This is an optimization exercise on Yosys and OpenROAD, whose aim is small area and a short achievable clock period, not a production implementation. At most, simulation tests tie the RTL to the original design; equivalence was not proved. The series may have gaps, and a smaller design here may also do less where the tests do not look. For run 6, only the layout was checked, not whether the RTL still works. Power is estimated from default activity; no workload was simulated.

Fig. 1: run 1, critical path on the layout
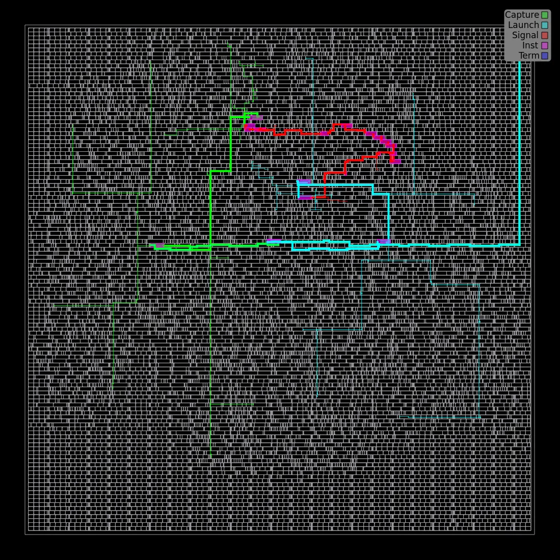
Fig. 2: run 1, placement by cell class
The bar under the picture is 100 µm long.
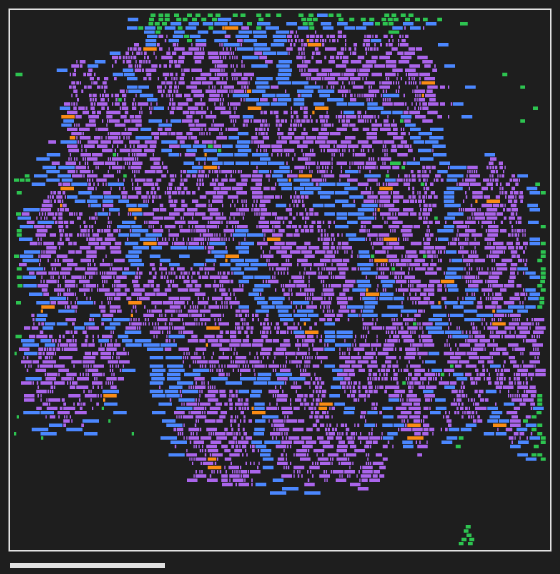
Fig. 3: run 1, wiring by layer
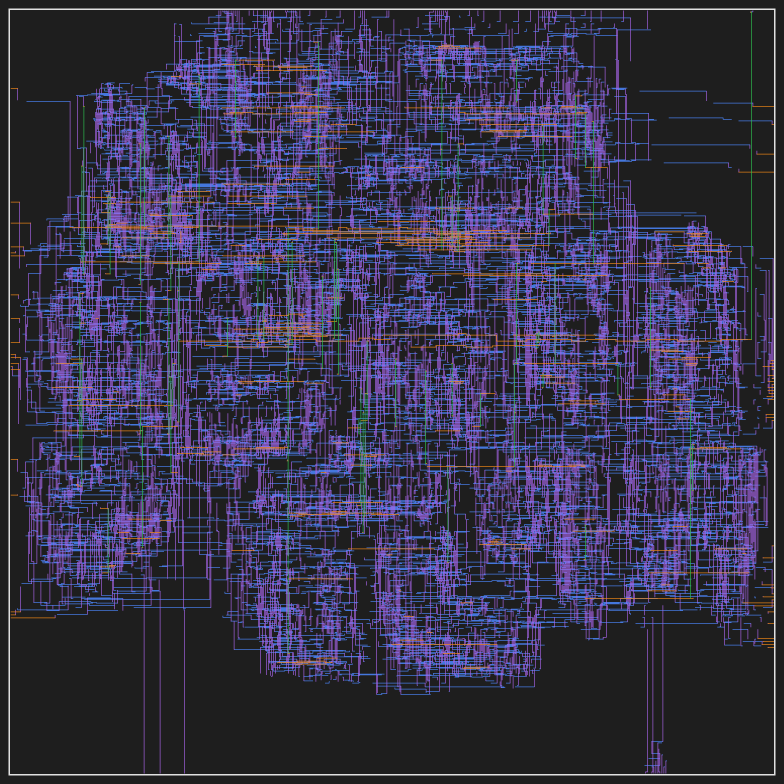
==> flow/design.v, too long to show whole: its modules and the start of the top module <==
// module pe: 45 lines
// module mac_0_16: 326 lines
// module mac_16_17: 368 lines
// module mac_17_17: 369 lines
// module mac_17_18: 381 lines
// module csa_fa: 4 lines
// module csa_ha: 4 lines
// module pp_nor: 3 lines
// module inv8: 3 lines
// module skew_buffer: 25 lines
// module systolic_array: 33 lines
// module matrix_accelerator: 30 lines
module matrix_accelerator(
    input  wire        clk,
    input  wire        rst,
    input  wire        load_weight,
    input  wire [31:0] activation_in,
    output wire [95:0] result_out
);
  // ...
==> flow/run.sh <==
#!/bin/bash
# synth_recipe.tcl (not shown) runs the flow's synth.tcl, then flattens the netlist and writes it again
# the make line also repeats each setting of config.mk as NAME=value (left out here)
make -C /OpenROAD-flow-scripts/flow DESIGN_CONFIG=/design/flow/config.mk WORK_HOME=/design/flow/orfs CLKGATE_MAP_FILE= SYNTH_SCRIPT=/design/flow/synth_recipe.tcl finish
==> flow/config.mk <==
export PLATFORM = sky130hd
export DESIGN_NAME = matrix_accelerator
export DESIGN_NICKNAME = matrix_accelerator
export VERILOG_FILES = /design/flow/design.v
export SDC_FILE = /design/flow/constraint.sdc
export NUM_CORES = 4
export LEC_CHECK = 0
export CAP_MARGIN = 20
export CORE_MARGIN = 2
export CORE_UTILIZATION = 40
export CTS_CLUSTER_DIAMETER = 120
export CTS_CLUSTER_SIZE = 22
export SETUP_SLACK_MARGIN = 3.5
export SLEW_MARGIN = 20
export SYNTH_HIERARCHICAL = 1
export SYNTH_MINIMUM_KEEP_SIZE = 0
==> flow/constraint.sdc <==
create_clock -name core_clock -period 8.0 [get_ports {clk}]
set_input_delay 1.6000 -clock core_clock [delete_from_list [all_inputs] [get_ports {clk}]]
set_output_delay 1.6000 -clock core_clock [all_outputs]
set_load 0.01 [all_outputs]
==> key figures, run 1 <==
Yosys
  – Post-Syn Area: 47200 µm²
  – Syn_nets: about 5600
  – Synth Area per Inst: between 10 and 15 µm²
  – Yosys warns: 16
  – Syn Inst Count: between 4000 and 5000

Cells and area
  – Post-route design area: between 50000 and 60000 µm²
  – Layout cells sized above 1: under 10%
  – Fin nets: around 5700
  – Syn-to-layout area delta: 8.54%
  – Max reg flops: 72

Critical path
  – Crit path cell chain: inv_2 > nor2_1 > ha_1 > fa_1 > fa_1 > fa_1 > fa_1 > fa_1 > a211oi_4 > o2111ai_2 > and3_1 > a311oi_2 > mux2_1
  – Slowest stage delay, CP: ~0.45 ns
  – FF-to-FF setup slack: ~3.6 ns
  – Crit-path max FO: 7
  – Setup crit start kind: register
  – Worst Setup Path Type: reg2reg
  – R2R depth: 13
  – Worst EP arrival: between 4 and 5 ns
  – CP max stage cell: fa_1
  – Critical Path End Type: register
  – Critical Path Most Common Cell: fa_1
  – Required time worst endpoint: about 8.6 ns

Timing
  – Maximum clock frequency: between 200 and 250 MHz
  – Tcrit/Tclk final: between 50% and 60%
  – Slew headroom: 41.9%
  – RSZ-0062 raised after global routing: yes
  – Final setup fails: 0
  – Clock Skews: 0.0211 ns
  – Worst hold slack: about 0.35 ns
  – Worst-Margin Slew: about 0.87 ns
  – Final hold vios: 0
  – Slew Limit Fails: 0
  – PnR worst setup slack: ~3.6 ns

Clock network
  – Hold buffer count at cts: 0
  – Clock Latency Late Sink: between 0.6 and 0.7 ns
  – Clk sinks: roughly 550
  – Htree depth: 1
  – CTS tree: built
  – Root Driver: clkbuf_16
  – Clock-pin slew on the worst setup and hold paths: 0.09 ns
  – Total CTS buffers: 30
  – Clock buffer depth: 3

Worst hold path
  – Hold WC Path Type: reg2reg
  – Hold depth: 0

Detailed routing
  – Iteration-0 DRC Markers: 1943
  – Final wirelength: approximately 110000 µm
  – Vias: approximately 32000
  – DR pass1 iterations: 5
  – Via density: between 5 and 6
  – Post-route ant nets: 0
  – DRC: 0

GRT
  – Vias in the first global route: 34000
  – Initial antenna violation count: 1
  – Pin count of the biggest net entering global routing: about 120
  – Total grt overflow: 0
  – First-pass GRT wire length: 182000 µm

Floorplan
  – Die ar.: 121000 µm²
  – Initial Utilization: between 40% and 50%
  – IO Count: about 130
  – Core area: between 100000 and 150000 µm²
  – Row count: between 100 and 150
  – Die H: ~350 µm
  – Die width: ~350 µm

Status
  – Status: finished clean

Place
  – Dpl hpwl: roughly 89000 µm
  – Pre-CTS setup slack: roughly 2.5 ns
  – Placer Congestion: 0.886
  – DP Area: roughly 50000 µm²
  – Buffers on Ports: 130

Pwr
  – Leak pwr: between 20 and 25 nW
  – VDD IR max: roughly 0.25 mV
  – Power density over the cells: a little over 400 nW/µm²

Flow run
  – Max-cap violations: 0
## Picture notes: Fig. 1
min Tclk post-route: 4.41 ns
Setup TNS: 0 ns
Final Util: 43.6%
Finished Layout Cells: 6127

## Picture notes: Fig. 2
class	color	cells
remaining logic cells	purple	3840
clock drivers and dummy loads	orange	56
registers	blue	545
remaining buffers and delay cells	green	148

## Picture notes: Fig. 3
layer	color	wire length
M4	green	2770 µm
M3	orange	4650 µm
M1	blue	49.1 mm
M2	purple	53.3 mm
Tot GR Track Use: 18.7%
WL/cell: 17.9 µm

==> run 1: cell usage in the layout (no fill, tap or decap), types with 30 or more instances in the layout <==
master / instances
o21ai_0: 54
inv_1: 419
a211oi_1: 30
edfxtp_1: 128
xnor2_1: 32
nor2_1: 1023
mux2i_1: 88
dfxtp_1: 272
dfrtp_1: 142
a21oi_1: 117
ha_1: 296
nor3_1: 43
clkbuf_16: 31
nand2_1: 316
xor2_1: 40
a21o_1: 32
fa_1: 789
inv_2: 34
clkdlybuf4s50_1: 120
==> run 1: metrics by stage <==
step	total power [mW]	util (%)	instances
finish	21.1	43.6	6127
CTS	21.0	43.4	6116
detailed placement	19.1	42.6	6059
floorplan	16.0	-	4476
global placement	18.9	42.6	6059
global route	23.5	43.6	6125
==> run 1: cell type report <==
cell class | instances | area (µm²)
flip-flops and latches | 545 | 12900
inverters | 462 | 1770
multi-input cells | 3378 | 32200
fillers | 11100 | 66200
repair buffers | 148 | 1440
clock buffers | 50 | 847
clock inverters | 6 | 88.8
diodes | 2 | 5.00
well taps | 1536 | 1920
==> run 1: per-layer routing <==
layer | share of wire (%) | global-route usage, % | up-vias
met1 | 45 | 25.6 | 16200
met2 | 49 | 31.6 | 652
met5 | 0 | 0 | -
met3 | 4.2 | 2.32 | 135
li1 | - | - | 14700
met4 | 2.5 | 4.36 | 0
==> run 1: worst max-delay path: cells and delay by family (launching register included) <==
family | cells | cell delay (ns)
adders and majority gates | 6 | 2.31
AOI/OAI and AO/OA | 3 | 0.80
DFF | 1 | 0.44
muxes | 1 | 0.34
and+or+nand+nor | 2 | 0.28
buffers and inverters | 1 | 0.14
==> run 1: report_power, final <==
part           total [mW]  switching [mW]  internal [mW]
clock network        1.75           0.979          0.769
logic                15.5            8.51           6.98
registers            3.88           0.516           3.36
==> run 1: timing repair <==
action,CTS,global route
endpoints found under the setup margin,11,33
resized for setup,16,79
hold endpoints to repair,0,0
pin swaps,2,9
buffers inserted,1,9
Fig. 4: run 1, wires at chosen ports, followed through buffers
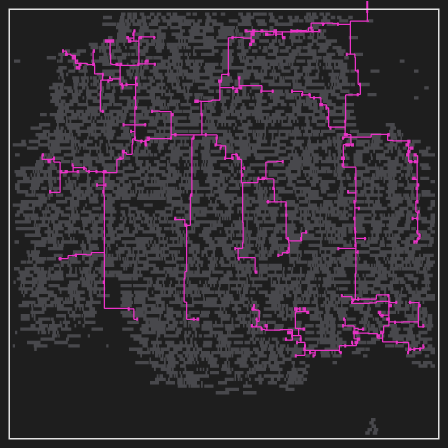

==> run 1 -> run 2 <==
--- a/flow/design.v
+++ b/flow/design.v
@@ -7,7 +7,8 @@
     input  wire                 clk,
     input  wire                 rst,
     input  wire                 load_weight,
-    input  wire                 hold,        
+    input  wire                 sel_w,       
+    input  wire                 sel_s,       
     input  wire [7:0]           in_n,
     input  wire [7:0]           in_m,        
     input  wire [(WI>0?WI:1)-1:0] in_w,
@@ -18,14 +19,14 @@
     wire [WO-1:0] d;         
     generate
         if (WI == 0) begin : C0
-            mac_0_16 mac (.a(in_m), .b(weight_reg), .hold(hold), .rst(rst), .d(d));
+            mac_0_16 mac (.a(in_m), .b(weight_reg), .se(sel_w), .sy(sel_s), .d(d));
         end else begin : CJ
             if (WI == 16)
-                mac_16_17 mac (.a(in_m), .b(weight_reg), .e(in_w), .hold(hold), .rst(rst), .d(d));
+                mac_16_17 mac (.a(in_m), .b(weight_reg), .e(in_w), .se(sel_w), .sy(sel_s), .d(d));
             else if (WO == 17)
-                mac_17_17 mac (.a(in_m), .b(weight_reg), .e(in_w), .hold(hold), .rst(rst), .d(d));
+                mac_17_17 mac (.a(in_m), .b(weight_reg), .e(in_w), .se(sel_w), .sy(sel_s), .d(d));
             else
-                mac_17_18 mac (.a(in_m), .b(weight_reg), .e(in_w), .hold(hold), .rst(rst), .d(d));
+                mac_17_18 mac (.a(in_m), .b(weight_reg), .e(in_w), .se(sel_w), .sy(sel_s), .d(d));
         end
     endgenerate
     generate
@@ -47,8 +48,8 @@
 module mac_0_16 (
     input  wire [7:0] a,
     input  wire [7:0] b,
-    input  wire hold,
-    input  wire rst,
+    input  wire se,       
+    input  wire sy,       
     output wire [15:0] d
 );
     wire [7:0] an, bn;    
@@ -368,14 +369,14 @@
     wire [15:0] rb = {1'b0, t147, t146, t144, t140, t134, t126, t116, t104, t92, t82, t74, t68, t64, t8, 1'b0};
     wire [15:0] y = {t259, t258, t257, t256, t255, t254, t253, t252, t251, t250, t249, t248, t247, t246, t245, t164};
     wire [15:0] e_ext = 16'd0;
-    assign d = rst ? 16'd0 : hold ? e_ext : y;
+    assign d = ({16{se}} & e_ext) | ({16{sy}} & y);
 endmodule
 module mac_16_17 (
     input  wire [7:0] a,
     input  wire [7:0] b,
     input  wire [15:0] e,
-    input  wire hold,
-    input  wire rst,
+    input  wire se,       
+    input  wire sy,       
     output wire [16:0] d
 );
     wire [7:0] an, bn;    
@@ -736,14 +737,14 @@
     wire [16:0] rb = {1'b0, t176, t175, t173, t169, t163, t155, t145, t133, t119, t105, t93, t83, t75, t69, t65, e[0]};
     wire [16:0] y = {t300, t299, t298, t297, t296, t295, t294, t293, t292, t291, t290, t289, t288, t287, t286, t285, t194};
     wire [16:0] e_ext = {{1{e[15]}}, e};
-    assign d = rst ? 17'd0 : hold ? e_ext : y;
+    assign d = ({17{se}} & e_ext) | ({17{sy}} & y);
 endmodule
 module mac_17_17 (
     input  wire [7:0] a,
     input  wire [7:0] b,
     input  wire [16:0] e,
-    input  wire hold,
-    input  wire rst,
+    input  wire se,       
+    input  wire sy,       
     output wire [16:0] d
 );
     wire [7:0] an, bn;    
@@ -1105,14 +1106,14 @@
     wire [16:0] rb = {e[15], t177, t175, t173, t169, t163, t155, t145, t133, t119, t105, t93, t83, t75, t69, t65, e[0]};
     wire [16:0] y = {t301, t300, t299, t298, t297, t296, t295, t294, t293, t292, t291, t290, t289, t288, t287, t286, t195};
     wire [16:0] e_ext = {{0{e[16]}}, e};
-    assign d = rst ? 17'd0 : hold ? e_ext : y;
+    assign d = ({17{se}} & e_ext) | ({17{sy}} & y);
 endmodule
 module mac_17_18 (
     input  wire [7:0] a,
     input  wire [7:0] b,
     input  wire [16:0] e,
-    input  wire hold,
-    input  wire rst,
+    input  wire se,       
+    input  wire sy,       
     output wire [17:0] d
 );
     wire [7:0] an, bn;    
@@ -1486,7 +1487,7 @@
     wire [17:0] rb = {1'b0, e[15], t177, t175, t173, t169, t163, t155, t145, t133, t119, t105, t93, t83, t75, t69, t65, e[0]};
     wire [17:0] y = {t313, t312, t311, t310, t309, t308, t307, t306, t305, t304, t303, t302, t301, t300, t299, t298, t297, t196};
     wire [17:0] e_ext = {{1{e[16]}}, e};
-    assign d = rst ? 18'd0 : hold ? e_ext : y;
+    assign d = ({18{se}} & e_ext) | ({18{sy}} & y);
 endmodule
 module csa_fa (input wire a, input wire b, input wire c, output wire s, output wire co);
     assign s  = a ^ b ^ c;
@@ -1533,7 +1534,8 @@
     input  wire        clk,
     input  wire        rst,
     input  wire        load_weight,
-    input  wire        hold,
+    input  wire        sel_w,       
+    input  wire        sel_s,       
     input  wire [31:0] in_n,
     input  wire [31:0] in_m,        
     output wire [95:0] out_e
@@ -1554,10 +1556,10 @@
                 assign {n3, n2, n1, n0} = {ROW[i-1].s3, ROW[i-1].s2, ROW[i-1].s1, ROW[i-1].s0};
                 assign {m3, m2, m1, m0} = {n3, n2, n1, n0};
             end
-            pe #(.WI(0),  .WO(16), .SOUTH(i < 3)) c0 (clk, rst, load_weight, hold, n0, m0, 1'b0, s0, e0);
-            pe #(.WI(16), .WO(17), .SOUTH(i < 3)) c1 (clk, rst, load_weight, hold, n1, m1, e0,   s1, e1);
-            pe #(.WI(17), .WO(17), .SOUTH(i < 3)) c2 (clk, rst, load_weight, hold, n2, m2, e1,   s2, e2);
-            pe #(.WI(17), .WO(18), .SOUTH(i < 3)) c3 (clk, rst, load_weight, hold, n3, m3, e2,   s3, e3);
+            pe #(.WI(0),  .WO(16), .SOUTH(i < 3)) c0 (clk, rst, load_weight, sel_w, sel_s, n0, m0, 1'b0, s0, e0);
+            pe #(.WI(16), .WO(17), .SOUTH(i < 3)) c1 (clk, rst, load_weight, sel_w, sel_s, n1, m1, e0,   s1, e1);
+            pe #(.WI(17), .WO(17), .SOUTH(i < 3)) c2 (clk, rst, load_weight, sel_w, sel_s, n2, m2, e1,   s2, e2);
+            pe #(.WI(17), .WO(18), .SOUTH(i < 3)) c3 (clk, rst, load_weight, sel_w, sel_s, n3, m3, e2,   s3, e3);
             assign out_e[24*i +: 24] = {{6{e3[17]}}, e3};
         end
     endgenerate
@@ -1581,13 +1583,15 @@
     always @(posedge clk or posedge rst)
         if (rst)              valid <= 1'b0;
         else if (load_weight) valid <= 1'b1;
+    wire hold = load_weight | ~valid;
     wire [31:0] in_n = {load_weight ? activation_in[31:8] : skewed[31:8],
                         activation_in[7:0]};
     systolic_array array_core (
         .clk(clk),
         .rst(rst),
         .load_weight(load_weight),
-        .hold(load_weight | ~valid),
+        .sel_w(hold & ~rst),
+        .sel_s(~hold & ~rst),
         .in_n(in_n),
         .in_m(skewed),   
         .out_e(result_out)
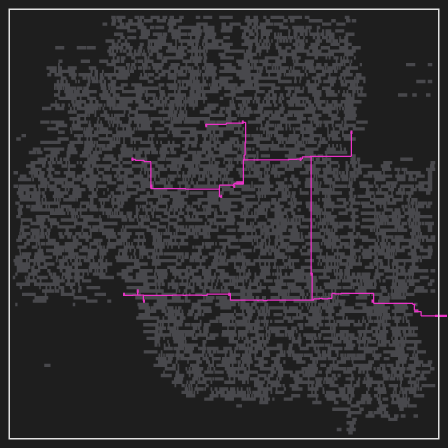
Fig. 5. Wires at chosen ports, followed through buffers (run 2).
port	color	bits	direction	end cells	buffers	wire
rst	magenta	1	input	15	2	741 µm
IO Count: 131
Buffers on Ports: 130

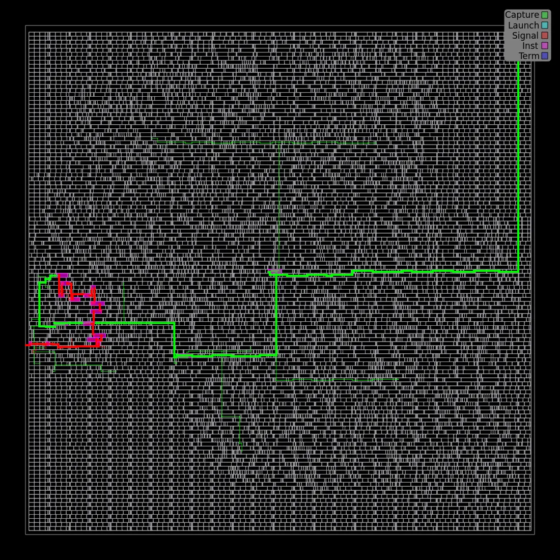
Fig. 6. Critical path on the layout (run 2).
min Tclk post-route: 4.40 ns
PnR worst setup slack: 3.60 ns
Finished Layout Cells: 6086

==> key figures, run 2 <==
Critical path
  – Critical Path End Type: register
  – Worst EP arrival: between 4 and 5 ns
  – R2R depth: 15
  – Slowest stage delay, CP: 0.56 ns
  – Required time worst endpoint: roughly 8.5 ns
  – FF-to-FF setup slack: 3.60 ns
  – Critical Path Most Common Cell: fa_1
  – Setup crit start kind: primary input
  – Crit path cell chain: clkbuf_2 > inv_4 > nor2_2 > fa_1 > fa_2 > fa_1 > fa_1 > ha_4 > a21o_1 > nand2_4 > nand3_4 > o21ba_4 > o311a_1
  – Crit-path max FO: 7
  – Worst Setup Path Type: in2reg
  – CP max stage cell: fa_1

Cells and area
  – Syn-to-layout area delta: 10.1%
  – Fillcell total: between 10000 and 15000
  – Layout cells sized above 1: about 8.0%
  – Fin nets: approximately 5700
  – Most common cell after layout, fill and taps aside: nor2_1
  – Most frequent cells in the layout: nor2_1 (862), fa_1 (796), inv_1 (479), nand2_1 (415), ha_1 (287)
  – Max reg flops: roughly 70

Floorplan
  – Die width: 345 µm
  – Row count: between 100 and 150
  – Die ar.: around 120000 µm²
  – Initial Utilization: roughly 40%
  – Core area: around 110000 µm²
  – Die H: ~340 µm

Timing
  – Clock Skews: 0.0321 ns
  – Slew headroom: approximately 47%
  – Final setup fails: 0
  – Final hold vios: 0
  – Slew Limit Fails: 0
  – RSZ-0062 raised after global routing: yes
  – Maximum clock frequency: between 200 and 250 MHz
  – Tcrit/Tclk final: ~55%
  – Setup TNS: 0 ns
  – Worst-Margin Slew: between 0.7 and 0.8 ns

Detailed routing
  – Via density: a little over 5
  – Vias: a little over 30000
  – Final wirelength: between 100000 and 150000 µm
  – Iteration-0 DRC Markers: about 1800
  – DRC: 0
  – WL/cell: about 18 µm
  – Post-route ant nets: 0
  – DR pass1 iterations: 5

Status
  – Status: finished clean

Clock network
  – Clock Latency Late Sink: just over 0.6 ns
  – CTS tree: built
  – Clock-pin slew on the worst setup and hold paths: 0.10 ns
  – Clock buffer depth: 3
  – Clk sinks: roughly 550
  – Htree depth: 2
  – Total CTS buffers: 34
  – Hold buffer count at cts: 0
  – Root Driver: clkbuf_16

GRT
  – First-pass GRT wire length: 178000 µm
  – Total grt overflow: 0
  – Pin count of the biggest net entering global routing: between 100 and 150
  – Initial antenna violation count: 4
  – Vias in the first global route: approximately 33000
  – Tot GR Track Use: a little under a fifth

Flow run
  – Max-cap violations: 0

Pwr
  – Leak pwr: ~23 nW
  – VDD IR max: around 0.27 mV
  – Power density over the cells: 383 nW/µm²

Worst hold path
  – Hold depth: 0
  – Hold WC Path Type: reg2reg

Yosys
  – Syn Inst Count: between 4000 and 5000
  – Syn_nets: about 5500
  – Post-Syn Area: between 40000 and 50000 µm²
  – Synth Area per Inst: 10.5 µm²
  – Yosys warns: 16

Place
  – Placer Congestion: roughly 0.9
  – Dpl hpwl: between 80000 and 90000 µm
  – Pre-CTS setup slack: around 2.5 ns
-- run 2: cell types whose count changed in the layout (fill, tap and decap cells not counted), moves of 20 or more --
cell,before,now
a21oi_1,117,59
buf_4,16,61
inv_1,419,479
inv_2,34,64
mux2i_1,88,8
nand2_1,316,415
nor2_1,1023,862
nor3b_1,27,4
o21ai_0,54,162
xnor2_1,32,52
-- run 2: critical path: cells and delay by family --
| family | cells | cell delay, ns |
|---|---|---|
| compound gates | 3 | 0.67 |
| buf+inv | 2 | 0.22 |
| simple gates | 3 | 0.23 |
| fa+ha+maj | 5 | 2.16 |
-- run 2: layer usage --
layer / share of wire, % / GRT usage (%) / vias to the layer above
li1: - / - / 14300
met1: 45 / 25.9 / 15800
met2: 49 / 31.7 / 695
met3: 4.4 / 2.72 / 151
met4: 2.2 / 4.28 / 0
met5: 0 / 0 / -
-- run 2: per-stage QoR --
| step | cells | utilization (%) | hold slack, ns | total power, mW | area (µm²) |
|---|---|---|---|---|---|
| final | 6086 | 44.5 | 0.350 | 19.5 | 51100 |
| after global routing | 6085 | 44.5 | 0.360 | 21.7 | 51100 |
| after CTS | 6039 | 44.0 | 0.351 | 19.2 | 50500 |
| after detailed placement | 5971 | 43.0 | 0.335 | 17.2 | 49300 |
| after global placement | 5971 | 43.0 | 0.332 | 16.9 | 49300 |
| after floorplan | 4398 | - | 0.331 | 14.4 | 46500 |
-- run 2: layout make-up --
cell class              count  area, µm²  area share [%]
clock inverters            12        125           0.245
inverters                 563       2170            4.26
repair buffers            193       1770            3.48
diodes                      1       2.50         0.00490
clock buffers              49        948            1.86
multi-input cells        3211      31200            61.1
well taps                1512       1890            3.71
flip-flops and latches    545      12900            25.3
-- run 2: where the power goes --
group          leakage [nW]  total [mW]  switching (mW)  internal, mW
combinational          17.1        13.8            7.35          6.45
clock                 0.520        1.91            1.05         0.863
sequential             5.16        3.83           0.477          3.35
-- run 2: what timing repair did --
action,CTS,global route
setup buffers,7,46
pin swaps,6,29
resized for setup,53,129
endpoints found under the hold margin,0,0
setup endpoints to repair,30,61
gates cloned,0,0
Fig. 7: run 2, wiring by layer
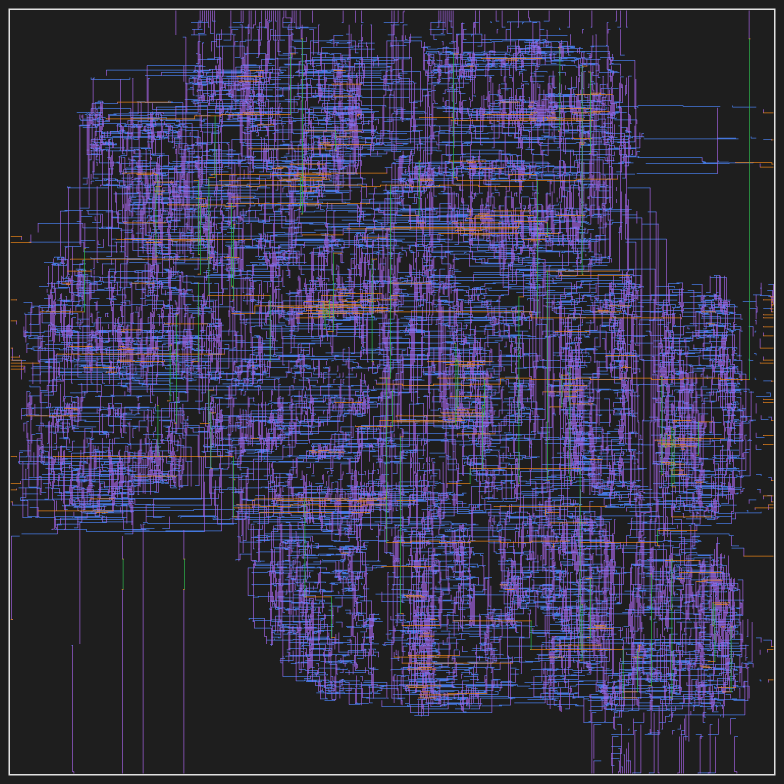

==> run 2 -> run 3 <==
--- a/flow/config.mk
+++ b/flow/config.mk
@@ -10,7 +10,7 @@
 export CORE_UTILIZATION = 40
 export CTS_CLUSTER_DIAMETER = 120
 export CTS_CLUSTER_SIZE = 22
-export SETUP_SLACK_MARGIN = 3.5
+export SETUP_SLACK_MARGIN = 3.65
 export SLEW_MARGIN = 20
 export SYNTH_HIERARCHICAL = 1
 export SYNTH_MINIMUM_KEEP_SIZE = 0
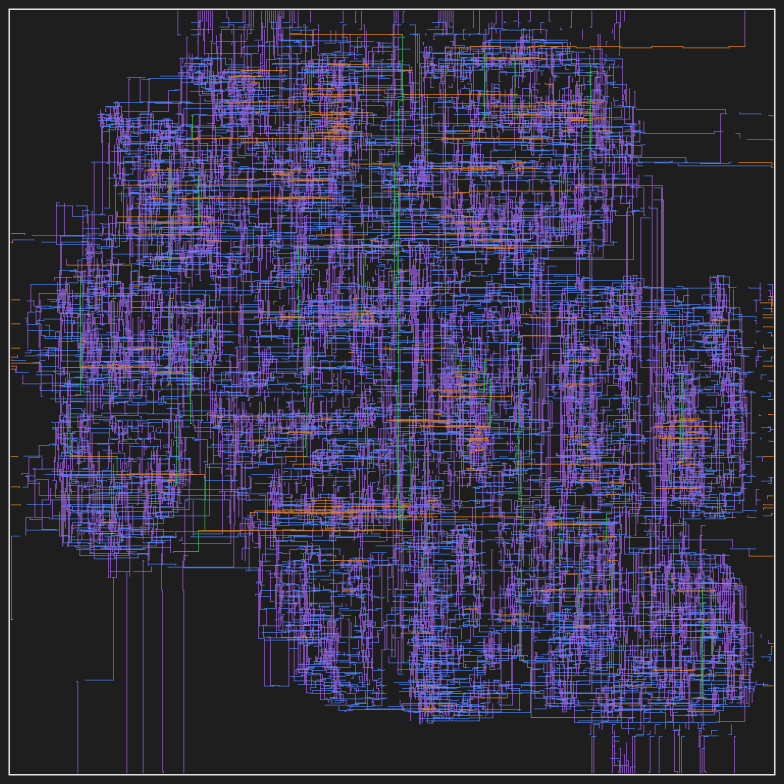
Fig. 8. Wiring by layer (run 3).
layer	color	wire length
M1	blue	48.0 mm
M3	orange	4720 µm
M4	green	2020 µm
M2	purple	54.7 mm
WL/cell: 17.7 µm
Vias: 31500
Tot GR Track Use: 19.0%

==> key figures, run 3 <==
Status
  – Status: finished clean

Clock network
  – Total CTS buffers: 30
  – Clock-pin slew on the worst setup and hold paths: ~0.10 ns
  – Htree depth: 1
  – Hold buffer count at cts: 0
  – Clock buffer depth: 3
  – Root Driver: clkbuf_16
  – CTS tree: built
  – Clk sinks: around 550
  – Clock Latency Late Sink: 0.66 ns

Pwr
  – Power density over the cells: between 300 and 400 nW/µm²
  – VDD IR max: around 0.24 mV
  – Leak pwr: roughly 23 nW

Floorplan
  – Row count: between 100 and 150
  – Die width: 345 µm
  – Die H: between 300 and 400 µm
  – IO Count: between 100 and 150
  – Die ar.: between 100000 and 150000 µm²
  – Core area: ~110000 µm²
  – Initial Utilization: around 40%

Timing
  – Setup TNS: 0 ns
  – Final setup fails: 0
  – PnR worst setup slack: around 3.7 ns
  – Tcrit/Tclk final: between 50% and 60%
  – Worst-Margin Slew: between 0.9 and 1 ns
  – Slew headroom: 38.5%
  – Final hold vios: 0
  – Clock Skews: 0.0326 ns
  – Min Tclk post-route: roughly 4.3 ns
  – RSZ-0062 raised after global routing: yes
  – Slew Limit Fails: 0
  – Maximum clock frequency: 230 MHz

Critical path
  – Crit-path max FO: 7
  – Worst EP arrival: 4.88 ns
  – Worst Setup Path Type: reg2reg
  – CP max stage cell: o311ai_0
  – Crit path cell chain: inv_2 > nor2_1 > ha_1 > inv_1 > fa_1 > fa_1 > fa_1 > fa_1 > fa_1 > and4b_1 > a211oi_4 > buf_4 > o21ai_4 > a21oi_2 > o311ai_0
  – FF-to-FF setup slack: around 3.7 ns
  – Required time worst endpoint: between 8 and 9 ns
  – Critical Path End Type: register
  – Slowest stage delay, CP: between 0.4 and 0.5 ns
  – Setup crit start kind: register
  – R2R depth: 15
  – Critical Path Most Common Cell: fa_1

Detailed routing
  – Post-route ant nets: 0
  – Via density: 5.08
  – Iteration-0 DRC Markers: between 2000 and 2500
  – DR pass1 iterations: 5
  – DRC: 0
  – Final wirelength: between 100000 and 150000 µm

Cells and area
  – Fillcell total: between 10000 and 15000
  – Most frequent cells in the layout: nor2_1 (845), fa_1 (761), nand2_1 (414), inv_1 (408), ha_1 (274)
  – Most common cell after layout, fill and taps aside: nor2_1
  – Syn-to-layout area delta: 13.0%
  – Multi-input gate area: 31600 µm²
  – Max reg flops: ~70
  – Layout cells sized above 1: approximately 14%
  – Ant diodes: 0
  – Total area of sequential cells: roughly 13000 µm²
  – Fin nets: roughly 5800

Worst hold path
  – Hold WC Path Type: reg2reg
  – Hold depth: 0

Place
  – Pre-CTS setup slack: between 2 and 2.5 ns
  – Placer Congestion: between 0.8 and 0.9
  – Dpl hpwl: 86200 µm
  – Buffers on Ports: between 100 and 150

GRT
  – Initial antenna violation count: 1
  – GR Layer Usage met2: around a third
  – Pin count of the biggest net entering global routing: 145
  – Layer with the highest usage: met2
  – Met3 Use GR: just under 2%
  – Met1 Use GR: about a quarter
  – Total grt overflow: 0
  – First-pass GRT wire length: around 180000 µm
  – Vias in the first global route: 34000

Yosys
  – Synth Area per Inst: 10.5 µm²
  – Syn Inst Count: 4398
  – Post-Syn Area: approximately 46000 µm²
  – Syn_nets: approximately 5500
  – Yosys warns: 16

Flow run
  – Max-cap violations: 0
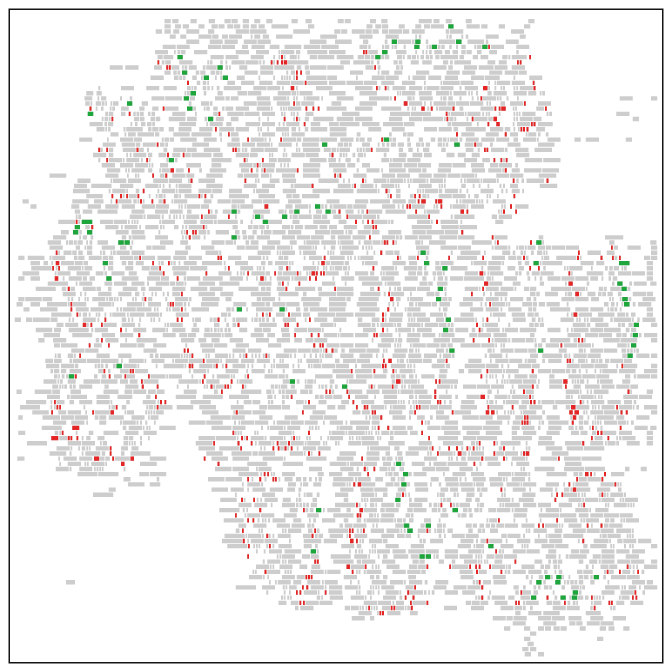
Fig. 9. Gate families picked out (run 3).
family	color	cells	where
xor and xnor cells	green	88	spread over the die
inv cells	red	563	spread over the die

[run 3: cell count changes in the layout (fill, tap and decap cells not counted), sizes merged, moves of 2 or more]
| cell | before | now |
|---|---|---|
| buf | 66 | 190 |
| clkinvlp | 6 | 11 |
| clkbuf | 53 | 51 |
| clkinv | 5 | 3 |
| inv | 564 | 556 |
[run 3: where the power goes]
group / switching (mW) / total, mW / internal (mW) / leakage [nW]
combinational: 7.71 / 14.9 / 7.16 / 17.6
sequential: 0.483 / 3.84 / 3.36 / 5.14
clock: 0.984 / 1.74 / 0.753 / 0.448
total: 9.17 / 20.4 / 11.3 / 23.2
[run 3: what timing repair did]
action                                  CTS  global route
gates resized for setup                 145           283
buffers inserted                         50           128
endpoints found under the setup margin   60            75
pin swaps                                24           118
[run 3: through the flow]
step / power [mW] / hold WS, ns / instance area, µm² / std cells / utilization, %
2_1_floorplan: 14.4 / 0.331 / 46500 / 4398 / -
3_3_place_gp: 16.9 / 0.333 / 49300 / 5967 / 43.0
3_5_place_dp: 17.2 / 0.335 / 49300 / 5967 / 43.0
4_1_cts: 19.5 / 0.356 / 50700 / 6073 / 44.3
5_1_grt: 22.7 / 0.358 / 52400 / 6201 / 45.7
6_report: 20.4 / 0.354 / 52400 / 6201 / 45.7
[run 3: layout make-up]
cell class / count / share of cell area (%)
tap: 1512 / 3.61
clock inverter: 7 / 0.112
timing repair buffer: 314 / 5.28
clock buffer: 49 / 1.65
multi-input combinational: 3211 / 60.3
inverter: 563 / 4.32
sequential: 545 / 24.7
[run 3: routing by layer]
metal	routed length [µm]	vias to the layer above	part of all wire, %
li1	-	14600	-
met1	48000	16100	44
met2	54700	720	50
met3	4720	136	4.3
met4	2020	0	1.8
met5	0	-	0
[run 3: worst max-delay path, delay by kind of cell (launching register included)]
kind | cells | cell delay, ns
and+or+nand+nor | 2 | 0.39
adders and majority gates | 6 | 2.30
buffers and inverters | 3 | 0.35
AOI/OAI and AO/OA | 4 | 0.78
DFF | 1 | 0.42
Fig. 10: run 3, wires at chosen ports, followed through buffers
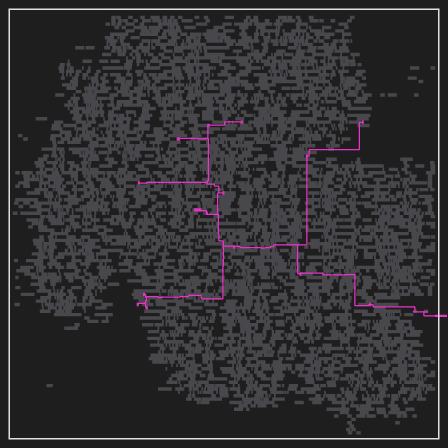

==> run 3 -> run 4 <==
==> flow/flow/run.sh (new file) <==
#!/bin/bash
# The standard layout (standard.sh), with plain buffers on the ports in place
# of the delay cells that buffer_ports picks by default. Every port still gets
# its own buffer. make's full output goes to standard.log in this folder.
set -euo pipefail
export BUFFER_PORTS_ARGS="-buffer_cell sky130_fd_sc_hd__buf_2"
bash standard.sh > standard.log 2>&1
==> flow/standard.sh (new file) <==
#!/bin/bash
# synth_recipe.tcl (not shown) runs the flow's synth.tcl, then flattens the netlist and writes it again
# the make line also repeats each setting of config.mk as NAME=value (left out here)
make -C /OpenROAD-flow-scripts/flow DESIGN_CONFIG=/design/flow/config.mk WORK_HOME=/design/flow/orfs CLKGATE_MAP_FILE= SYNTH_SCRIPT=/design/flow/synth_recipe.tcl "${@:-finish}"
--- a/flow/config.mk
+++ b/flow/config.mk
@@ -10,7 +10,7 @@
 export CORE_UTILIZATION = 40
 export CTS_CLUSTER_DIAMETER = 120
 export CTS_CLUSTER_SIZE = 22
-export SETUP_SLACK_MARGIN = 3.65
+export SETUP_SLACK_MARGIN = 3.5
 export SLEW_MARGIN = 20
 export SYNTH_HIERARCHICAL = 1
 export SYNTH_MINIMUM_KEEP_SIZE = 0
removed: flow/run.sh
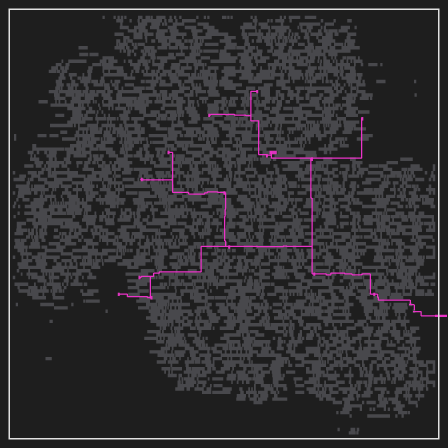
Fig. 11. Wires at chosen ports, followed through buffers (run 4).
port	color	bits	direction	end cells	buffers	wire
rst	magenta	1	input	15	2	820 µm

==> key figures, run 4 <==
Clock network
  – CTS tree: built
  – Clock buffer depth: 3
  – Clock Latency Late Sink: 0.66 ns
  – Hold buffer count at cts: 0
  – Htree depth: 1
  – Total CTS buffers: 31
  – Clk sinks: 545
  – Root Driver: clkbuf_16
  – Clock-pin slew on the worst setup and hold paths: around 0.10 ns

Critical path
  – Crit-path max FO: 7
  – Setup crit start kind: register
  – FF-to-FF setup slack: between 3 and 4 ns
  – Required time worst endpoint: about 8.6 ns
  – R2R depth: 15
  – Critical Path End Type: register
  – Worst Setup Path Type: reg2reg
  – Worst EP arrival: between 4 and 5 ns

Timing
  – Worst-Margin Slew: roughly 0.67 ns
  – Slew Limit Fails: 0
  – Final hold vios: 0
  – Final setup fails: 0
  – PnR worst setup slack: 3.61 ns
  – Clock Skews: between 0.02 and 0.025 ns
  – Tcrit/Tclk final: a little over half
  – Maximum clock frequency: 228 MHz
  – Worst hold slack: 0.356 ns
  – Slew headroom: 55.3%
  – Setup TNS: 0 ns
  – Min Tclk post-route: approximately 4.4 ns
  – RSZ-0062 raised after global routing: yes

Cells and area
  – Max reg flops: 72
  – Total area of sequential cells: between 10000 and 15000 µm²
  – Layout cells sized above 1: between 10 and 15%
  – Most frequent cells in the layout: nor2_1 (867), fa_1 (798), inv_1 (482), nand2_1 (415), ha_1 (286)
  – Post-route design area: around 50000 µm²
  – Fin nets: 5671
  – Fillcell total: around 11000
  – Final Util: a little over two fifths
  – Most common cell after layout, fill and taps aside: nor2_1
  – Multi-input gate area: approximately 31000 µm²
  – Syn-to-layout area delta: 8.29%
  – Finished Layout Cells: between 6000 and 7000
  – Ant diodes: 0

Floorplan
  – Initial Utilization: approximately two fifths
  – IO Count: 131
  – Die ar.: about 120000 µm²
  – Die H: 345 µm
  – Core area: ~110000 µm²
  – Die width: 345 µm
  – Row count: ~120

Place
  – Pre-CTS setup slack: about 3.0 ns
  – Buffers on Ports: 130
  – Placed Cells: 5973
  – DP Area: slightly below 50000 µm²
  – Dpl hpwl: a little under 90000 µm
  – Placer Congestion: 0.879

Pwr
  – Leak pwr: ~23 nW
  – VDD IR max: between 0.2 and 0.25 mV
  – Total power: a little under 20 mW
  – Power density over the cells: approximately 380 nW/µm²

Detailed routing
  – DR pass1 iterations: 5
  – Post-route ant nets: 0
  – Via density: 5.11
  – DRC: 0
  – Final wirelength: roughly 110000 µm
  – Vias: 31000
  – Iteration-0 DRC Markers: 1713
  – WL/cell: between 15 and 20 µm

GRT
  – Tot GR Track Use: a little under a fifth
  – First-pass GRT wire length: 179000 µm
  – Vias in the first global route: around 33000
  – Initial antenna violation count: 7
  – Total grt overflow: 0
  – Pin count of the biggest net entering global routing: 104

Yosys
  – Syn_nets: 5541
  – Yosys warns: 16
  – Syn Inst Count: 4398
  – Synth Area per Inst: approximately 11 µm²
  – Post-Syn Area: roughly 46000 µm²

Worst hold path
  – Hold depth: 0
  – Hold WC Path Type: reg2reg

Flow run
  – Max-cap violations: 0

Status
  – Status: finished clean
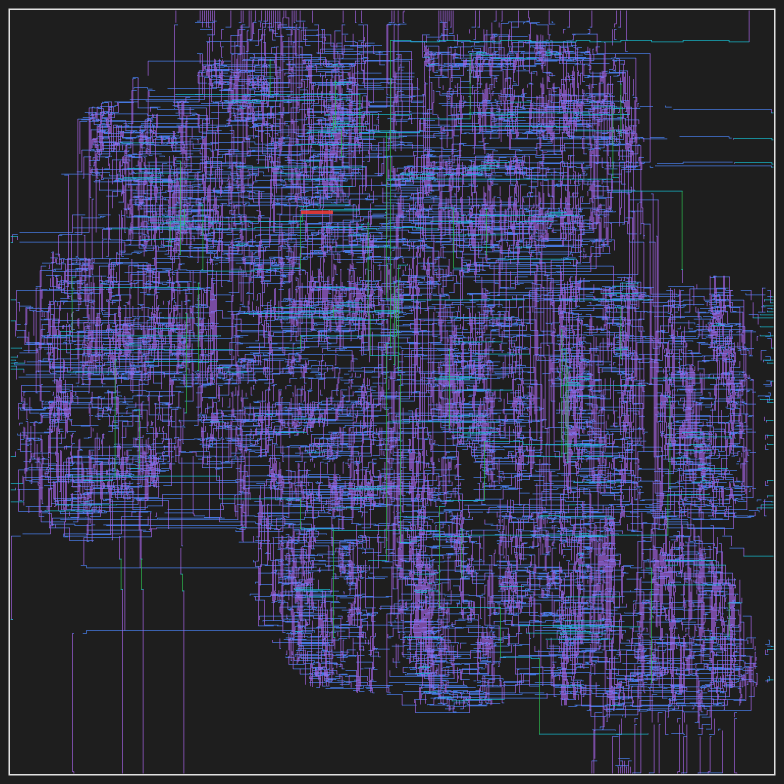
Fig. 12. Wiring by layer (run 4).
layer	color	wire length
M4	green	1680 µm
M2	purple	52.9 mm
M5	red	12.9 µm
M3	cyan	4620 µm
M1	blue	48.1 mm

-- run 4: critical path: stages, from the launching register on --
cell      delay [ns]
edfxtp_1        0.45
inv_4           0.13
nor2_1          0.07
fa_1            0.37
fa_1            0.41
fa_1            0.47
fa_2            0.36
fa_1            0.57
ha_4            0.23
and4b_1         0.24
a211oi_4        0.27
buf_4           0.16
and2b_2         0.20
nor2_1          0.11
xnor2_1         0.07
a22o_1          0.17
-- run 4: final cells by class --
type                       count  area share (%)
multi-input combinational   3211            62.1
clock buffer                  48            1.78
clock inverter                 9           0.154
inverter                     563            4.34
timing repair buffer         176            2.09
tap                         1512            3.77
sequential                   545            25.8
-- run 4: where the power goes --
part | switching [mW] | leakage [nW] | internal (mW)
Clock | 0.995 | 0.470 | 0.785
Sequential | 0.469 | 5.16 | 3.35
Combinational | 7.36 | 17.1 | 6.27
-- run 4: routing by layer --
| metal | share of wire, % | global-route usage, % | up-vias |
|---|---|---|---|
| met3 | 4.3 | 1.95 | 110 |
| met5 | 0.011 | 0 | - |
| met2 | 49 | 32.2 | 668 |
| li1 | - | - | 14300 |
| met4 | 1.6 | 3.19 | 2 |
| met1 | 45 | 26.3 | 15900 |
-- run 4: timing repair --
action | in CTS | in global routing
gates resized for setup | 35 | 127
buffers inserted | 0 | 34
cloned | 0 | 0
pin swaps | 1 | 23
endpoints found under the setup margin | 23 | 53
Fig. 13: run 4, critical path on the layout
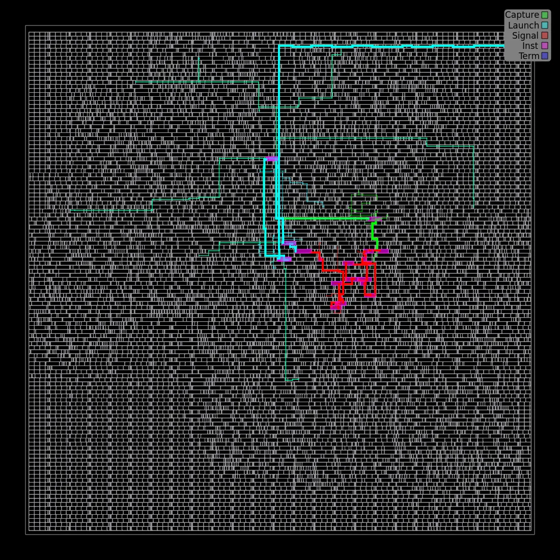

==> run 4 -> run 5 <==
==> flow/flow/run.sh (replaced) <==
#!/bin/bash
# The standard layout (standard.sh), with plain buffers on the ports in place
# of the delay cells that buffer_ports picks by default. Every port still gets
# its own buffer. make's full output goes to standard.log in this folder.
set -euo pipefail
export BUFFER_PORTS_ARGS="-buffer_cell sky130_fd_sc_hd__buf_1"
bash standard.sh > standard.log 2>&1
--- a/flow/config.mk
+++ b/flow/config.mk
@@ -8,8 +8,9 @@
 export CAP_MARGIN = 20
 export CORE_MARGIN = 2
 export CORE_UTILIZATION = 40
-export CTS_CLUSTER_DIAMETER = 120
-export CTS_CLUSTER_SIZE = 22
+export CTS_BUF_LIST = sky130_fd_sc_hd__clkbuf_8
+export CTS_CLUSTER_DIAMETER = 100
+export CTS_CLUSTER_SIZE = 14
 export SETUP_SLACK_MARGIN = 3.5
 export SLEW_MARGIN = 20
 export SYNTH_HIERARCHICAL = 1
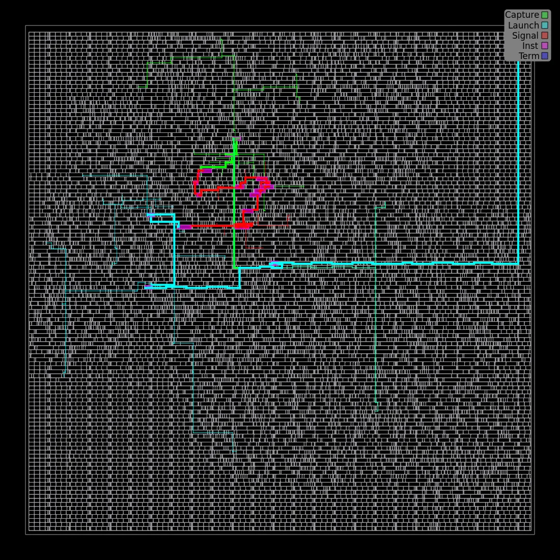
Fig. 14. Critical path on the layout (run 5).
Finished Layout Cells: 6094
min Tclk post-route: 4.39 ns
Final Util: 43.5%
PnR worst setup slack: 3.61 ns

==> key figures, run 5 <==
Place
  – Placer Congestion: between 0.8 and 0.9
  – Dpl hpwl: about 86000 µm
  – Buffers on Ports: between 100 and 150
  – Pre-CTS setup slack: between 2 and 3 ns

Flow run
  – Max-cap violations: 0

Worst hold path
  – Hold depth: 0
  – Hold WC Path Type: reg2reg

Cells and area
  – Most frequent cells in the layout: nor2_1 (867), fa_1 (795), inv_1 (500), nand2_1 (415), ha_1 (286)
  – Fin nets: 5686
  – Layout cells sized above 1: just under 8%
  – Max reg flops: 72
  – Syn-to-layout area delta: 7.63%
  – Most common cell after layout, fill and taps aside: nor2_1

Clock network
  – Clock buffer depth: 3
  – Clock Latency Late Sink: 0.77 ns
  – Total CTS buffers: 47
  – Clk sinks: 545
  – Htree depth: 2
  – CTS tree: built
  – Clock-pin slew on the worst setup and hold paths: approximately 0.11 ns
  – Root Driver: clkbuf_8

Detailed routing
  – Via density: between 5 and 6
  – Post-route ant nets: 0
  – Final wirelength: ~110000 µm
  – DRC: 0
  – Vias: 31000
  – WL/cell: 17.7 µm
  – DR pass1 iterations: 6
  – Iteration-0 DRC Markers: 1900

GRT
  – Vias in the first global route: 33300
  – Initial antenna violation count: 3
  – Tot GR Track Use: about a fifth
  – First-pass GRT wire length: 179000 µm
  – Pin count of the biggest net entering global routing: 127
  – Total grt overflow: 0

Critical path
  – Setup crit start kind: register
  – Critical Path Most Common Cell: fa_1
  – Crit path cell chain: inv_1 > nor2_1 > fa_1 > fa_1 > fa_1 > fa_1 > ha_4 > and4b_1 > a211oi_4 > o21ai_4 > a31o_1 > a211o_1 > nand2_1
  – Critical Path End Type: register
  – Crit-path max FO: 7
  – FF-to-FF setup slack: roughly 3.6 ns
  – CP max stage cell: fa_1
  – Required time worst endpoint: between 8 and 9 ns
  – Cell family with most CP delay: adder cells
  – Number of cells on the critical path: 13
  – R2R depth: 13
  – Worst EP arrival: around 5 ns
  – Crit path buf inv count: 1
  – Worst Setup Path Type: reg2reg
  – Slowest stage delay, CP: around 0.54 ns

Pwr
  – Leak pwr: between 20 and 25 nW
  – Sw frac: between 40 and 50%
  – P_int: slightly above 10 mW
  – Clk pwr share: 8.9%
  – Sequential share of power: approximately 20%
  – NetSw: slightly below 9 mW
  – Combinational share of power: 71.1%
  – VDD IR max: about 0.27 mV
  – Power density over the cells: roughly 380 nW/µm²

Floorplan
  – Die H: 345 µm
  – Die ar.: 119000 µm²
  – Initial Utilization: between 40 and 50%
  – Die width: 345 µm
  – Core area: between 100000 and 150000 µm²
  – IO Count: approximately 130
  – Row count: ~120

Timing
  – Setup TNS: 0 ns
  – RSZ-0062 raised after global routing: yes
  – Worst-Margin Slew: about 1.1 ns
  – Slew headroom: between 20% and 30%
  – Slew Limit Fails: 0
  – Final setup fails: 0
  – Final hold vios: 0
  – Tcrit/Tclk final: between 50% and 60%
  – Clock Skews: 0.0840 ns
  – Maximum clock frequency: 228 MHz

Yosys
  – Synth Area per Inst: 10.5 µm²
  – Syn Inst Count: ~4400
  – Post-Syn Area: between 40000 and 50000 µm²
  – Syn_nets: 5541
  – Yosys warns: 16

Status
  – Status: finished clean
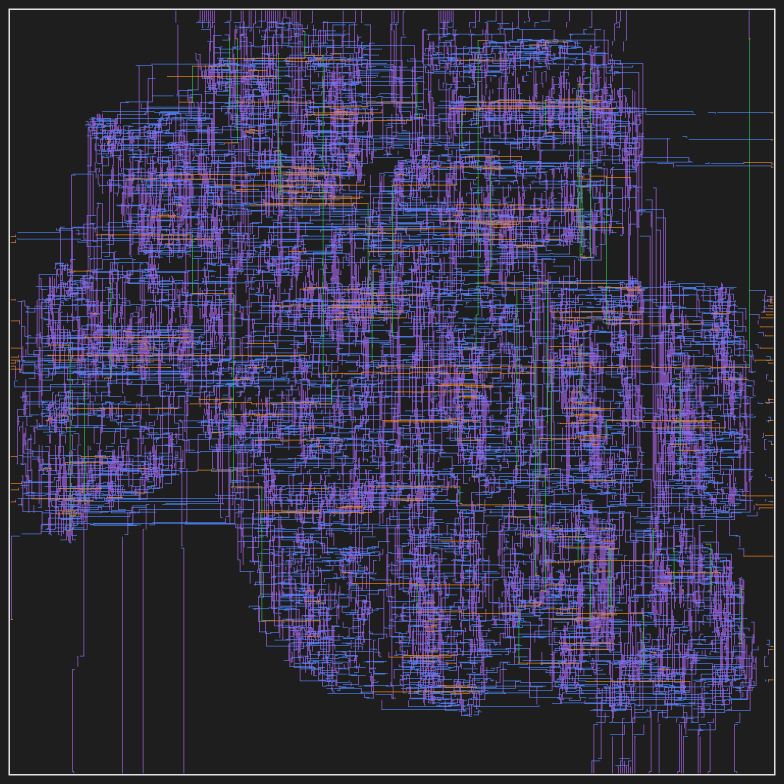
Fig. 15. Wiring by layer (run 5).
layer	color	wire length
M2	purple	53.2 mm
M4	green	2260 µm
M3	orange	4820 µm
M1	blue	47.5 mm

## run 5: worst reg2reg max path: cells and delay by family (launching register included)
kind,cells,cell delay [ns]
flops,1,0.46
buf+inv,1,0.23
compound gates,4,0.98
fa+ha+maj,5,2.22
simple gates,3,0.39
## run 5: timing repair
item / CTS / global route
resized for setup: 41 / 118
hold buffers: 0 / 0
setup buffers: 3 / 32
pin swaps: 2 / 17
cloned: 0 / 0
endpoints found under the setup margin: 30 / 57
## run 5: layout make-up
type / count / area, µm²
timing repair buffer: 175 / 858
sequential: 545 / 12900
tap: 1512 / 1890
clock buffer: 49 / 674
antenna: 1 / 2.50
multi-input combinational: 3211 / 31200
clock inverter: 38 / 231
inverter: 563 / 2170
fill: 11000 / 64700
## run 5: power groups by stage
| stage | combinational [mW] | sequential [mW] | clock (mW) |
|---|---|---|---|
| final | 13.5 | 3.83 | 1.69 |
| after global routing | 15.5 | 3.90 | 1.86 |
| after CTS | 13.2 | 3.84 | 1.77 |
| after detailed placement | 13.1 | 3.90 | 0 |
| after global placement | 12.8 | 3.90 | 0 |
| after floorplan | 10.6 | 3.73 | 0 |
## run 5: layer usage
metal / routed length (µm) / share of wire, % / up-vias / global-route usage (%)
met5: 0 / 0 / - / 0
met4: 2260 / 2.1 / 0 / 4.36
met3: 4820 / 4.5 / 130 / 2.20
met2: 53200 / 49 / 702 / 32.2
met1: 47500 / 44 / 15800 / 25.8
li1: - / - / 14300 / -
## run 5: metrics by stage
step | instances | hold WS [ns] | cell area [µm²] | utilization (%) | total power [mW]
2_1_floorplan | 4398 | 0.331 | 46500 | - | 14.4
3_3_place_gp | 5971 | 0.331 | 48500 | 42.3 | 16.7
3_5_place_dp | 5971 | 0.335 | 48500 | 42.3 | 17.0
4_1_cts | 6061 | 0.351 | 49400 | 43.1 | 18.8
5_1_grt | 6094 | 0.360 | 49900 | 43.5 | 21.3
6_report | 6094 | 0.350 | 49900 | 43.5 | 19.1
Fig. 16: run 5, gate families picked out
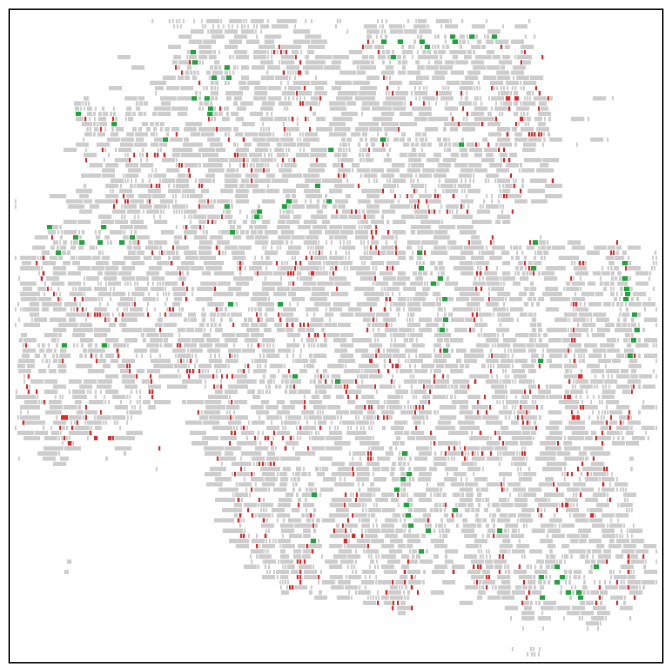

## Run 6: large edit since run 5, in outline
flow/design.v: 1599 -> 1567 lines; modules unchanged: 8
  mac_0_16: edited, 326 -> 318 lines
  mac_16_17: edited, 368 -> 360 lines
  mac_17_17: edited, 369 -> 361 lines
  mac_17_18: edited, 381 -> 373 lines
==> module mac_17_17 as of run 6 <==
module mac_17_17 (
    input  wire [7:0] a,
    input  wire [7:0] b,
    input  wire [16:0] e,
    input  wire se,       
    input  wire sy,       
    output wire [16:0] d
);
    wire [7:0] an, bn;    
    inv8 ua (.a(a), .y(an));
    inv8 ub (.a(b), .y(bn));
    wire t0;
    pp_nor ut0 (.a(an[0]), .b(bn[0]), .y(t0));
    wire t1;
    pp_nor ut1 (.a(an[0]), .b(bn[1]), .y(t1));
    wire t2;
    pp_nor ut2 (.a(an[0]), .b(bn[2]), .y(t2));
    wire t3;
    pp_nor ut3 (.a(an[0]), .b(bn[3]), .y(t3));
    wire t4;
    pp_nor ut4 (.a(an[0]), .b(bn[4]), .y(t4));
    wire t5;
    pp_nor ut5 (.a(an[0]), .b(bn[5]), .y(t5));
    wire t6;
    pp_nor ut6 (.a(an[0]), .b(bn[6]), .y(t6));
    wire t7 = ~(a[0] & b[7]);
    wire t8;
    pp_nor ut8 (.a(an[1]), .b(bn[0]), .y(t8));
    wire t9;
    pp_nor ut9 (.a(an[1]), .b(bn[1]), .y(t9));
    wire t10;
    pp_nor ut10 (.a(an[1]), .b(bn[2]), .y(t10));
    wire t11;
    pp_nor ut11 (.a(an[1]), .b(bn[3]), .y(t11));
    wire t12;
    pp_nor ut12 (.a(an[1]), .b(bn[4]), .y(t12));
    wire t13;
    pp_nor ut13 (.a(an[1]), .b(bn[5]), .y(t13));
    wire t14;
    pp_nor ut14 (.a(an[1]), .b(bn[6]), .y(t14));
    wire t15 = ~(a[1] & b[7]);
    wire t16;
    pp_nor ut16 (.a(an[2]), .b(bn[0]), .y(t16));
    wire t17;
    pp_nor ut17 (.a(an[2]), .b(bn[1]), .y(t17));
    wire t18;
    pp_nor ut18 (.a(an[2]), .b(bn[2]), .y(t18));
    wire t19;
    pp_nor ut19 (.a(an[2]), .b(bn[3]), .y(t19));
    wire t20;
    pp_nor ut20 (.a(an[2]), .b(bn[4]), .y(t20));
    wire t21;
    pp_nor ut21 (.a(an[2]), .b(bn[5]), .y(t21));
    wire t22;
    pp_nor ut22 (.a(an[2]), .b(bn[6]), .y(t22));
    wire t23 = ~(a[2] & b[7]);
    wire t24;
    pp_nor ut24 (.a(an[3]), .b(bn[0]), .y(t24));
    wire t25;
    pp_nor ut25 (.a(an[3]), .b(bn[1]), .y(t25));
    wire t26;
    pp_nor ut26 (.a(an[3]), .b(bn[2]), .y(t26));
    wire t27;
    pp_nor ut27 (.a(an[3]), .b(bn[3]), .y(t27));
    wire t28;
    pp_nor ut28 (.a(an[3]), .b(bn[4]), .y(t28));
    wire t29;
    pp_nor ut29 (.a(an[3]), .b(bn[5]), .y(t29));
    wire t30;
    pp_nor ut30 (.a(an[3]), .b(bn[6]), .y(t30));
    wire t31 = ~(a[3] & b[7]);
    wire t32;
    pp_nor ut32 (.a(an[4]), .b(bn[0]), .y(t32));
    wire t33;
    pp_nor ut33 (.a(an[4]), .b(bn[1]), .y(t33));
    wire t34;
    pp_nor ut34 (.a(an[4]), .b(bn[2]), .y(t34));
    wire t35;
    pp_nor ut35 (.a(an[4]), .b(bn[3]), .y(t35));
    wire t36;
    pp_nor ut36 (.a(an[4]), .b(bn[4]), .y(t36));
    wire t37;
    pp_nor ut37 (.a(an[4]), .b(bn[5]), .y(t37));
    wire t38;
    pp_nor ut38 (.a(an[4]), .b(bn[6]), .y(t38));
    wire t39 = ~(a[4] & b[7]);
    wire t40;
    pp_nor ut40 (.a(an[5]), .b(bn[0]), .y(t40));
    wire t41;
    pp_nor ut41 (.a(an[5]), .b(bn[1]), .y(t41));
    wire t42;
    pp_nor ut42 (.a(an[5]), .b(bn[2]), .y(t42));
    wire t43;
    pp_nor ut43 (.a(an[5]), .b(bn[3]), .y(t43));
    wire t44;
    pp_nor ut44 (.a(an[5]), .b(bn[4]), .y(t44));
    wire t45;
    pp_nor ut45 (.a(an[5]), .b(bn[5]), .y(t45));
    wire t46;
    pp_nor ut46 (.a(an[5]), .b(bn[6]), .y(t46));
    wire t47 = ~(a[5] & b[7]);
    wire t48;
    pp_nor ut48 (.a(an[6]), .b(bn[0]), .y(t48));
    wire t49;
    pp_nor ut49 (.a(an[6]), .b(bn[1]), .y(t49));
    wire t50;
    pp_nor ut50 (.a(an[6]), .b(bn[2]), .y(t50));
    wire t51;
    pp_nor ut51 (.a(an[6]), .b(bn[3]), .y(t51));
    wire t52;
    pp_nor ut52 (.a(an[6]), .b(bn[4]), .y(t52));
    wire t53;
    pp_nor ut53 (.a(an[6]), .b(bn[5]), .y(t53));
    wire t54;
    pp_nor ut54 (.a(an[6]), .b(bn[6]), .y(t54));
    wire t55 = ~(a[6] & b[7]);
    wire t56 = ~(a[7] & b[0]);
    wire t57 = ~(a[7] & b[1]);
    wire t58 = ~(a[7] & b[2]);
    wire t59 = ~(a[7] & b[3]);
    wire t60 = ~(a[7] & b[4]);
    wire t61 = ~(a[7] & b[5]);
    wire t62 = ~(a[7] & b[6]);
    wire t63;
    pp_nor ut63 (.a(an[7]), .b(bn[7]), .y(t63));
    wire t64 = ~e[16];
    wire t65, t66;
    csa_ha ut65 (.a(e[1]), .b(t1), .s(t65), .co(t66));
    wire t67, t68;
    csa_fa ut67 (.a(e[2]), .b(t2), .c(t9), .s(t67), .co(t68));
    wire t69, t70;
    csa_ha ut69 (.a(t16), .b(t66), .s(t69), .co(t70));
    wire t71, t72;
    csa_fa ut71 (.a(e[3]), .b(t3), .c(t10), .s(t71), .co(t72));
    wire t73, t74;
    csa_fa ut73 (.a(t17), .b(t24), .c(t68), .s(t73), .co(t74));
    wire t75, t76;
    csa_ha ut75 (.a(t70), .b(t71), .s(t75), .co(t76));
    wire t77, t78;
    csa_fa ut77 (.a(e[4]), .b(t4), .c(t11), .s(t77), .co(t78));
    wire t79, t80;
    csa_fa ut79 (.a(t18), .b(t25), .c(t32), .s(t79), .co(t80));
    wire t81, t82;
    csa_fa ut81 (.a(t72), .b(t77), .c(t79), .s(t81), .co(t82));
    wire t83, t84;
    csa_ha ut83 (.a(t76), .b(t74), .s(t83), .co(t84));
    wire t85, t86;
    csa_fa ut85 (.a(e[5]), .b(t5), .c(t12), .s(t85), .co(t86));
    wire t87, t88;
    csa_fa ut87 (.a(t19), .b(t26), .c(t33), .s(t87), .co(t88));
    wire t89, t90;
    csa_fa ut89 (.a(t40), .b(t78), .c(t80), .s(t89), .co(t90));
    wire t91, t92;
    csa_fa ut91 (.a(t85), .b(t87), .c(t82), .s(t91), .co(t92));
    wire t93, t94;
    csa_ha ut93 (.a(t89), .b(t84), .s(t93), .co(t94));
    wire t95, t96;
    csa_fa ut95 (.a(e[6]), .b(t6), .c(t13), .s(t95), .co(t96));
    wire t97, t98;
    csa_fa ut97 (.a(t20), .b(t27), .c(t34), .s(t97), .co(t98));
    wire t99, t100;
    csa_fa ut99 (.a(t41), .b(t48), .c(t86), .s(t99), .co(t100));
    wire t101, t102;
    csa_fa ut101 (.a(t88), .b(t95), .c(t97), .s(t101), .co(t102));
    wire t103, t104;
    csa_fa ut103 (.a(t90), .b(t99), .c(t101), .s(t103), .co(t104));
    wire t105, t106;
    csa_ha ut105 (.a(t92), .b(t94), .s(t105), .co(t106));
    wire t107, t108;
    csa_fa ut107 (.a(e[7]), .b(t7), .c(t14), .s(t107), .co(t108));
    wire t109, t110;
    csa_fa ut109 (.a(t21), .b(t28), .c(t35), .s(t109), .co(t110));
    wire t111, t112;
    csa_fa ut111 (.a(t42), .b(t49), .c(t56), .s(t111), .co(t112));
    wire t113, t114;
    csa_fa ut113 (.a(t96), .b(t98), .c(t107), .s(t113), .co(t114));
    wire t115, t116;
    csa_fa ut115 (.a(t109), .b(t111), .c(t100), .s(t115), .co(t116));
    wire t117, t118;
    csa_fa ut117 (.a(t102), .b(t113), .c(t115), .s(t117), .co(t118));
    wire t119, t120;
    csa_ha ut119 (.a(t104), .b(t106), .s(t119), .co(t120));
    wire t121 = ~(e[8] ^ t15);
    wire t122 = e[8] | t15;
    wire t123, t124;
    csa_fa ut123 (.a(t22), .b(t29), .c(t36), .s(t123), .co(t124));
    wire t125, t126;
    csa_fa ut125 (.a(t43), .b(t50), .c(t57), .s(t125), .co(t126));
    wire t127, t128;
    csa_fa ut127 (.a(t108), .b(t110), .c(t112), .s(t127), .co(t128));
    wire t129, t130;
    csa_fa ut129 (.a(t121), .b(t123), .c(t125), .s(t129), .co(t130));
    wire t131, t132;
    csa_fa ut131 (.a(t114), .b(t127), .c(t129), .s(t131), .co(t132));
    wire t133, t134;
    csa_fa ut133 (.a(t116), .b(t131), .c(t118), .s(t133), .co(t134));
    wire t135, t136;
    csa_fa ut135 (.a(e[9]), .b(t23), .c(t30), .s(t135), .co(t136));
    wire t137, t138;
    csa_fa ut137 (.a(t37), .b(t44), .c(t51), .s(t137), .co(t138));
    wire t139, t140;
    csa_fa ut139 (.a(t58), .b(t122), .c(t124), .s(t139), .co(t140));
    wire t141, t142;
    csa_fa ut141 (.a(t126), .b(t135), .c(t137), .s(t141), .co(t142));
    wire t143, t144;
    csa_fa ut143 (.a(t128), .b(t130), .c(t139), .s(t143), .co(t144));
    wire t145, t146;
    csa_fa ut145 (.a(t141), .b(t132), .c(t143), .s(t145), .co(t146));
    wire t147, t148;
    csa_fa ut147 (.a(e[10]), .b(t31), .c(t38), .s(t147), .co(t148));
    wire t149, t150;
    csa_fa ut149 (.a(t45), .b(t52), .c(t59), .s(t149), .co(t150));
    wire t151, t152;
    csa_fa ut151 (.a(t136), .b(t138), .c(t147), .s(t151), .co(t152));
    wire t153, t154;
    csa_fa ut153 (.a(t149), .b(t140), .c(t142), .s(t153), .co(t154));
    wire t155, t156;
    csa_fa ut155 (.a(t151), .b(t144), .c(t153), .s(t155), .co(t156));
    wire t157, t158;
    csa_fa ut157 (.a(e[11]), .b(t39), .c(t46), .s(t157), .co(t158));
    wire t159, t160;
    csa_fa ut159 (.a(t53), .b(t60), .c(t148), .s(t159), .co(t160));
    wire t161, t162;
    csa_fa ut161 (.a(t150), .b(t157), .c(t152), .s(t161), .co(t162));
    wire t163, t164;
    csa_fa ut163 (.a(t159), .b(t154), .c(t161), .s(t163), .co(t164));
    wire t165, t166;
    csa_fa ut165 (.a(e[12]), .b(t47), .c(t54), .s(t165), .co(t166));
    wire t167, t168;
    csa_fa ut167 (.a(t61), .b(t158), .c(t165), .s(t167), .co(t168));
    wire t169, t170;
    csa_fa ut169 (.a(t160), .b(t167), .c(t162), .s(t169), .co(t170));
    wire t171, t172;
    csa_fa ut171 (.a(e[13]), .b(t55), .c(t62), .s(t171), .co(t172));
    wire t173, t174;
    csa_fa ut173 (.a(t166), .b(t171), .c(t168), .s(t173), .co(t174));
    wire t175, t176;
    csa_fa ut175 (.a(e[14]), .b(t63), .c(t172), .s(t175), .co(t176));
    wire t177 = ~e[15];
    wire t178 = t0 & e[0];
    wire t179 = t8 & t65;
    wire t180 = t67 & t69;
    wire t181 = t73 & t75;
    wire t182 = t81 & t83;
    wire t183 = t91 & t93;
    wire t184 = t103 & t105;
    wire t185 = t117 & t119;
    wire t186 = t120 & t133;
    wire t187 = t134 & t145;
    wire t188 = t146 & t155;
    wire t189 = t156 & t163;
    wire t190 = t164 & t169;
    wire t191 = t170 & t173;
    wire t192 = t174 & t175;
    wire t193 = t176 & t177;
    wire t194 = t64 & e[15];
    wire t195 = t0 ^ e[0];
    wire t196 = t8 ^ t65;
    wire t197 = t67 ^ t69;
    wire t198 = t73 ^ t75;
    wire t199 = t81 ^ t83;
    wire t200 = t91 ^ t93;
    wire t201 = t103 ^ t105;
    wire t202 = t117 ^ t119;
    wire t203 = t120 ^ t133;
    wire t204 = t134 ^ t145;
    wire t205 = t146 ^ t155;
    wire t206 = t156 ^ t163;
    wire t207 = t164 ^ t169;
    wire t208 = t170 ^ t173;
    wire t209 = t174 ^ t175;
    wire t210 = t176 ^ t177;
    wire t211 = t64 ^ e[15];
    wire t212 = t179 | (t196 & t178);
    wire t213 = t180 | (t197 & t212);
    wire t214 = t181 | (t198 & t213);
    wire t215 = t182 | (t199 & t214);
    wire t216 = t183 | (t200 & t215);
    wire t217 = t184 | (t201 & t216);
    wire t218 = t186 | (t203 & t185);
    wire t219 = t203 & t202;
    wire t220 = t187 | (t204 & t186);
    wire t221 = t204 & t203;
    wire t222 = t188 | (t205 & t187);
    wire t223 = t205 & t204;
    wire t224 = t189 | (t206 & t188);
    wire t225 = t206 & t205;
    wire t226 = t190 | (t207 & t189);
    wire t227 = t207 & t206;
    wire t228 = t191 | (t208 & t190);
    wire t229 = t208 & t207;
    wire t230 = t192 | (t209 & t191);
    wire t231 = t209 & t208;
    wire t232 = t193 | (t210 & t192);
    wire t233 = t210 & t209;
    wire t234 = t194 | (t211 & t193);
    wire t235 = t211 & t210;
    wire t236 = t220 | (t221 & t185);
    wire t237 = t221 & t202;
    wire t238 = t222 | (t223 & t218);
    wire t239 = t223 & t219;
    wire t240 = t224 | (t225 & t220);
    wire t241 = t225 & t221;
    wire t242 = t226 | (t227 & t222);
    wire t243 = t227 & t223;
    wire t244 = t228 | (t229 & t224);
    wire t245 = t229 & t225;
    wire t246 = t230 | (t231 & t226);
    wire t247 = t231 & t227;
    wire t248 = t232 | (t233 & t228);
    wire t249 = t233 & t229;
    wire t250 = t234 | (t235 & t230);
    wire t251 = t235 & t231;
    wire t252 = t240 | (t241 & t185);
    wire t253 = t241 & t202;
    wire t254 = t242 | (t243 & t218);
    wire t255 = t243 & t219;
    wire t256 = t244 | (t245 & t236);
    wire t257 = t245 & t237;
    wire t258 = t246 | (t247 & t238);
    wire t259 = t247 & t239;
    wire t260 = t248 | (t249 & t240);
    wire t261 = t249 & t241;
    wire t262 = t250 | (t251 & t242);
    wire t263 = t251 & t243;
    wire t264 = t260 | (t261 & t185);
    wire t265 = t261 & t202;
    wire t266 = t262 | (t263 & t218);
    wire t267 = t263 & t219;
    wire t268 = t185 | (t202 & t217);
    wire t269 = t218 | (t219 & t217);
    wire t270 = t236 | (t237 & t217);
    wire t271 = t238 | (t239 & t217);
    wire t272 = t252 | (t253 & t217);
    wire t273 = t254 | (t255 & t217);
    wire t274 = t256 | (t257 & t217);
    wire t275 = t258 | (t259 & t217);
    wire t276 = t264 | (t265 & t217);
    wire t277 = t266 | (t267 & t217);
    wire t278 = t196 ^ t178;
    wire t279 = t197 ^ t212;
    wire t280 = t198 ^ t213;
    wire t281 = t199 ^ t214;
    wire t282 = t200 ^ t215;
    wire t283 = t201 ^ t216;
    wire t284 = t202 ^ t217;
    wire t285 = t203 ^ t268;
    wire t286 = t204 ^ t269;
    wire t287 = t205 ^ t270;
    wire t288 = t206 ^ t271;
    wire t289 = t207 ^ t272;
    wire t290 = t208 ^ t273;
    wire t291 = t209 ^ t274;
    wire t292 = t210 ^ t275;
    wire t293 = t211 ^ t276;
    wire [16:0] ra = {t64, t176, t174, t170, t164, t156, t146, t134, t120, t117, t103, t91, t81, t73, t67, t8, t0};
    wire [16:0] rb = {e[15], t177, t175, t173, t169, t163, t155, t145, t133, t119, t105, t93, t83, t75, t69, t65, e[0]};
    wire [16:0] y = {t293, t292, t291, t290, t289, t288, t287, t286, t285, t284, t283, t282, t281, t280, t279, t278, t195};
    wire [16:0] e_ext = {{0{e[16]}}, e};
    assign d = ({17{se}} & e_ext) | ({17{sy}} & y);
endmodule
--- a/flow/flow/run.sh
+++ b/flow/flow/run.sh
@@ -4,4 +4,4 @@
 # its own buffer. make's full output goes to standard.log in this folder.
 set -euo pipefail
-export BUFFER_PORTS_ARGS="-buffer_cell sky130_fd_sc_hd__buf_1"
+export BUFFER_PORTS_ARGS="-buffer_cell sky130_fd_sc_hd__buf_2"
 bash standard.sh > standard.log 2>&1
--- a/flow/config.mk
+++ b/flow/config.mk
@@ -9,7 +9,6 @@
 export CORE_MARGIN = 2
 export CORE_UTILIZATION = 40
-export CTS_BUF_LIST = sky130_fd_sc_hd__clkbuf_8
-export CTS_CLUSTER_DIAMETER = 100
-export CTS_CLUSTER_SIZE = 14
+export CTS_CLUSTER_DIAMETER = 120
+export CTS_CLUSTER_SIZE = 22
 export SETUP_SLACK_MARGIN = 3.5
 export SLEW_MARGIN = 20
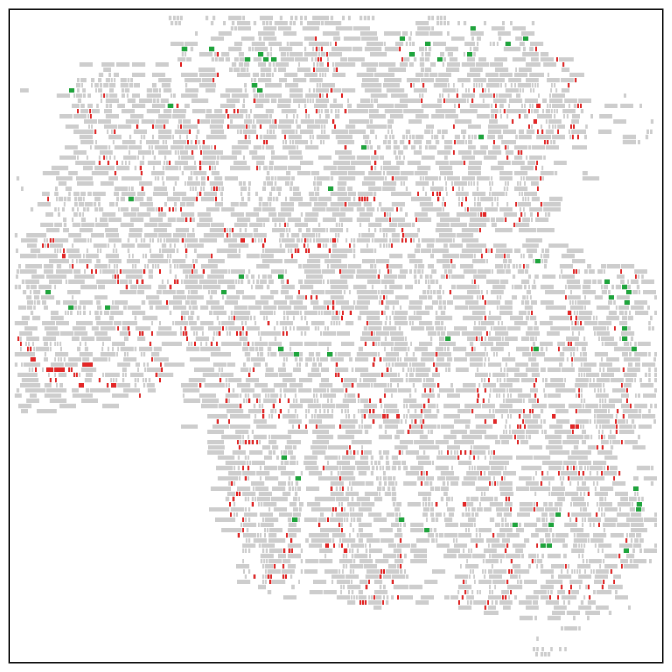
Fig. 17. Gate families picked out (run 6).
family	color	cells	where
inv cells	red	571	spread over the die
xor and xnor cells	green	56	spread over the die
most common cell after layout, fill and taps aside: nor2_1
Finished Layout Cells: 6036
fraction of area in multi-input gates: 61.6%

==> key figures, run 6 <==
GRT
  – First-pass GRT wire length: 175000 µm
  – Total grt overflow: 0
  – Vias in the first global route: 32900
  – Initial antenna violation count: 1
  – Tot GR Track Use: about 18%
  – Pin count of the biggest net entering global routing: 83

Timing
  – Maximum clock frequency: about 220 MHz
  – RSZ-0062 raised after global routing: yes
  – Slew headroom: approximately 31%
  – Worst-Margin Slew: around 1.0 ns
  – Min Tclk post-route: 4.49 ns
  – Final hold vios: 0
  – Slew Limit Fails: 0
  – Tcrit/Tclk final: ~56%
  – Setup TNS: 0 ns
  – Clock Skews: about 0.026 ns
  – Final setup fails: 0

Cells and area
  – Multi-input gate area: 31000 µm²
  – Fillcell total: roughly 11000
  – Most frequent cells in the layout: nor2_1 (881), fa_1 (776), inv_1 (479), nand2_1 (391)
  – Max reg flops: ~70
  – Fin nets: about 5600
  – Total area of sequential cells: 12900 µm²
  – Layout cells sized above 1: roughly an eighth
  – Syn-to-layout area delta: 9.46%

Detailed routing
  – Via density: between 5 and 6
  – DR pass1 iterations: 6
  – WL/cell: 17.5 µm
  – DRC: 0
  – Final wirelength: approximately 110000 µm
  – Post-route ant nets: 0
  – Iteration-0 DRC Markers: ~1700
  – Vias: 30600

Worst hold path
  – Hold depth: 0
  – Hold WC Path Type: reg2reg

Critical path
  – Critical Path End Type: register
  – Setup crit start kind: primary input
  – Required time worst endpoint: 8.57 ns
  – FF-to-FF setup slack: 3.60 ns
  – R2R depth: 14
  – Crit-path max FO: 6
  – Worst Setup Path Type: in2reg
  – Worst EP arrival: ~5.1 ns

Place
  – Placer Congestion: just under 0.9
  – Buffers on Ports: between 100 and 150
  – Dpl hpwl: 84400 µm

Clock network
  – Hold buffer count at cts: 0
  – Htree depth: 1
  – Clock buffer depth: 3
  – Clock-pin slew on the worst setup and hold paths: approximately 0.090 ns
  – Root Driver: clkbuf_16
  – Total CTS buffers: 30
  – CTS tree: built
  – Clock Latency Late Sink: roughly 0.66 ns
  – Clk sinks: about 550

Pwr
  – Clk pwr share: under 10%
  – Power density over the cells: approximately 380 nW/µm²
  – Sw frac: roughly 46%
  – Combinational share of power: 71.0%
  – NetSw: approximately 8.7 mW
  – VDD IR max: 0.218 mV
  – Total power: around 19 mW
  – Leak pwr: about 23 nW
  – Sequential share of power: between 20% and 30%
  – P_int: between 10 and 15 mW

Status
  – Status: finished clean

Floorplan
  – Die width: ~340 µm
  – Row count: around 120
  – Die ar.: 118000 µm²
  – IO Count: 131
  – Core area: 114000 µm²
  – Die H: roughly 340 µm
  – Initial Utilization: approximately 40%

Yosys
  – Syn_nets: 5485
  – Synth Area per Inst: between 10 and 15 µm²
  – Post-Syn Area: approximately 46000 µm²
  – Syn Inst Count: between 4000 and 5000
  – Yosys warns: 16

Flow run
  – Max-cap violations: 0
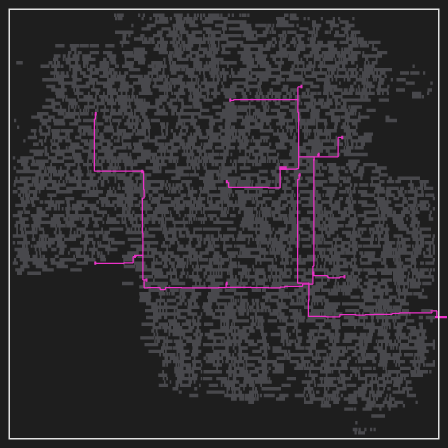
Fig. 18. Wires at chosen ports, followed through buffers (run 6).
port	color	bits	direction	end cells	buffers	wire
rst	magenta	1	input	15	2	999 µm

## run 6: changes by cell type in the layout (fill, tap and decap cells not counted), moves of 21 or more
| cell | previous run | this run |
|---|---|---|
| buf_1 | 126 | 0 |
| buf_2 | 0 | 123 |
| clkbuf_8 | 49 | 1 |
| fa_2 | 13 | 48 |
| clkbuf_16 | 0 | 32 |
| buf_4 | 43 | 73 |
| nand2_1 | 415 | 391 |
| inv_1 | 500 | 479 |
## run 6: area by class of cell
class	count	share of cell area, %
clock inverter	5	0.102
inverter	571	4.45
sequential	545	25.7
clock buffer	51	1.73
antenna	1	0.00498
timing repair buffer	204	2.55
multi-input combinational	3147	61.6
tap	1512	3.76
## run 6: through the flow
stage | hold WS, ns | setup WS, ns | utilization [%] | instance area (µm²) | std cells
after global routing | 0.360 | 3.45 | 44.1 | 50300 | 6035
final | 0.353 | 3.51 | 44.1 | 50300 | 6036
after detailed placement | 0.336 | 2.77 | 42.3 | 48200 | 5914
after CTS | 0.343 | 3.43 | 43.3 | 49400 | 5988
after floorplan | 0.331 | 2.98 | - | 46100 | 4342
after global placement | 0.333 | 2.81 | 42.3 | 48200 | 5914
## run 6: critical path, cell delays in order
cell and delay, ns:
buf_6 0.11, inv_6 0.07, nor2_4 0.04, fa_2 0.54, fa_2 0.46, fa_2 0.37
fa_1 0.55, ha_4 0.21, o21a_1 0.17, o31a_1 0.14, o41a_4 0.40, and4_4 0.21
nor4_4 0.19
## run 6: metal layers
metal | vias to the layer above | track usage (%) | part of all wire, %
met5 | - | 0 | 0
met4 | 0 | 3.66 | 2.1
met3 | 115 | 1.82 | 3.8
met2 | 661 | 30.9 | 48
met1 | 15700 | 26.2 | 46
li1 | 14100 | - | -
## run 6: power groups by stage
stage | logic [mW] | registers (mW) | clock network (mW)
5_1_grt | 15.5 | 3.91 | 1.90
2_1_floorplan | 10.1 | 3.74 | 0
3_5_place_dp | 12.5 | 3.90 | 0
4_1_cts | 12.9 | 3.85 | 1.81
6_report | 13.6 | 3.84 | 1.73
3_3_place_gp | 12.2 | 3.91 | 0
## run 6: repair_timing
item / CTS / global route
setup buffers: 18 / 47
pin swaps: 13 / 31
setup endpoints to repair: 54 / 76
resized for setup: 78 / 176
Fig. 19: run 6, critical path on the layout
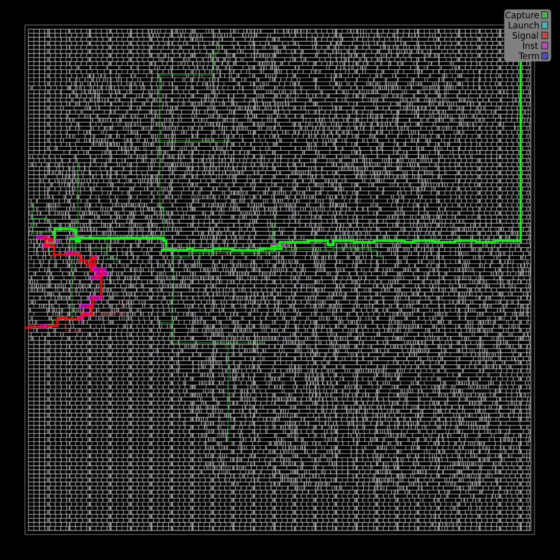

## Run 7: large edit since run 6, in outline
flow/design.v: 1567 -> 1491 lines; modules unchanged: 8
  mac_0_16: edited, 318 -> 304 lines
  mac_16_17: edited, 360 -> 340 lines
  mac_17_17: edited, 361 -> 341 lines
  mac_17_18: edited, 373 -> 351 lines
==> module mac_0_16 as of run 7 <==
module mac_0_16 (
    input  wire [7:0] a,
    input  wire [7:0] b,
    input  wire se,       
    input  wire sy,       
    output wire [15:0] d
);
    wire [7:0] an, bn;    
    inv8 ua (.a(a), .y(an));
    inv8 ub (.a(b), .y(bn));
    wire t0;
    pp_nor ut0 (.a(an[0]), .b(bn[0]), .y(t0));
    wire t1;
    pp_nor ut1 (.a(an[0]), .b(bn[1]), .y(t1));
    wire t2;
    pp_nor ut2 (.a(an[0]), .b(bn[2]), .y(t2));
    wire t3;
    pp_nor ut3 (.a(an[0]), .b(bn[3]), .y(t3));
    wire t4;
    pp_nor ut4 (.a(an[0]), .b(bn[4]), .y(t4));
    wire t5;
    pp_nor ut5 (.a(an[0]), .b(bn[5]), .y(t5));
    wire t6;
    pp_nor ut6 (.a(an[0]), .b(bn[6]), .y(t6));
    wire t7 = ~(a[0] & b[7]);
    wire t8;
    pp_nor ut8 (.a(an[1]), .b(bn[0]), .y(t8));
    wire t9;
    pp_nor ut9 (.a(an[1]), .b(bn[1]), .y(t9));
    wire t10;
    pp_nor ut10 (.a(an[1]), .b(bn[2]), .y(t10));
    wire t11;
    pp_nor ut11 (.a(an[1]), .b(bn[3]), .y(t11));
    wire t12;
    pp_nor ut12 (.a(an[1]), .b(bn[4]), .y(t12));
    wire t13;
    pp_nor ut13 (.a(an[1]), .b(bn[5]), .y(t13));
    wire t14;
    pp_nor ut14 (.a(an[1]), .b(bn[6]), .y(t14));
    wire t15 = ~(a[1] & b[7]);
    wire t16;
    pp_nor ut16 (.a(an[2]), .b(bn[0]), .y(t16));
    wire t17;
    pp_nor ut17 (.a(an[2]), .b(bn[1]), .y(t17));
    wire t18;
    pp_nor ut18 (.a(an[2]), .b(bn[2]), .y(t18));
    wire t19;
    pp_nor ut19 (.a(an[2]), .b(bn[3]), .y(t19));
    wire t20;
    pp_nor ut20 (.a(an[2]), .b(bn[4]), .y(t20));
    wire t21;
    pp_nor ut21 (.a(an[2]), .b(bn[5]), .y(t21));
    wire t22;
    pp_nor ut22 (.a(an[2]), .b(bn[6]), .y(t22));
    wire t23 = ~(a[2] & b[7]);
    wire t24;
    pp_nor ut24 (.a(an[3]), .b(bn[0]), .y(t24));
    wire t25;
    pp_nor ut25 (.a(an[3]), .b(bn[1]), .y(t25));
    wire t26;
    pp_nor ut26 (.a(an[3]), .b(bn[2]), .y(t26));
    wire t27;
    pp_nor ut27 (.a(an[3]), .b(bn[3]), .y(t27));
    wire t28;
    pp_nor ut28 (.a(an[3]), .b(bn[4]), .y(t28));
    wire t29;
    pp_nor ut29 (.a(an[3]), .b(bn[5]), .y(t29));
    wire t30;
    pp_nor ut30 (.a(an[3]), .b(bn[6]), .y(t30));
    wire t31 = ~(a[3] & b[7]);
    wire t32;
    pp_nor ut32 (.a(an[4]), .b(bn[0]), .y(t32));
    wire t33;
    pp_nor ut33 (.a(an[4]), .b(bn[1]), .y(t33));
    wire t34;
    pp_nor ut34 (.a(an[4]), .b(bn[2]), .y(t34));
    wire t35;
    pp_nor ut35 (.a(an[4]), .b(bn[3]), .y(t35));
    wire t36;
    pp_nor ut36 (.a(an[4]), .b(bn[4]), .y(t36));
    wire t37;
    pp_nor ut37 (.a(an[4]), .b(bn[5]), .y(t37));
    wire t38;
    pp_nor ut38 (.a(an[4]), .b(bn[6]), .y(t38));
    wire t39 = ~(a[4] & b[7]);
    wire t40;
    pp_nor ut40 (.a(an[5]), .b(bn[0]), .y(t40));
    wire t41;
    pp_nor ut41 (.a(an[5]), .b(bn[1]), .y(t41));
    wire t42;
    pp_nor ut42 (.a(an[5]), .b(bn[2]), .y(t42));
    wire t43;
    pp_nor ut43 (.a(an[5]), .b(bn[3]), .y(t43));
    wire t44;
    pp_nor ut44 (.a(an[5]), .b(bn[4]), .y(t44));
    wire t45;
    pp_nor ut45 (.a(an[5]), .b(bn[5]), .y(t45));
    wire t46;
    pp_nor ut46 (.a(an[5]), .b(bn[6]), .y(t46));
    wire t47 = ~(a[5] & b[7]);
    wire t48;
    pp_nor ut48 (.a(an[6]), .b(bn[0]), .y(t48));
    wire t49;
    pp_nor ut49 (.a(an[6]), .b(bn[1]), .y(t49));
    wire t50;
    pp_nor ut50 (.a(an[6]), .b(bn[2]), .y(t50));
    wire t51;
    pp_nor ut51 (.a(an[6]), .b(bn[3]), .y(t51));
    wire t52;
    pp_nor ut52 (.a(an[6]), .b(bn[4]), .y(t52));
    wire t53;
    pp_nor ut53 (.a(an[6]), .b(bn[5]), .y(t53));
    wire t54;
    pp_nor ut54 (.a(an[6]), .b(bn[6]), .y(t54));
    wire t55 = ~(a[6] & b[7]);
    wire t56 = ~(a[7] & b[0]);
    wire t57 = ~(a[7] & b[1]);
    wire t58 = ~(a[7] & b[2]);
    wire t59 = ~(a[7] & b[3]);
    wire t60 = ~(a[7] & b[4]);
    wire t61 = ~(a[7] & b[5]);
    wire t62 = ~(a[7] & b[6]);
    wire t63;
    pp_nor ut63 (.a(an[7]), .b(bn[7]), .y(t63));
    wire t64, t65;
    csa_ha ut64 (.a(t2), .b(t9), .s(t64), .co(t65));
    wire t66, t67;
    csa_fa ut66 (.a(t3), .b(t10), .c(t17), .s(t66), .co(t67));
    wire t68, t69;
    csa_ha ut68 (.a(t24), .b(t65), .s(t68), .co(t69));
    wire t70, t71;
    csa_fa ut70 (.a(t4), .b(t11), .c(t18), .s(t70), .co(t71));
    wire t72, t73;
    csa_fa ut72 (.a(t25), .b(t32), .c(t67), .s(t72), .co(t73));
    wire t74, t75;
    csa_ha ut74 (.a(t69), .b(t70), .s(t74), .co(t75));
    wire t76, t77;
    csa_fa ut76 (.a(t5), .b(t12), .c(t19), .s(t76), .co(t77));
    wire t78, t79;
    csa_fa ut78 (.a(t26), .b(t33), .c(t40), .s(t78), .co(t79));
    wire t80, t81;
    csa_fa ut80 (.a(t71), .b(t76), .c(t78), .s(t80), .co(t81));
    wire t82, t83;
    csa_ha ut82 (.a(t75), .b(t73), .s(t82), .co(t83));
    wire t84, t85;
    csa_fa ut84 (.a(t6), .b(t13), .c(t20), .s(t84), .co(t85));
    wire t86, t87;
    csa_fa ut86 (.a(t27), .b(t34), .c(t41), .s(t86), .co(t87));
    wire t88, t89;
    csa_fa ut88 (.a(t48), .b(t77), .c(t79), .s(t88), .co(t89));
    wire t90, t91;
    csa_fa ut90 (.a(t84), .b(t86), .c(t81), .s(t90), .co(t91));
    wire t92, t93;
    csa_ha ut92 (.a(t88), .b(t83), .s(t92), .co(t93));
    wire t94, t95;
    csa_fa ut94 (.a(t7), .b(t14), .c(t21), .s(t94), .co(t95));
    wire t96, t97;
    csa_fa ut96 (.a(t28), .b(t35), .c(t42), .s(t96), .co(t97));
    wire t98, t99;
    csa_fa ut98 (.a(t49), .b(t56), .c(t85), .s(t98), .co(t99));
    wire t100, t101;
    csa_fa ut100 (.a(t87), .b(t94), .c(t96), .s(t100), .co(t101));
    wire t102, t103;
    csa_fa ut102 (.a(t89), .b(t98), .c(t100), .s(t102), .co(t103));
    wire t104, t105;
    csa_ha ut104 (.a(t91), .b(t93), .s(t104), .co(t105));
    wire t106 = ~(t15 ^ t22);
    wire t107 = t15 | t22;
    wire t108, t109;
    csa_fa ut108 (.a(t29), .b(t36), .c(t43), .s(t108), .co(t109));
    wire t110, t111;
    csa_fa ut110 (.a(t50), .b(t57), .c(t95), .s(t110), .co(t111));
    wire t112, t113;
    csa_fa ut112 (.a(t97), .b(t106), .c(t108), .s(t112), .co(t113));
    wire t114, t115;
    csa_fa ut114 (.a(t99), .b(t101), .c(t110), .s(t114), .co(t115));
    wire t116, t117;
    csa_fa ut116 (.a(t112), .b(t103), .c(t114), .s(t116), .co(t117));
    wire t118, t119;
    csa_fa ut118 (.a(t23), .b(t30), .c(t37), .s(t118), .co(t119));
    wire t120, t121;
    csa_fa ut120 (.a(t44), .b(t51), .c(t58), .s(t120), .co(t121));
    wire t122, t123;
    csa_fa ut122 (.a(t107), .b(t109), .c(t118), .s(t122), .co(t123));
    wire t124, t125;
    csa_fa ut124 (.a(t120), .b(t111), .c(t113), .s(t124), .co(t125));
    wire t126, t127;
    csa_fa ut126 (.a(t122), .b(t115), .c(t124), .s(t126), .co(t127));
    wire t128, t129;
    csa_fa ut128 (.a(t31), .b(t38), .c(t45), .s(t128), .co(t129));
    wire t130, t131;
    csa_fa ut130 (.a(t52), .b(t59), .c(t119), .s(t130), .co(t131));
    wire t132, t133;
    csa_fa ut132 (.a(t121), .b(t128), .c(t123), .s(t132), .co(t133));
    wire t134, t135;
    csa_fa ut134 (.a(t130), .b(t125), .c(t132), .s(t134), .co(t135));
    wire t136, t137;
    csa_fa ut136 (.a(t39), .b(t46), .c(t53), .s(t136), .co(t137));
    wire t138, t139;
    csa_fa ut138 (.a(t60), .b(t129), .c(t136), .s(t138), .co(t139));
    wire t140, t141;
    csa_fa ut140 (.a(t131), .b(t138), .c(t133), .s(t140), .co(t141));
    wire t142, t143;
    csa_fa ut142 (.a(t47), .b(t54), .c(t61), .s(t142), .co(t143));
    wire t144, t145;
    csa_fa ut144 (.a(t137), .b(t142), .c(t139), .s(t144), .co(t145));
    wire t146, t147;
    csa_fa ut146 (.a(t55), .b(t62), .c(t143), .s(t146), .co(t147));
    wire t148 = t0 & 1'b0;
    wire t149 = t1 & t8;
    wire t150 = t16 & t64;
    wire t151 = t66 & t68;
    wire t152 = t72 & t74;
    wire t153 = t80 & t82;
    wire t154 = t90 & t92;
    wire t155 = t102 & t104;
    wire t156 = t105 & t116;
    wire t157 = t117 & t126;
    wire t158 = t127 & t134;
    wire t159 = t135 & t140;
    wire t160 = t141 & t144;
    wire t161 = t145 & t146;
    wire t162 = t63 & t147;
    wire t163 = 1'b1 & 1'b0;
    wire t164 = t0 ^ 1'b0;
    wire t165 = t1 ^ t8;
    wire t166 = t16 ^ t64;
    wire t167 = t66 ^ t68;
    wire t168 = t72 ^ t74;
    wire t169 = t80 ^ t82;
    wire t170 = t90 ^ t92;
    wire t171 = t102 ^ t104;
    wire t172 = t105 ^ t116;
    wire t173 = t117 ^ t126;
    wire t174 = t127 ^ t134;
    wire t175 = t135 ^ t140;
    wire t176 = t141 ^ t144;
    wire t177 = t145 ^ t146;
    wire t178 = t63 ^ t147;
    wire t179 = 1'b1 ^ 1'b0;
    wire t180 = t149 | (t165 & t148);
    wire t181 = t150 | (t166 & t180);
    wire t182 = t151 | (t167 & t181);
    wire t183 = t152 | (t168 & t182);
    wire t184 = t153 | (t169 & t183);
    wire t185 = t155 | (t171 & t154);
    wire t186 = t171 & t170;
    wire t187 = t157 | (t173 & t156);
    wire t188 = t173 & t172;
    wire t189 = t159 | (t175 & t158);
    wire t190 = t175 & t174;
    wire t191 = t161 | (t177 & t160);
    wire t192 = t177 & t176;
    wire t193 = t163 | (t179 & t162);
    wire t194 = t179 & t178;
    wire t195 = t187 | (t188 & t185);
    wire t196 = t188 & t186;
    wire t197 = t191 | (t192 & t189);
    wire t198 = t192 & t190;
    wire t199 = t197 | (t198 & t195);
    wire t200 = t198 & t196;
    wire t201 = t189 | (t190 & t195);
    wire t202 = t190 & t196;
    wire t203 = t193 | (t194 & t199);
    wire t204 = t194 & t200;
    wire t205 = t156 | (t172 & t185);
    wire t206 = t172 & t186;
    wire t207 = t158 | (t174 & t195);
    wire t208 = t174 & t196;
    wire t209 = t160 | (t176 & t201);
    wire t210 = t176 & t202;
    wire t211 = t162 | (t178 & t199);
    wire t212 = t178 & t200;
    wire t213 = t154 | (t170 & t184);
    wire t214 = t185 | (t186 & t184);
    wire t215 = t205 | (t206 & t184);
    wire t216 = t195 | (t196 & t184);
    wire t217 = t207 | (t208 & t184);
    wire t218 = t201 | (t202 & t184);
    wire t219 = t209 | (t210 & t184);
    wire t220 = t199 | (t200 & t184);
    wire t221 = t211 | (t212 & t184);
    wire t222 = t203 | (t204 & t184);
    wire t223 = t165 ^ t148;
    wire t224 = t166 ^ t180;
    wire t225 = t167 ^ t181;
    wire t226 = t168 ^ t182;
    wire t227 = t169 ^ t183;
    wire t228 = t170 ^ t184;
    wire t229 = t171 ^ t213;
    wire t230 = t172 ^ t214;
    wire t231 = t173 ^ t215;
    wire t232 = t174 ^ t216;
    wire t233 = t175 ^ t217;
    wire t234 = t176 ^ t218;
    wire t235 = t177 ^ t219;
    wire t236 = t178 ^ t220;
    wire t237 = t179 ^ t221;
    wire [15:0] ra = {1'b1, t63, t145, t141, t135, t127, t117, t105, t102, t90, t80, t72, t66, t16, t1, t0};
    wire [15:0] rb = {1'b0, t147, t146, t144, t140, t134, t126, t116, t104, t92, t82, t74, t68, t64, t8, 1'b0};
    wire [15:0] y = {t237, t236, t235, t234, t233, t232, t231, t230, t229, t228, t227, t226, t225, t224, t223, t164};
    wire [15:0] e_ext = 16'd0;
    assign d = ({16{se}} & e_ext) | ({16{sy}} & y);
endmodule
--- a/flow/config.mk
+++ b/flow/config.mk
@@ -11,4 +11,5 @@
 export CTS_CLUSTER_DIAMETER = 120
 export CTS_CLUSTER_SIZE = 22
+export PLACE_DENSITY = 0.7
 export SETUP_SLACK_MARGIN = 3.5
 export SLEW_MARGIN = 20
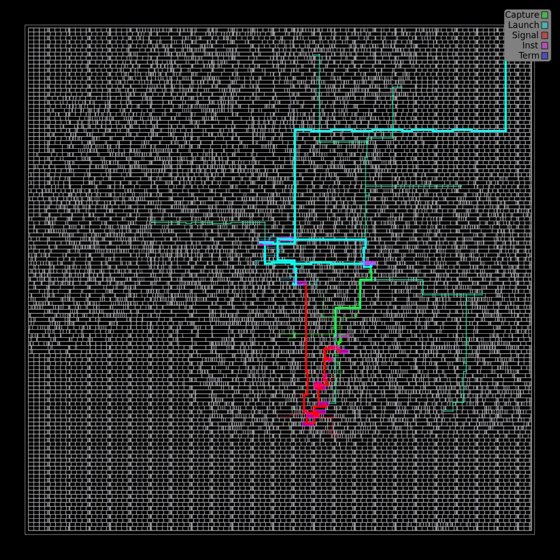
Fig. 20. Critical path on the layout (run 7).
Finished Layout Cells: 6110
Final Util: 43.2%
min Tclk post-route: 4.37 ns

==> key figures, run 7 <==
Place
  – Pre-CTS setup slack: 2.98 ns
  – Placer Congestion: between 0.9 and 1
  – Placed Cells: roughly 6000
  – Buffers on Ports: 130

Worst hold path
  – Hold WC Path Type: reg2reg
  – Hold depth: 0

Detailed routing
  – WL/cell: 17.1 µm
  – DR pass1 iterations: 7
  – DRC: 0
  – Final wirelength: approximately 100000 µm
  – Vias: approximately 32000
  – Post-route ant nets: 0
  – Iteration-0 DRC Markers: between 1500 and 2000

Timing
  – Clock Skews: between 0.02 and 0.025 ns
  – PnR worst setup slack: between 3 and 4 ns
  – Maximum clock frequency: roughly 230 MHz
  – Slew Limit Fails: 0
  – Final setup fails: 0
  – RSZ-0062 raised after global routing: no
  – Slew headroom: between 30% and 40%
  – Final hold vios: 0
  – Worst-Margin Slew: roughly 0.95 ns

Critical path
  – Worst EP arrival: roughly 4.9 ns
  – Critical Path End Type: register
  – Slowest stage delay, CP: 0.48 ns
  – Setup crit start kind: register
  – CP max stage cell: fa_1
  – Crit-path max FO: 7
  – Crit path cell chain: inv_2 > nor2_1 > fa_1 > fa_1 > fa_1 > fa_1 > fa_1 > ha_1 > a21oi_1 > o22ai_1 > o31a_1 > or3_1 > a32o_1
  – Worst Setup Path Type: reg2reg
  – FF-to-FF setup slack: 3.63 ns
  – Required time worst endpoint: between 8 and 9 ns

Cells and area
  – Max reg flops: 72
  – Fin nets: around 5700
  – Most common cell after layout, fill and taps aside: nor2_1
  – Most frequent cells in the layout: nor2_1 (848), fa_1 (796), inv_1 (508), nand2_1 (412), ha_1 (293)
  – Syn-to-layout area delta: 7.76%

Clock network
  – Root Driver: clkbuf_16
  – CTS tree: built
  – Clock Latency Late Sink: between 0.6 and 0.7 ns
  – Hold buffer count at cts: 0
  – Total CTS buffers: 30
  – Htree depth: 1
  – Clk sinks: 545
  – Clock-pin slew on the worst setup and hold paths: around 0.10 ns
  – Clock buffer depth: 3

GRT
  – Total grt overflow: 0
  – First-pass GRT wire length: ~170000 µm
  – Initial antenna violation count: 2
  – Pin count of the biggest net entering global routing: about 170
  – Vias in the first global route: between 30000 and 40000
  – Tot GR Track Use: a little under a fifth

Pwr
  – VDD IR max: ~0.24 mV
  – Total power: approximately 19 mW
  – Power density over the cells: ~370 nW/µm²
  – Leak pwr: around 23 nW

Floorplan
  – Die width: approximately 340 µm
  – Die H: around 340 µm
  – Initial Utilization: around two fifths
  – IO Count: about 130

Flow run
  – Max-cap violations: 0

Yosys
  – Post-Syn Area: approximately 46000 µm²
  – Syn Inst Count: around 4400
  – Syn_nets: roughly 5600

Status
  – Status: finished clean
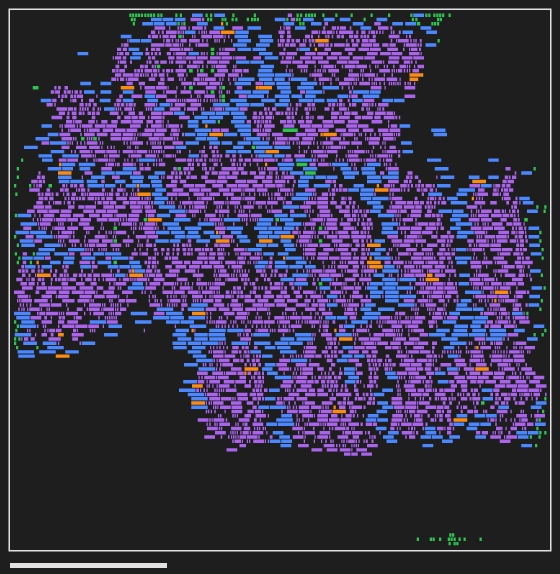
Fig. 21. Placement by cell class (run 7).
The bar under the picture is 100 µm long.
class	color	cells
remaining logic cells	purple	3822
remaining buffers and delay cells	green	161
clock drivers and dummy loads	orange	56
registers	blue	545
row count: 125
core area: 116000 µm²
post-route design area: 50000 µm²

run 7: area by class of cell:
cell class | count | area, µm²
Inverter | 591 | 2260
Multi-Input combinational cell | 3231 | 31100
Tap cell | 1524 | 1910
Fill cell | 10800 | 65700
Clock inverter | 4 | 58.8
Antenna cell | 2 | 5.00
Timing Repair Buffer | 161 | 935
Clock buffer | 52 | 855
Sequential cell | 545 | 12900
run 7: timing repair:
item / CTS / global route
gates cloned: 0 / 0
resized for setup: 2 / 114
buffers inserted: 0 / 25
setup endpoints to repair: 4 / 63
pin swaps: 1 / 11
run 7: power breakdown:
part	internal, mW	switching (mW)	total, mW
Clock	0.744	0.971	1.71
Combinational	5.86	7.17	13.0
Sequential	3.36	0.484	3.84
run 7: metal layers:
metal	up-vias	wire length, µm	track usage [%]
met5	-	13	0
met3	138	5300	2.27
met4	2	2120	3.63
li1	14400	-	-
met1	16200	45800	25.1
met2	857	51200	30.8
run 7: per-stage QoR:
step | hold slack, ns | cell area (µm²) | util (%)
finish | 0.353 | 50000 | 43.2
global route | 0.363 | 50000 | 43.2
CTS | 0.353 | 49700 | 42.9
detailed placement | 0.335 | 48800 | 42.1
global placement | 0.333 | 48700 | 42.1
floorplan | 0.331 | 46600 | -
run 7: worst max-delay path, delay by kind of cell, from the launching register on:
kind	cells	cell delay, ns
AOI/OAI and AO/OA	4	0.83
adders and majority gates	6	2.44
buffers and inverters	1	0.15
DFF	1	0.46
and+or+nand+nor	2	0.38
Fig. 22: run 7, wires at chosen ports, followed through buffers
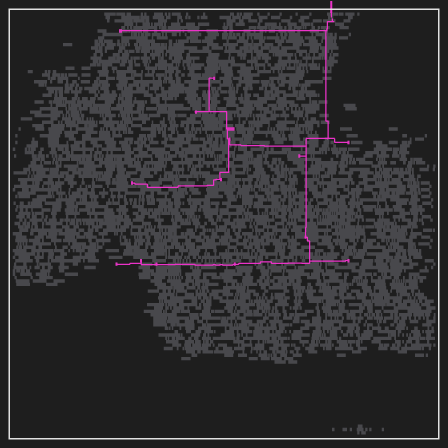

==> run 7 -> run 8 <==
--- a/flow/config.mk
+++ b/flow/config.mk
@@ -10,8 +10,8 @@
 export CORE_UTILIZATION = 40
 export CTS_CLUSTER_DIAMETER = 120
 export CTS_CLUSTER_SIZE = 22
-export PLACE_DENSITY = 0.7
 export SETUP_SLACK_MARGIN = 3.5
 export SLEW_MARGIN = 20
 export SYNTH_HIERARCHICAL = 1
 export SYNTH_MINIMUM_KEEP_SIZE = 0
+export TNS_END_PERCENT = 20
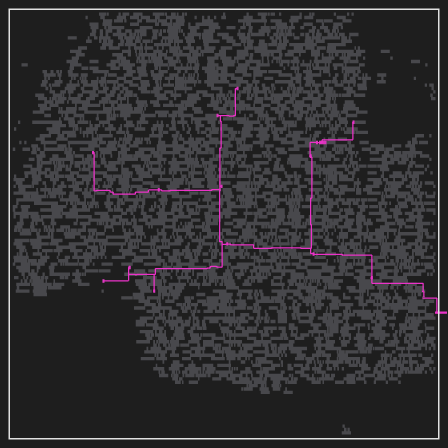
Fig. 23. Wires at chosen ports, followed through buffers (run 8).
port	color	bits	direction	end cells	buffers	wire
rst	magenta	1	input	15	2	808 µm

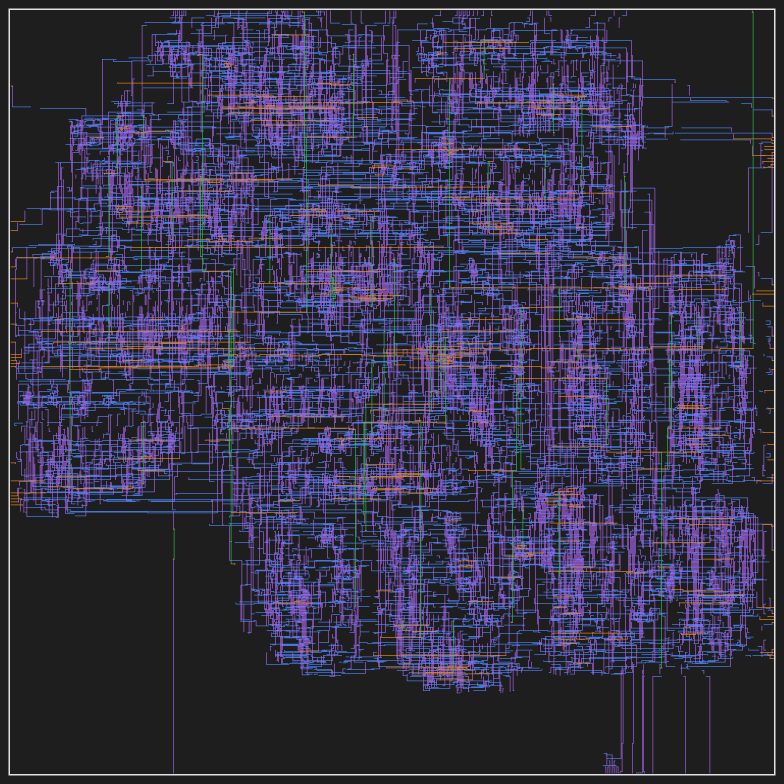
Fig. 24. Wiring by layer (run 8).
layer	color	wire length
M1	blue	48.2 mm
M4	green	2480 µm
M3	orange	5120 µm
M2	purple	50.6 mm

==> key figures, run 8 <==
Status
  – Status: finished clean

Detailed routing
  – Vias: 31100
  – WL/cell: about 17 µm
  – Final wirelength: 106000 µm
  – DR pass1 iterations: 8
  – Post-route ant nets: 0
  – Iteration-0 DRC Markers: about 1900
  – Via density: between 5 and 6
  – DRC: 0

Critical path
  – Cell family with most CP delay: adder cells
  – Slowest stage delay, CP: about 0.47 ns
  – Worst Setup Path Type: reg2reg
  – Required time worst endpoint: around 8.5 ns
  – Worst EP arrival: ~5.0 ns
  – Crit path cell chain: inv_2 > nor2_1 > fa_1 > fa_1 > fa_1 > fa_1 > fa_1 > ha_2 > a21oi_1 > o22ai_1 > o31a_1 > or3_1 > a32o_1
  – CP max stage cell: dfrtp_2
  – Critical Path End Type: register
  – Critical Path Most Common Cell: fa_1
  – FF-to-FF setup slack: about 3.6 ns
  – R2R depth: 13
  – Number of cells on the critical path: 13
  – Crit-path max FO: 7
  – Setup crit start kind: register
  – Crit path buf inv count: 1

Cells and area
  – Syn-to-layout area delta: 7.58%
  – Fin nets: between 5000 and 6000
  – Most common cell after layout, fill and taps aside: nor2_1
  – Most frequent cells in the layout: nor2_1 (854), fa_1 (798), inv_1 (518), nand2_1 (412), ha_1 (291)
  – Final Util: 43.2%
  – Max reg flops: 72
  – Finished Layout Cells: around 6000
  – Layout cells sized above 1: under 10%
  – Post-route design area: about 50000 µm²
  – Fillcell total: 11200

GRT
  – Pin count of the biggest net entering global routing: about 120
  – Vias in the first global route: between 30000 and 40000
  – Tot GR Track Use: between 10% and 20%
  – Total grt overflow: 0
  – First-pass GRT wire length: about 180000 µm
  – Initial antenna violation count: 3

Clock network
  – Clock Latency Late Sink: about 0.68 ns
  – Hold buffer count at cts: 0
  – Root Driver: clkbuf_16
  – Clk sinks: 545
  – Clock-pin slew on the worst setup and hold paths: approximately 0.090 ns
  – CTS tree: built
  – Htree depth: 1
  – Clock buffer depth: 3
  – Total CTS buffers: 31

Floorplan
  – Die width: between 300 and 400 µm
  – Initial Utilization: about two fifths
  – Row count: between 100 and 150
  – Core area: approximately 120000 µm²
  – Die H: 345 µm
  – IO Count: 131
  – Die ar.: between 100000 and 150000 µm²

Timing
  – Maximum clock frequency: between 200 and 250 MHz
  – Worst-Margin Slew: 0.986 ns
  – Worst hold slack: between 0.3 and 0.4 ns
  – Clock Skews: about 0.038 ns
  – Final setup fails: 0
  – Final hold vios: 0
  – Tcrit/Tclk final: between 50% and 60%
  – Slew headroom: 34.2%
  – Setup TNS: 0 ns
  – RSZ-0062 raised after global routing: yes
  – Slew Limit Fails: 0
  – Min Tclk post-route: around 4.4 ns
  – PnR worst setup slack: around 3.6 ns

Place
  – Placer Congestion: just under 0.9
  – Placed Cells: 6030
  – Pre-CTS setup slack: 2.99 ns
  – Buffers on Ports: 130
  – Dpl hpwl: 86200 µm
  – DP Area: around 50000 µm²

Pwr
  – Power density over the cells: between 300 and 400 nW/µm²
  – Leak pwr: around 22 nW
  – Total power: 18.7 mW
  – VDD IR max: about 0.22 mV

Yosys
  – Synth Area per Inst: 10.4 µm²
  – Yosys warns: 16
  – Syn Inst Count: ~4400
  – Syn_nets: between 5000 and 6000
  – Post-Syn Area: roughly 46000 µm²

Flow run
  – Max-cap violations: 0

Worst hold path
  – Hold depth: 0
  – Hold WC Path Type: reg2reg
run 8: area by class of cell:
type	instances	area, µm²	area share (%)
inverter	591	2230	4.47
antenna	2	5.00	0.0100
sequential	545	12900	25.9
tap	1524	1910	3.82
timing repair buffer	155	860	1.72
clock buffer	48	841	1.68
multi-input combinational	3231	31100	62.2
clock inverter	9	93.8	0.188
run 8: where the power goes:
part,internal (mW),switching (mW)
sequential,3.36,0.483
combinational,5.90,7.18
clock,0.748,1.00
run 8: routing by layer:
layer  vias up  part of all wire (%)  global-route usage (%)
met5         -                     0                       0
met4         0                   2.3                    4.15
met3       129                   4.8                    2.14
met2       722                    48                    31.1
met1     15900                    45                    26.2
li1      14400                     -                       -
run 8: what timing repair did:
action                                  in CTS  in global routing
gates resized for setup                      4                110
pin swaps                                    2                  8
endpoints found under the setup margin      18                 67
buffers inserted                             1                 15
Fig. 25: run 8, placement by cell class
The bar under the picture is 100 µm long.
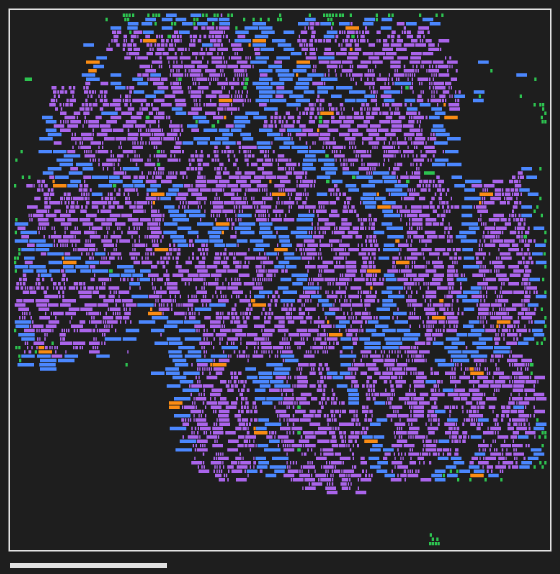

==> run 8 -> run 9 <==
--- a/flow/config.mk
+++ b/flow/config.mk
@@ -14,4 +14,3 @@
 export SLEW_MARGIN = 20
 export SYNTH_HIERARCHICAL = 1
 export SYNTH_MINIMUM_KEEP_SIZE = 0
-export TNS_END_PERCENT = 20
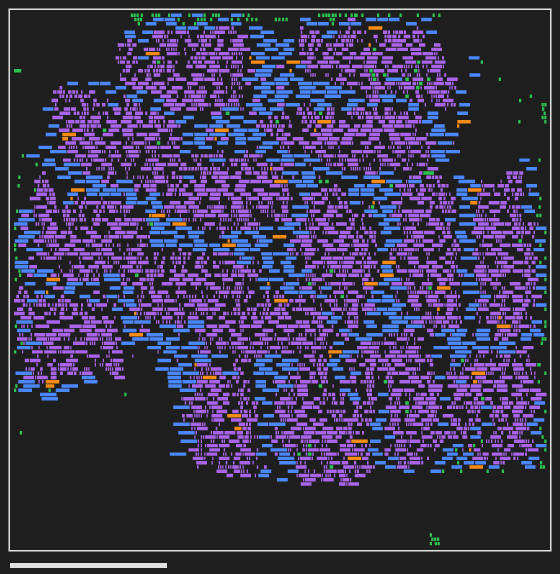
Fig. 26. Placement by cell class (run 9).
The bar under the picture is 100 µm long.
class	color	cells
clock drivers and dummy loads	orange	56
remaining buffers and delay cells	green	172
registers	blue	545
remaining logic cells	purple	3822

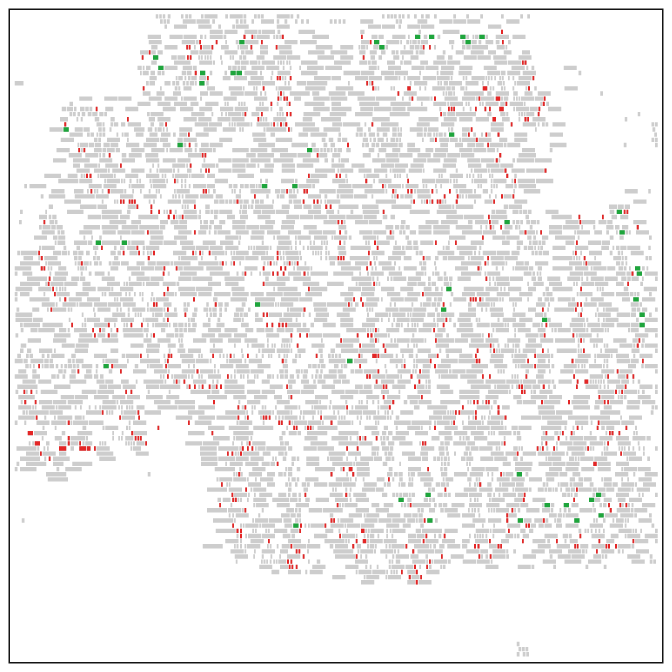
Fig. 27. Gate families picked out (run 9).
family	color	cells	where
xor and xnor cells	green	48	spread over the die
inv cells	red	591	spread over the die

==> key figures, run 9 <==
Critical path
  – Worst EP arrival: 4.88 ns
  – R2R depth: 15
  – Critical Path Most Common Cell: fa_1
  – Crit-path max FO: 7
  – Crit path cell chain: inv_2 > nor2_1 > fa_1 > fa_1 > fa_1 > fa_1 > fa_1 > ha_1 > a21o_1 > nand2_2 > a311oi_2 > buf_4 > or3_1 > xnor2_1 > o21ai_1
  – Slowest stage delay, CP: between 0.4 and 0.5 ns
  – FF-to-FF setup slack: ~3.6 ns
  – CP max stage cell: fa_1
  – Critical Path End Type: register
  – Worst Setup Path Type: reg2reg
  – Setup crit start kind: register
  – Required time worst endpoint: between 8 and 9 ns

Place
  – Dpl hpwl: ~87000 µm
  – Placer Congestion: 0.879
  – Buffers on Ports: 130
  – Pre-CTS setup slack: roughly 3.1 ns
  – Placed Cells: between 6000 and 7000

Timing
  – Clock Skews: 0.0232 ns
  – Worst-Margin Slew: about 0.92 ns
  – Setup TNS: 0 ns
  – RSZ-0062 raised after global routing: no
  – Maximum clock frequency: between 200 and 250 MHz
  – Slew Limit Fails: 0
  – Final setup fails: 0
  – Final hold vios: 0
  – Min Tclk post-route: 4.36 ns
  – Tcrit/Tclk final: a little over half
  – Slew headroom: between 30% and 40%
  – PnR worst setup slack: around 3.6 ns

Detailed routing
  – DRC: 0
  – Final wirelength: approximately 110000 µm
  – Via density: roughly 5.1
  – DR pass1 iterations: 5
  – Vias: 31200
  – Iteration-0 DRC Markers: ~2000
  – WL/cell: about 17 µm
  – Post-route ant nets: 0

Clock network
  – Clk sinks: 545
  – Hold buffer count at cts: 0
  – Htree depth: 1
  – CTS tree: built
  – Root Driver: clkbuf_16
  – Clock Latency Late Sink: 0.65 ns
  – Clock-pin slew on the worst setup and hold paths: 0.09 ns
  – Clock buffer depth: 3
  – Total CTS buffers: 30

Yosys
  – Synth Area per Inst: 10.4 µm²
  – Post-Syn Area: roughly 46000 µm²
  – Syn Inst Count: ~4400
  – Syn_nets: between 5000 and 6000
  – Yosys warns: 16

Cells and area
  – Most frequent cells in the layout: nor2_1 (847), fa_1 (796), inv_1 (496), nand2_1 (412), ha_1 (290)
  – Layout cells sized above 1: about a tenth
  – Final Util: ~43%
  – Most common cell after layout, fill and taps aside: nor2_1
  – Finished Layout Cells: ~6100
  – Fin nets: 5714
  – Fillcell total: about 11000
  – Max reg flops: 72
  – Ant diodes: 0
  – Syn-to-layout area delta: 8.07%

GRT
  – Tot GR Track Use: approximately a fifth
  – First-pass GRT wire length: roughly 180000 µm
  – Vias in the first global route: between 30000 and 40000
  – Total grt overflow: 0
  – Initial antenna violation count: 3
  – Pin count of the biggest net entering global routing: 122

Floorplan
  – Die ar.: ~120000 µm²
  – IO Count: roughly 130
  – Core area: roughly 120000 µm²
  – Row count: about 130
  – Die width: 345 µm
  – Die H: 345 µm
  – Initial Utilization: approximately 40%

Flow run
  – Max-cap violations: 0

Pwr
  – VDD IR max: roughly 0.25 mV
  – Total power: 18.7 mW
  – Power density over the cells: roughly 370 nW/µm²
  – Leak pwr: approximately 23 nW

Worst hold path
  – Hold WC Path Type: reg2reg
  – Hold depth: 0

Status
  – Status: finished clean
-- run 9: repair_timing --
item / CTS / global route
resized for setup: 7 / 140
setup buffers: 2 / 31
endpoints found under the setup margin: 13 / 61
pin swaps: 3 / 13
-- run 9: per-stage QoR --
step / hold WS, ns / cell area, µm²
after floorplan: 0.331 / 46600
after global placement: 0.333 / 48800
after detailed placement: 0.335 / 48800
after CTS: 0.355 / 49700
after global routing: 0.358 / 50200
final: 0.353 / 50200
-- run 9: area by class of cell --
type | count | area [µm²] | area share (%)
Clock buffer | 48 | 860 | 1.71
Timing Repair Buffer | 172 | 987 | 1.97
Sequential cell | 545 | 12900 | 25.8
Inverter | 591 | 2280 | 4.54
Multi-Input combinational cell | 3231 | 31100 | 62.0
Tap cell | 1524 | 1910 | 3.80
Clock inverter | 8 | 86.3 | 0.172
-- run 9: metal layers --
metal	vias up	track usage [%]	part of all wire [%]
met2	693	31.1	48
met5	-	0	0.028
met1	16000	26.4	46
met4	4	3.96	2.2
met3	133	1.97	4.1
li1	14400	-	-
-- run 9: critical path: cells and delay by family (launching register included) --
family / cells / cell delay (ns)
and+or+nand+nor: 3 / 0.49
AOI/OAI and AO/OA: 3 / 0.37
adders and majority gates: 6 / 2.49
buffers and inverters: 2 / 0.33
DFF: 1 / 0.41
xor gates and xnor gates: 1 / 0.15
-- run 9: where the power goes --
part	internal, mW	leakage [nW]	switching [mW]
logic	5.92	16.9	7.17
clock network	0.782	0.460	0.969
registers	3.36	5.16	0.491
Fig. 28: run 9, wiring by layer
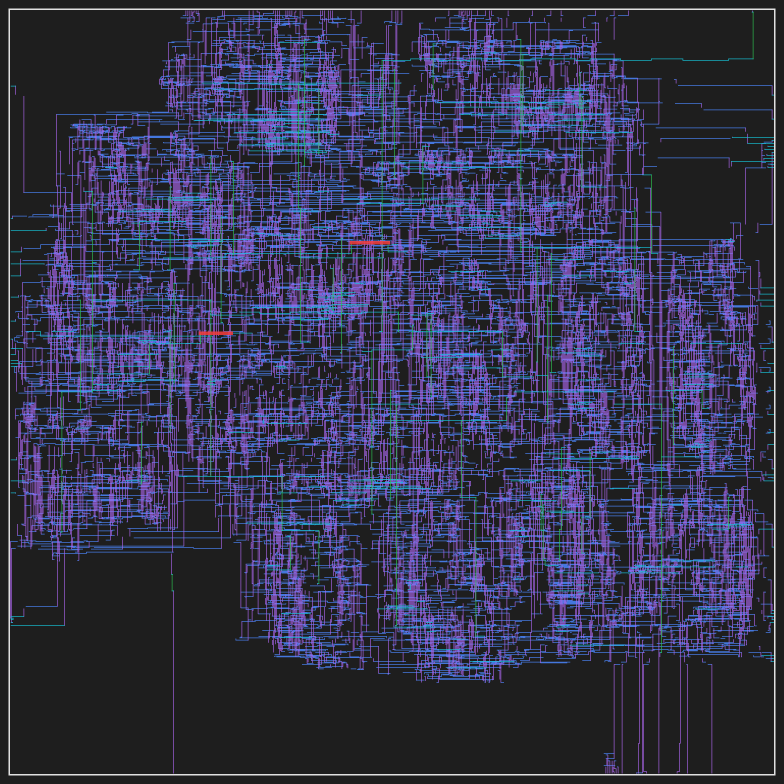

==> run 9 -> run 10 <==
--- a/flow/config.mk
+++ b/flow/config.mk
@@ -14,3 +14,4 @@
 export SLEW_MARGIN = 20
 export SYNTH_HIERARCHICAL = 1
 export SYNTH_MINIMUM_KEEP_SIZE = 0
+export TNS_END_PERCENT = 50
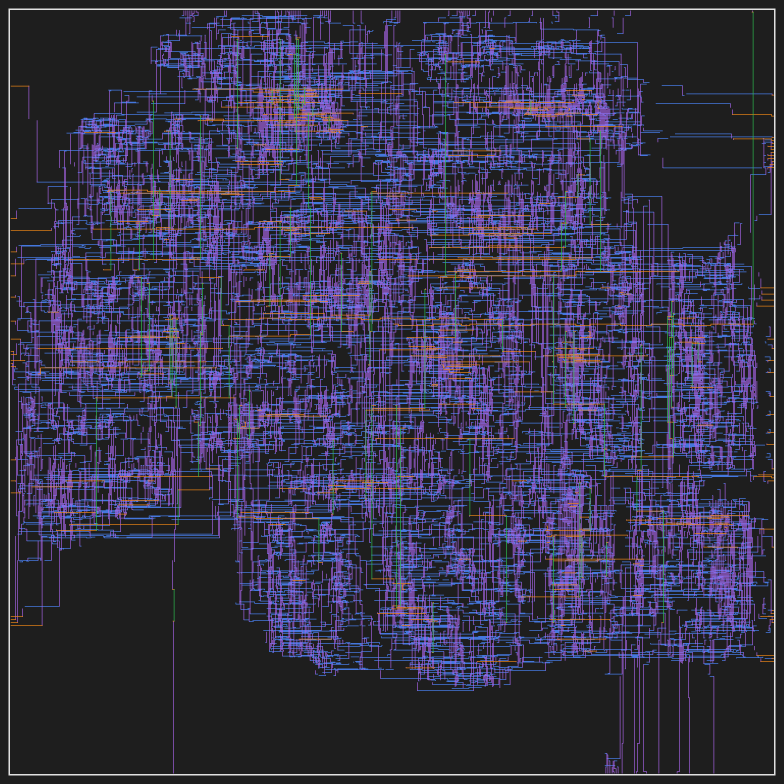
Fig. 29. Wiring by layer (run 10).
layer	color	wire length
M2	purple	51.2 mm
M3	orange	5040 µm
M4	green	2940 µm
M1	blue	47.8 mm

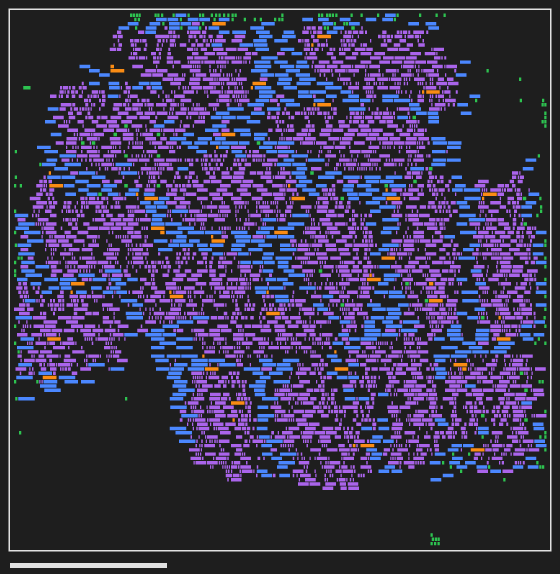
Fig. 30. Placement by cell class (run 10).
The bar under the picture is 100 µm long.
class	color	cells
clock drivers and dummy loads	orange	54
registers	blue	545
remaining logic cells	purple	3822
remaining buffers and delay cells	green	159
Final Util: 43.2%
post-route design area: 50000 µm²
Seq/total area: 25.9%

==> key figures, run 10 <==
Status
  – Status: finished clean

Pwr
  – Clk pwr share: under 10%
  – Leak pwr: approximately 22 nW
  – Sequential share of power: 20.7%
  – P_int: roughly 10 mW
  – VDD IR max: between 0.2 and 0.25 mV
  – NetSw: 8.63 mW
  – Power density over the cells: 372 nW/µm²
  – Sw frac: between 40% and 50%
  – Combinational share of power: 70.3%

Floorplan
  – Die ar.: ~120000 µm²
  – Die H: 345 µm
  – Die width: approximately 340 µm
  – Core area: ~120000 µm²
  – Row count: 125
  – IO Count: 131
  – Initial Utilization: roughly two fifths

Flow run
  – Max-cap violations: 0

Detailed routing
  – Vias: approximately 31000
  – DR pass1 iterations: 5
  – Via density: roughly 5.1
  – Final wirelength: roughly 110000 µm
  – DRC: 0
  – Post-route ant nets: 0
  – Iteration-0 DRC Markers: about 1800
  – WL/cell: 17.5 µm

Critical path
  – Number of cells on the critical path: 13
  – Worst EP arrival: between 4 and 5 ns
  – Required time worst endpoint: about 8.5 ns
  – Crit path buf inv count: 1
  – R2R depth: 13
  – Critical Path End Type: register
  – CP max stage cell: fa_1
  – Slowest stage delay, CP: 0.46 ns
  – Critical Path Most Common Cell: fa_1
  – Crit path cell chain: inv_2 > nor2_1 > fa_1 > fa_1 > fa_1 > fa_1 > fa_1 > ha_1 > a21o_1 > a21oi_4 > a21oi_1 > or3_1 > a32o_1
  – FF-to-FF setup slack: between 3 and 4 ns
  – Worst Setup Path Type: reg2reg
  – Cell family with most CP delay: adder cells
  – Crit-path max FO: 7
  – Setup crit start kind: register

Cells and area
  – Max reg flops: 72
  – Most common cell after layout, fill and taps aside: nor2_1
  – Fillcell total: roughly 11000
  – Layout cells sized above 1: 9.61%
  – Most frequent cells in the layout: nor2_1 (848), fa_1 (797), inv_1 (515), nand2_1 (412), ha_1 (291)
  – Fin nets: between 5000 and 6000
  – Syn-to-layout area delta: 7.63%

Clock network
  – Clock-pin slew on the worst setup and hold paths: 0.10 ns
  – Root Driver: clkbuf_16
  – Clock buffer depth: 3
  – Clk sinks: 545
  – Total CTS buffers: 29
  – Clock Latency Late Sink: ~0.66 ns
  – Htree depth: 1
  – CTS tree: built

GRT
  – Total grt overflow: 0
  – Vias in the first global route: about 34000
  – Tot GR Track Use: between 10% and 20%
  – Pin count of the biggest net entering global routing: between 60 and 70
  – First-pass GRT wire length: about 180000 µm
  – Initial antenna violation count: 2

Timing
  – Maximum clock frequency: 227 MHz
  – Slew Limit Fails: 0
  – Final setup fails: 0
  – Clock Skews: approximately 0.026 ns
  – Tcrit/Tclk final: between 50% and 60%
  – Setup TNS: 0 ns
  – Final hold vios: 0
  – RSZ-0062 raised after global routing: yes
  – Min Tclk post-route: approximately 4.4 ns
  – Worst-Margin Slew: between 0.9 and 1 ns
  – Slew headroom: a little under two fifths

Place
  – Buffers on Ports: 130
  – Dpl hpwl: between 80000 and 90000 µm
  – Placer Congestion: about 0.9
  – DP Area: between 40000 and 50000 µm²

Yosys
  – Post-Syn Area: around 46000 µm²
  – Yosys warns: 16
  – Syn Inst Count: ~4400
  – Syn_nets: about 5600
  – Synth Area per Inst: roughly 10 µm²

Worst hold path
  – Hold depth: 0
  – Hold WC Path Type: reg2reg
-- run 10: repair_timing --
item                       4_1_cts  5_1_grt
pin swaps                        3        7
hold buffers                     0        0
setup endpoints to repair       14       70
gates resized for setup          5      117
buffers inserted                 1       18
-- run 10: final cells by class --
class / count / area (µm²) / area share, %
Sequential cell: 545 / 12900 / 25.9
Tap cell: 1524 / 1910 / 3.82
Clock buffer: 49 / 822 / 1.64
Timing Repair Buffer: 159 / 877 / 1.75
Multi-Input combinational cell: 3231 / 31100 / 62.3
Clock inverter: 5 / 40.0 / 0.0801
Antenna cell: 1 / 2.50 / 0.00501
Inverter: 591 / 2260 / 4.53
-- run 10: power groups by stage --
| stage | Clock, mW | Sequential (mW) | Combinational [mW] |
|---|---|---|---|
| 2_1_floorplan | 0 | 3.74 | 10.3 |
| 3_3_place_gp | 0 | 3.92 | 12.5 |
| 3_5_place_dp | 0 | 3.92 | 12.7 |
| 4_1_cts | 1.74 | 3.86 | 12.9 |
| 5_1_grt | 1.83 | 3.93 | 15.1 |
| 6_report | 1.67 | 3.85 | 13.1 |
-- run 10: per-layer routing --
| metal | GRT usage, % | up-vias | wire length [µm] | part of all wire, % |
|---|---|---|---|---|
| met5 | 0 | - | 0 | 0 |
| met4 | 4.69 | 0 | 2940 | 2.7 |
| met3 | 2.54 | 167 | 5040 | 4.7 |
| met2 | 31.6 | 713 | 51200 | 48 |
| met1 | 25.5 | 15900 | 47800 | 45 |
| li1 | - | 14400 | - | - |
-- run 10: stage by stage --
step	hold slack (ns)	cells	total power [mW]	setup WS, ns
after CTS	0.334	6086	18.5	3.49
after floorplan	0.331	4446	14.0	3.24
after global routing	0.345	6104	20.8	3.44
final	0.337	6105	18.6	3.60
after detailed placement	0.335	6031	16.7	3.04
after global placement	0.332	6031	16.4	3.07

re-timing with driven ports:
In the flow no input, the clock included, has a driving cell. The finished layouts below were timed again as built, in two steps. Step 1: set_driving_cell puts a clkbuf_16 on clk and a buf_2 on each other input, an assumption about the parent block. Step 2 moves the port delays by t, midway between the first and last clock arrival at a register: inputs arrive t later, outputs are due t later. That takes back most of the time a late clock gives input paths. a / b / c = no drivers / after step 1 / after step 2; a / b = the first two.
run | t, ns | setup WS [ns] | slew at the worst register clock pin (ns)
run 1 | 0.724 | 3.589 / 3.589 / 2.885 | 0.10 / 0.10
run 2 | 0.680 | 3.597 / 3.603 / 2.927 | 0.10 / 0.10
run 3 | 0.725 | 3.653 / 3.653 / 2.983 | 0.10 / 0.10
run 4 | 0.726 | 3.610 / 3.610 / 2.947 | 0.10 / 0.10
run 5 | 0.799 | 3.612 / 3.612 / 2.859 | 0.12 / 0.12
run 6 | 0.716 | 3.507 / 3.531 / 2.815 | 0.11 / 0.11
run 7 | 0.709 | 3.629 / 3.629 / 2.968 | 0.10 / 0.10
run 8 | 0.735 | 3.596 / 3.596 / 2.987 | 0.10 / 0.10
run 9 | 0.715 | 3.638 / 3.638 / 3.074 | 0.10 / 0.10
run 10 | 0.714 | 3.598 / 3.598 / 3.011 | 0.10 / 0.10
After both steps every run listed still meets setup and hold. The setup slack of run 5, which loses most, moves by 0.000 ns with the drivers and by -0.753 ns with both steps.
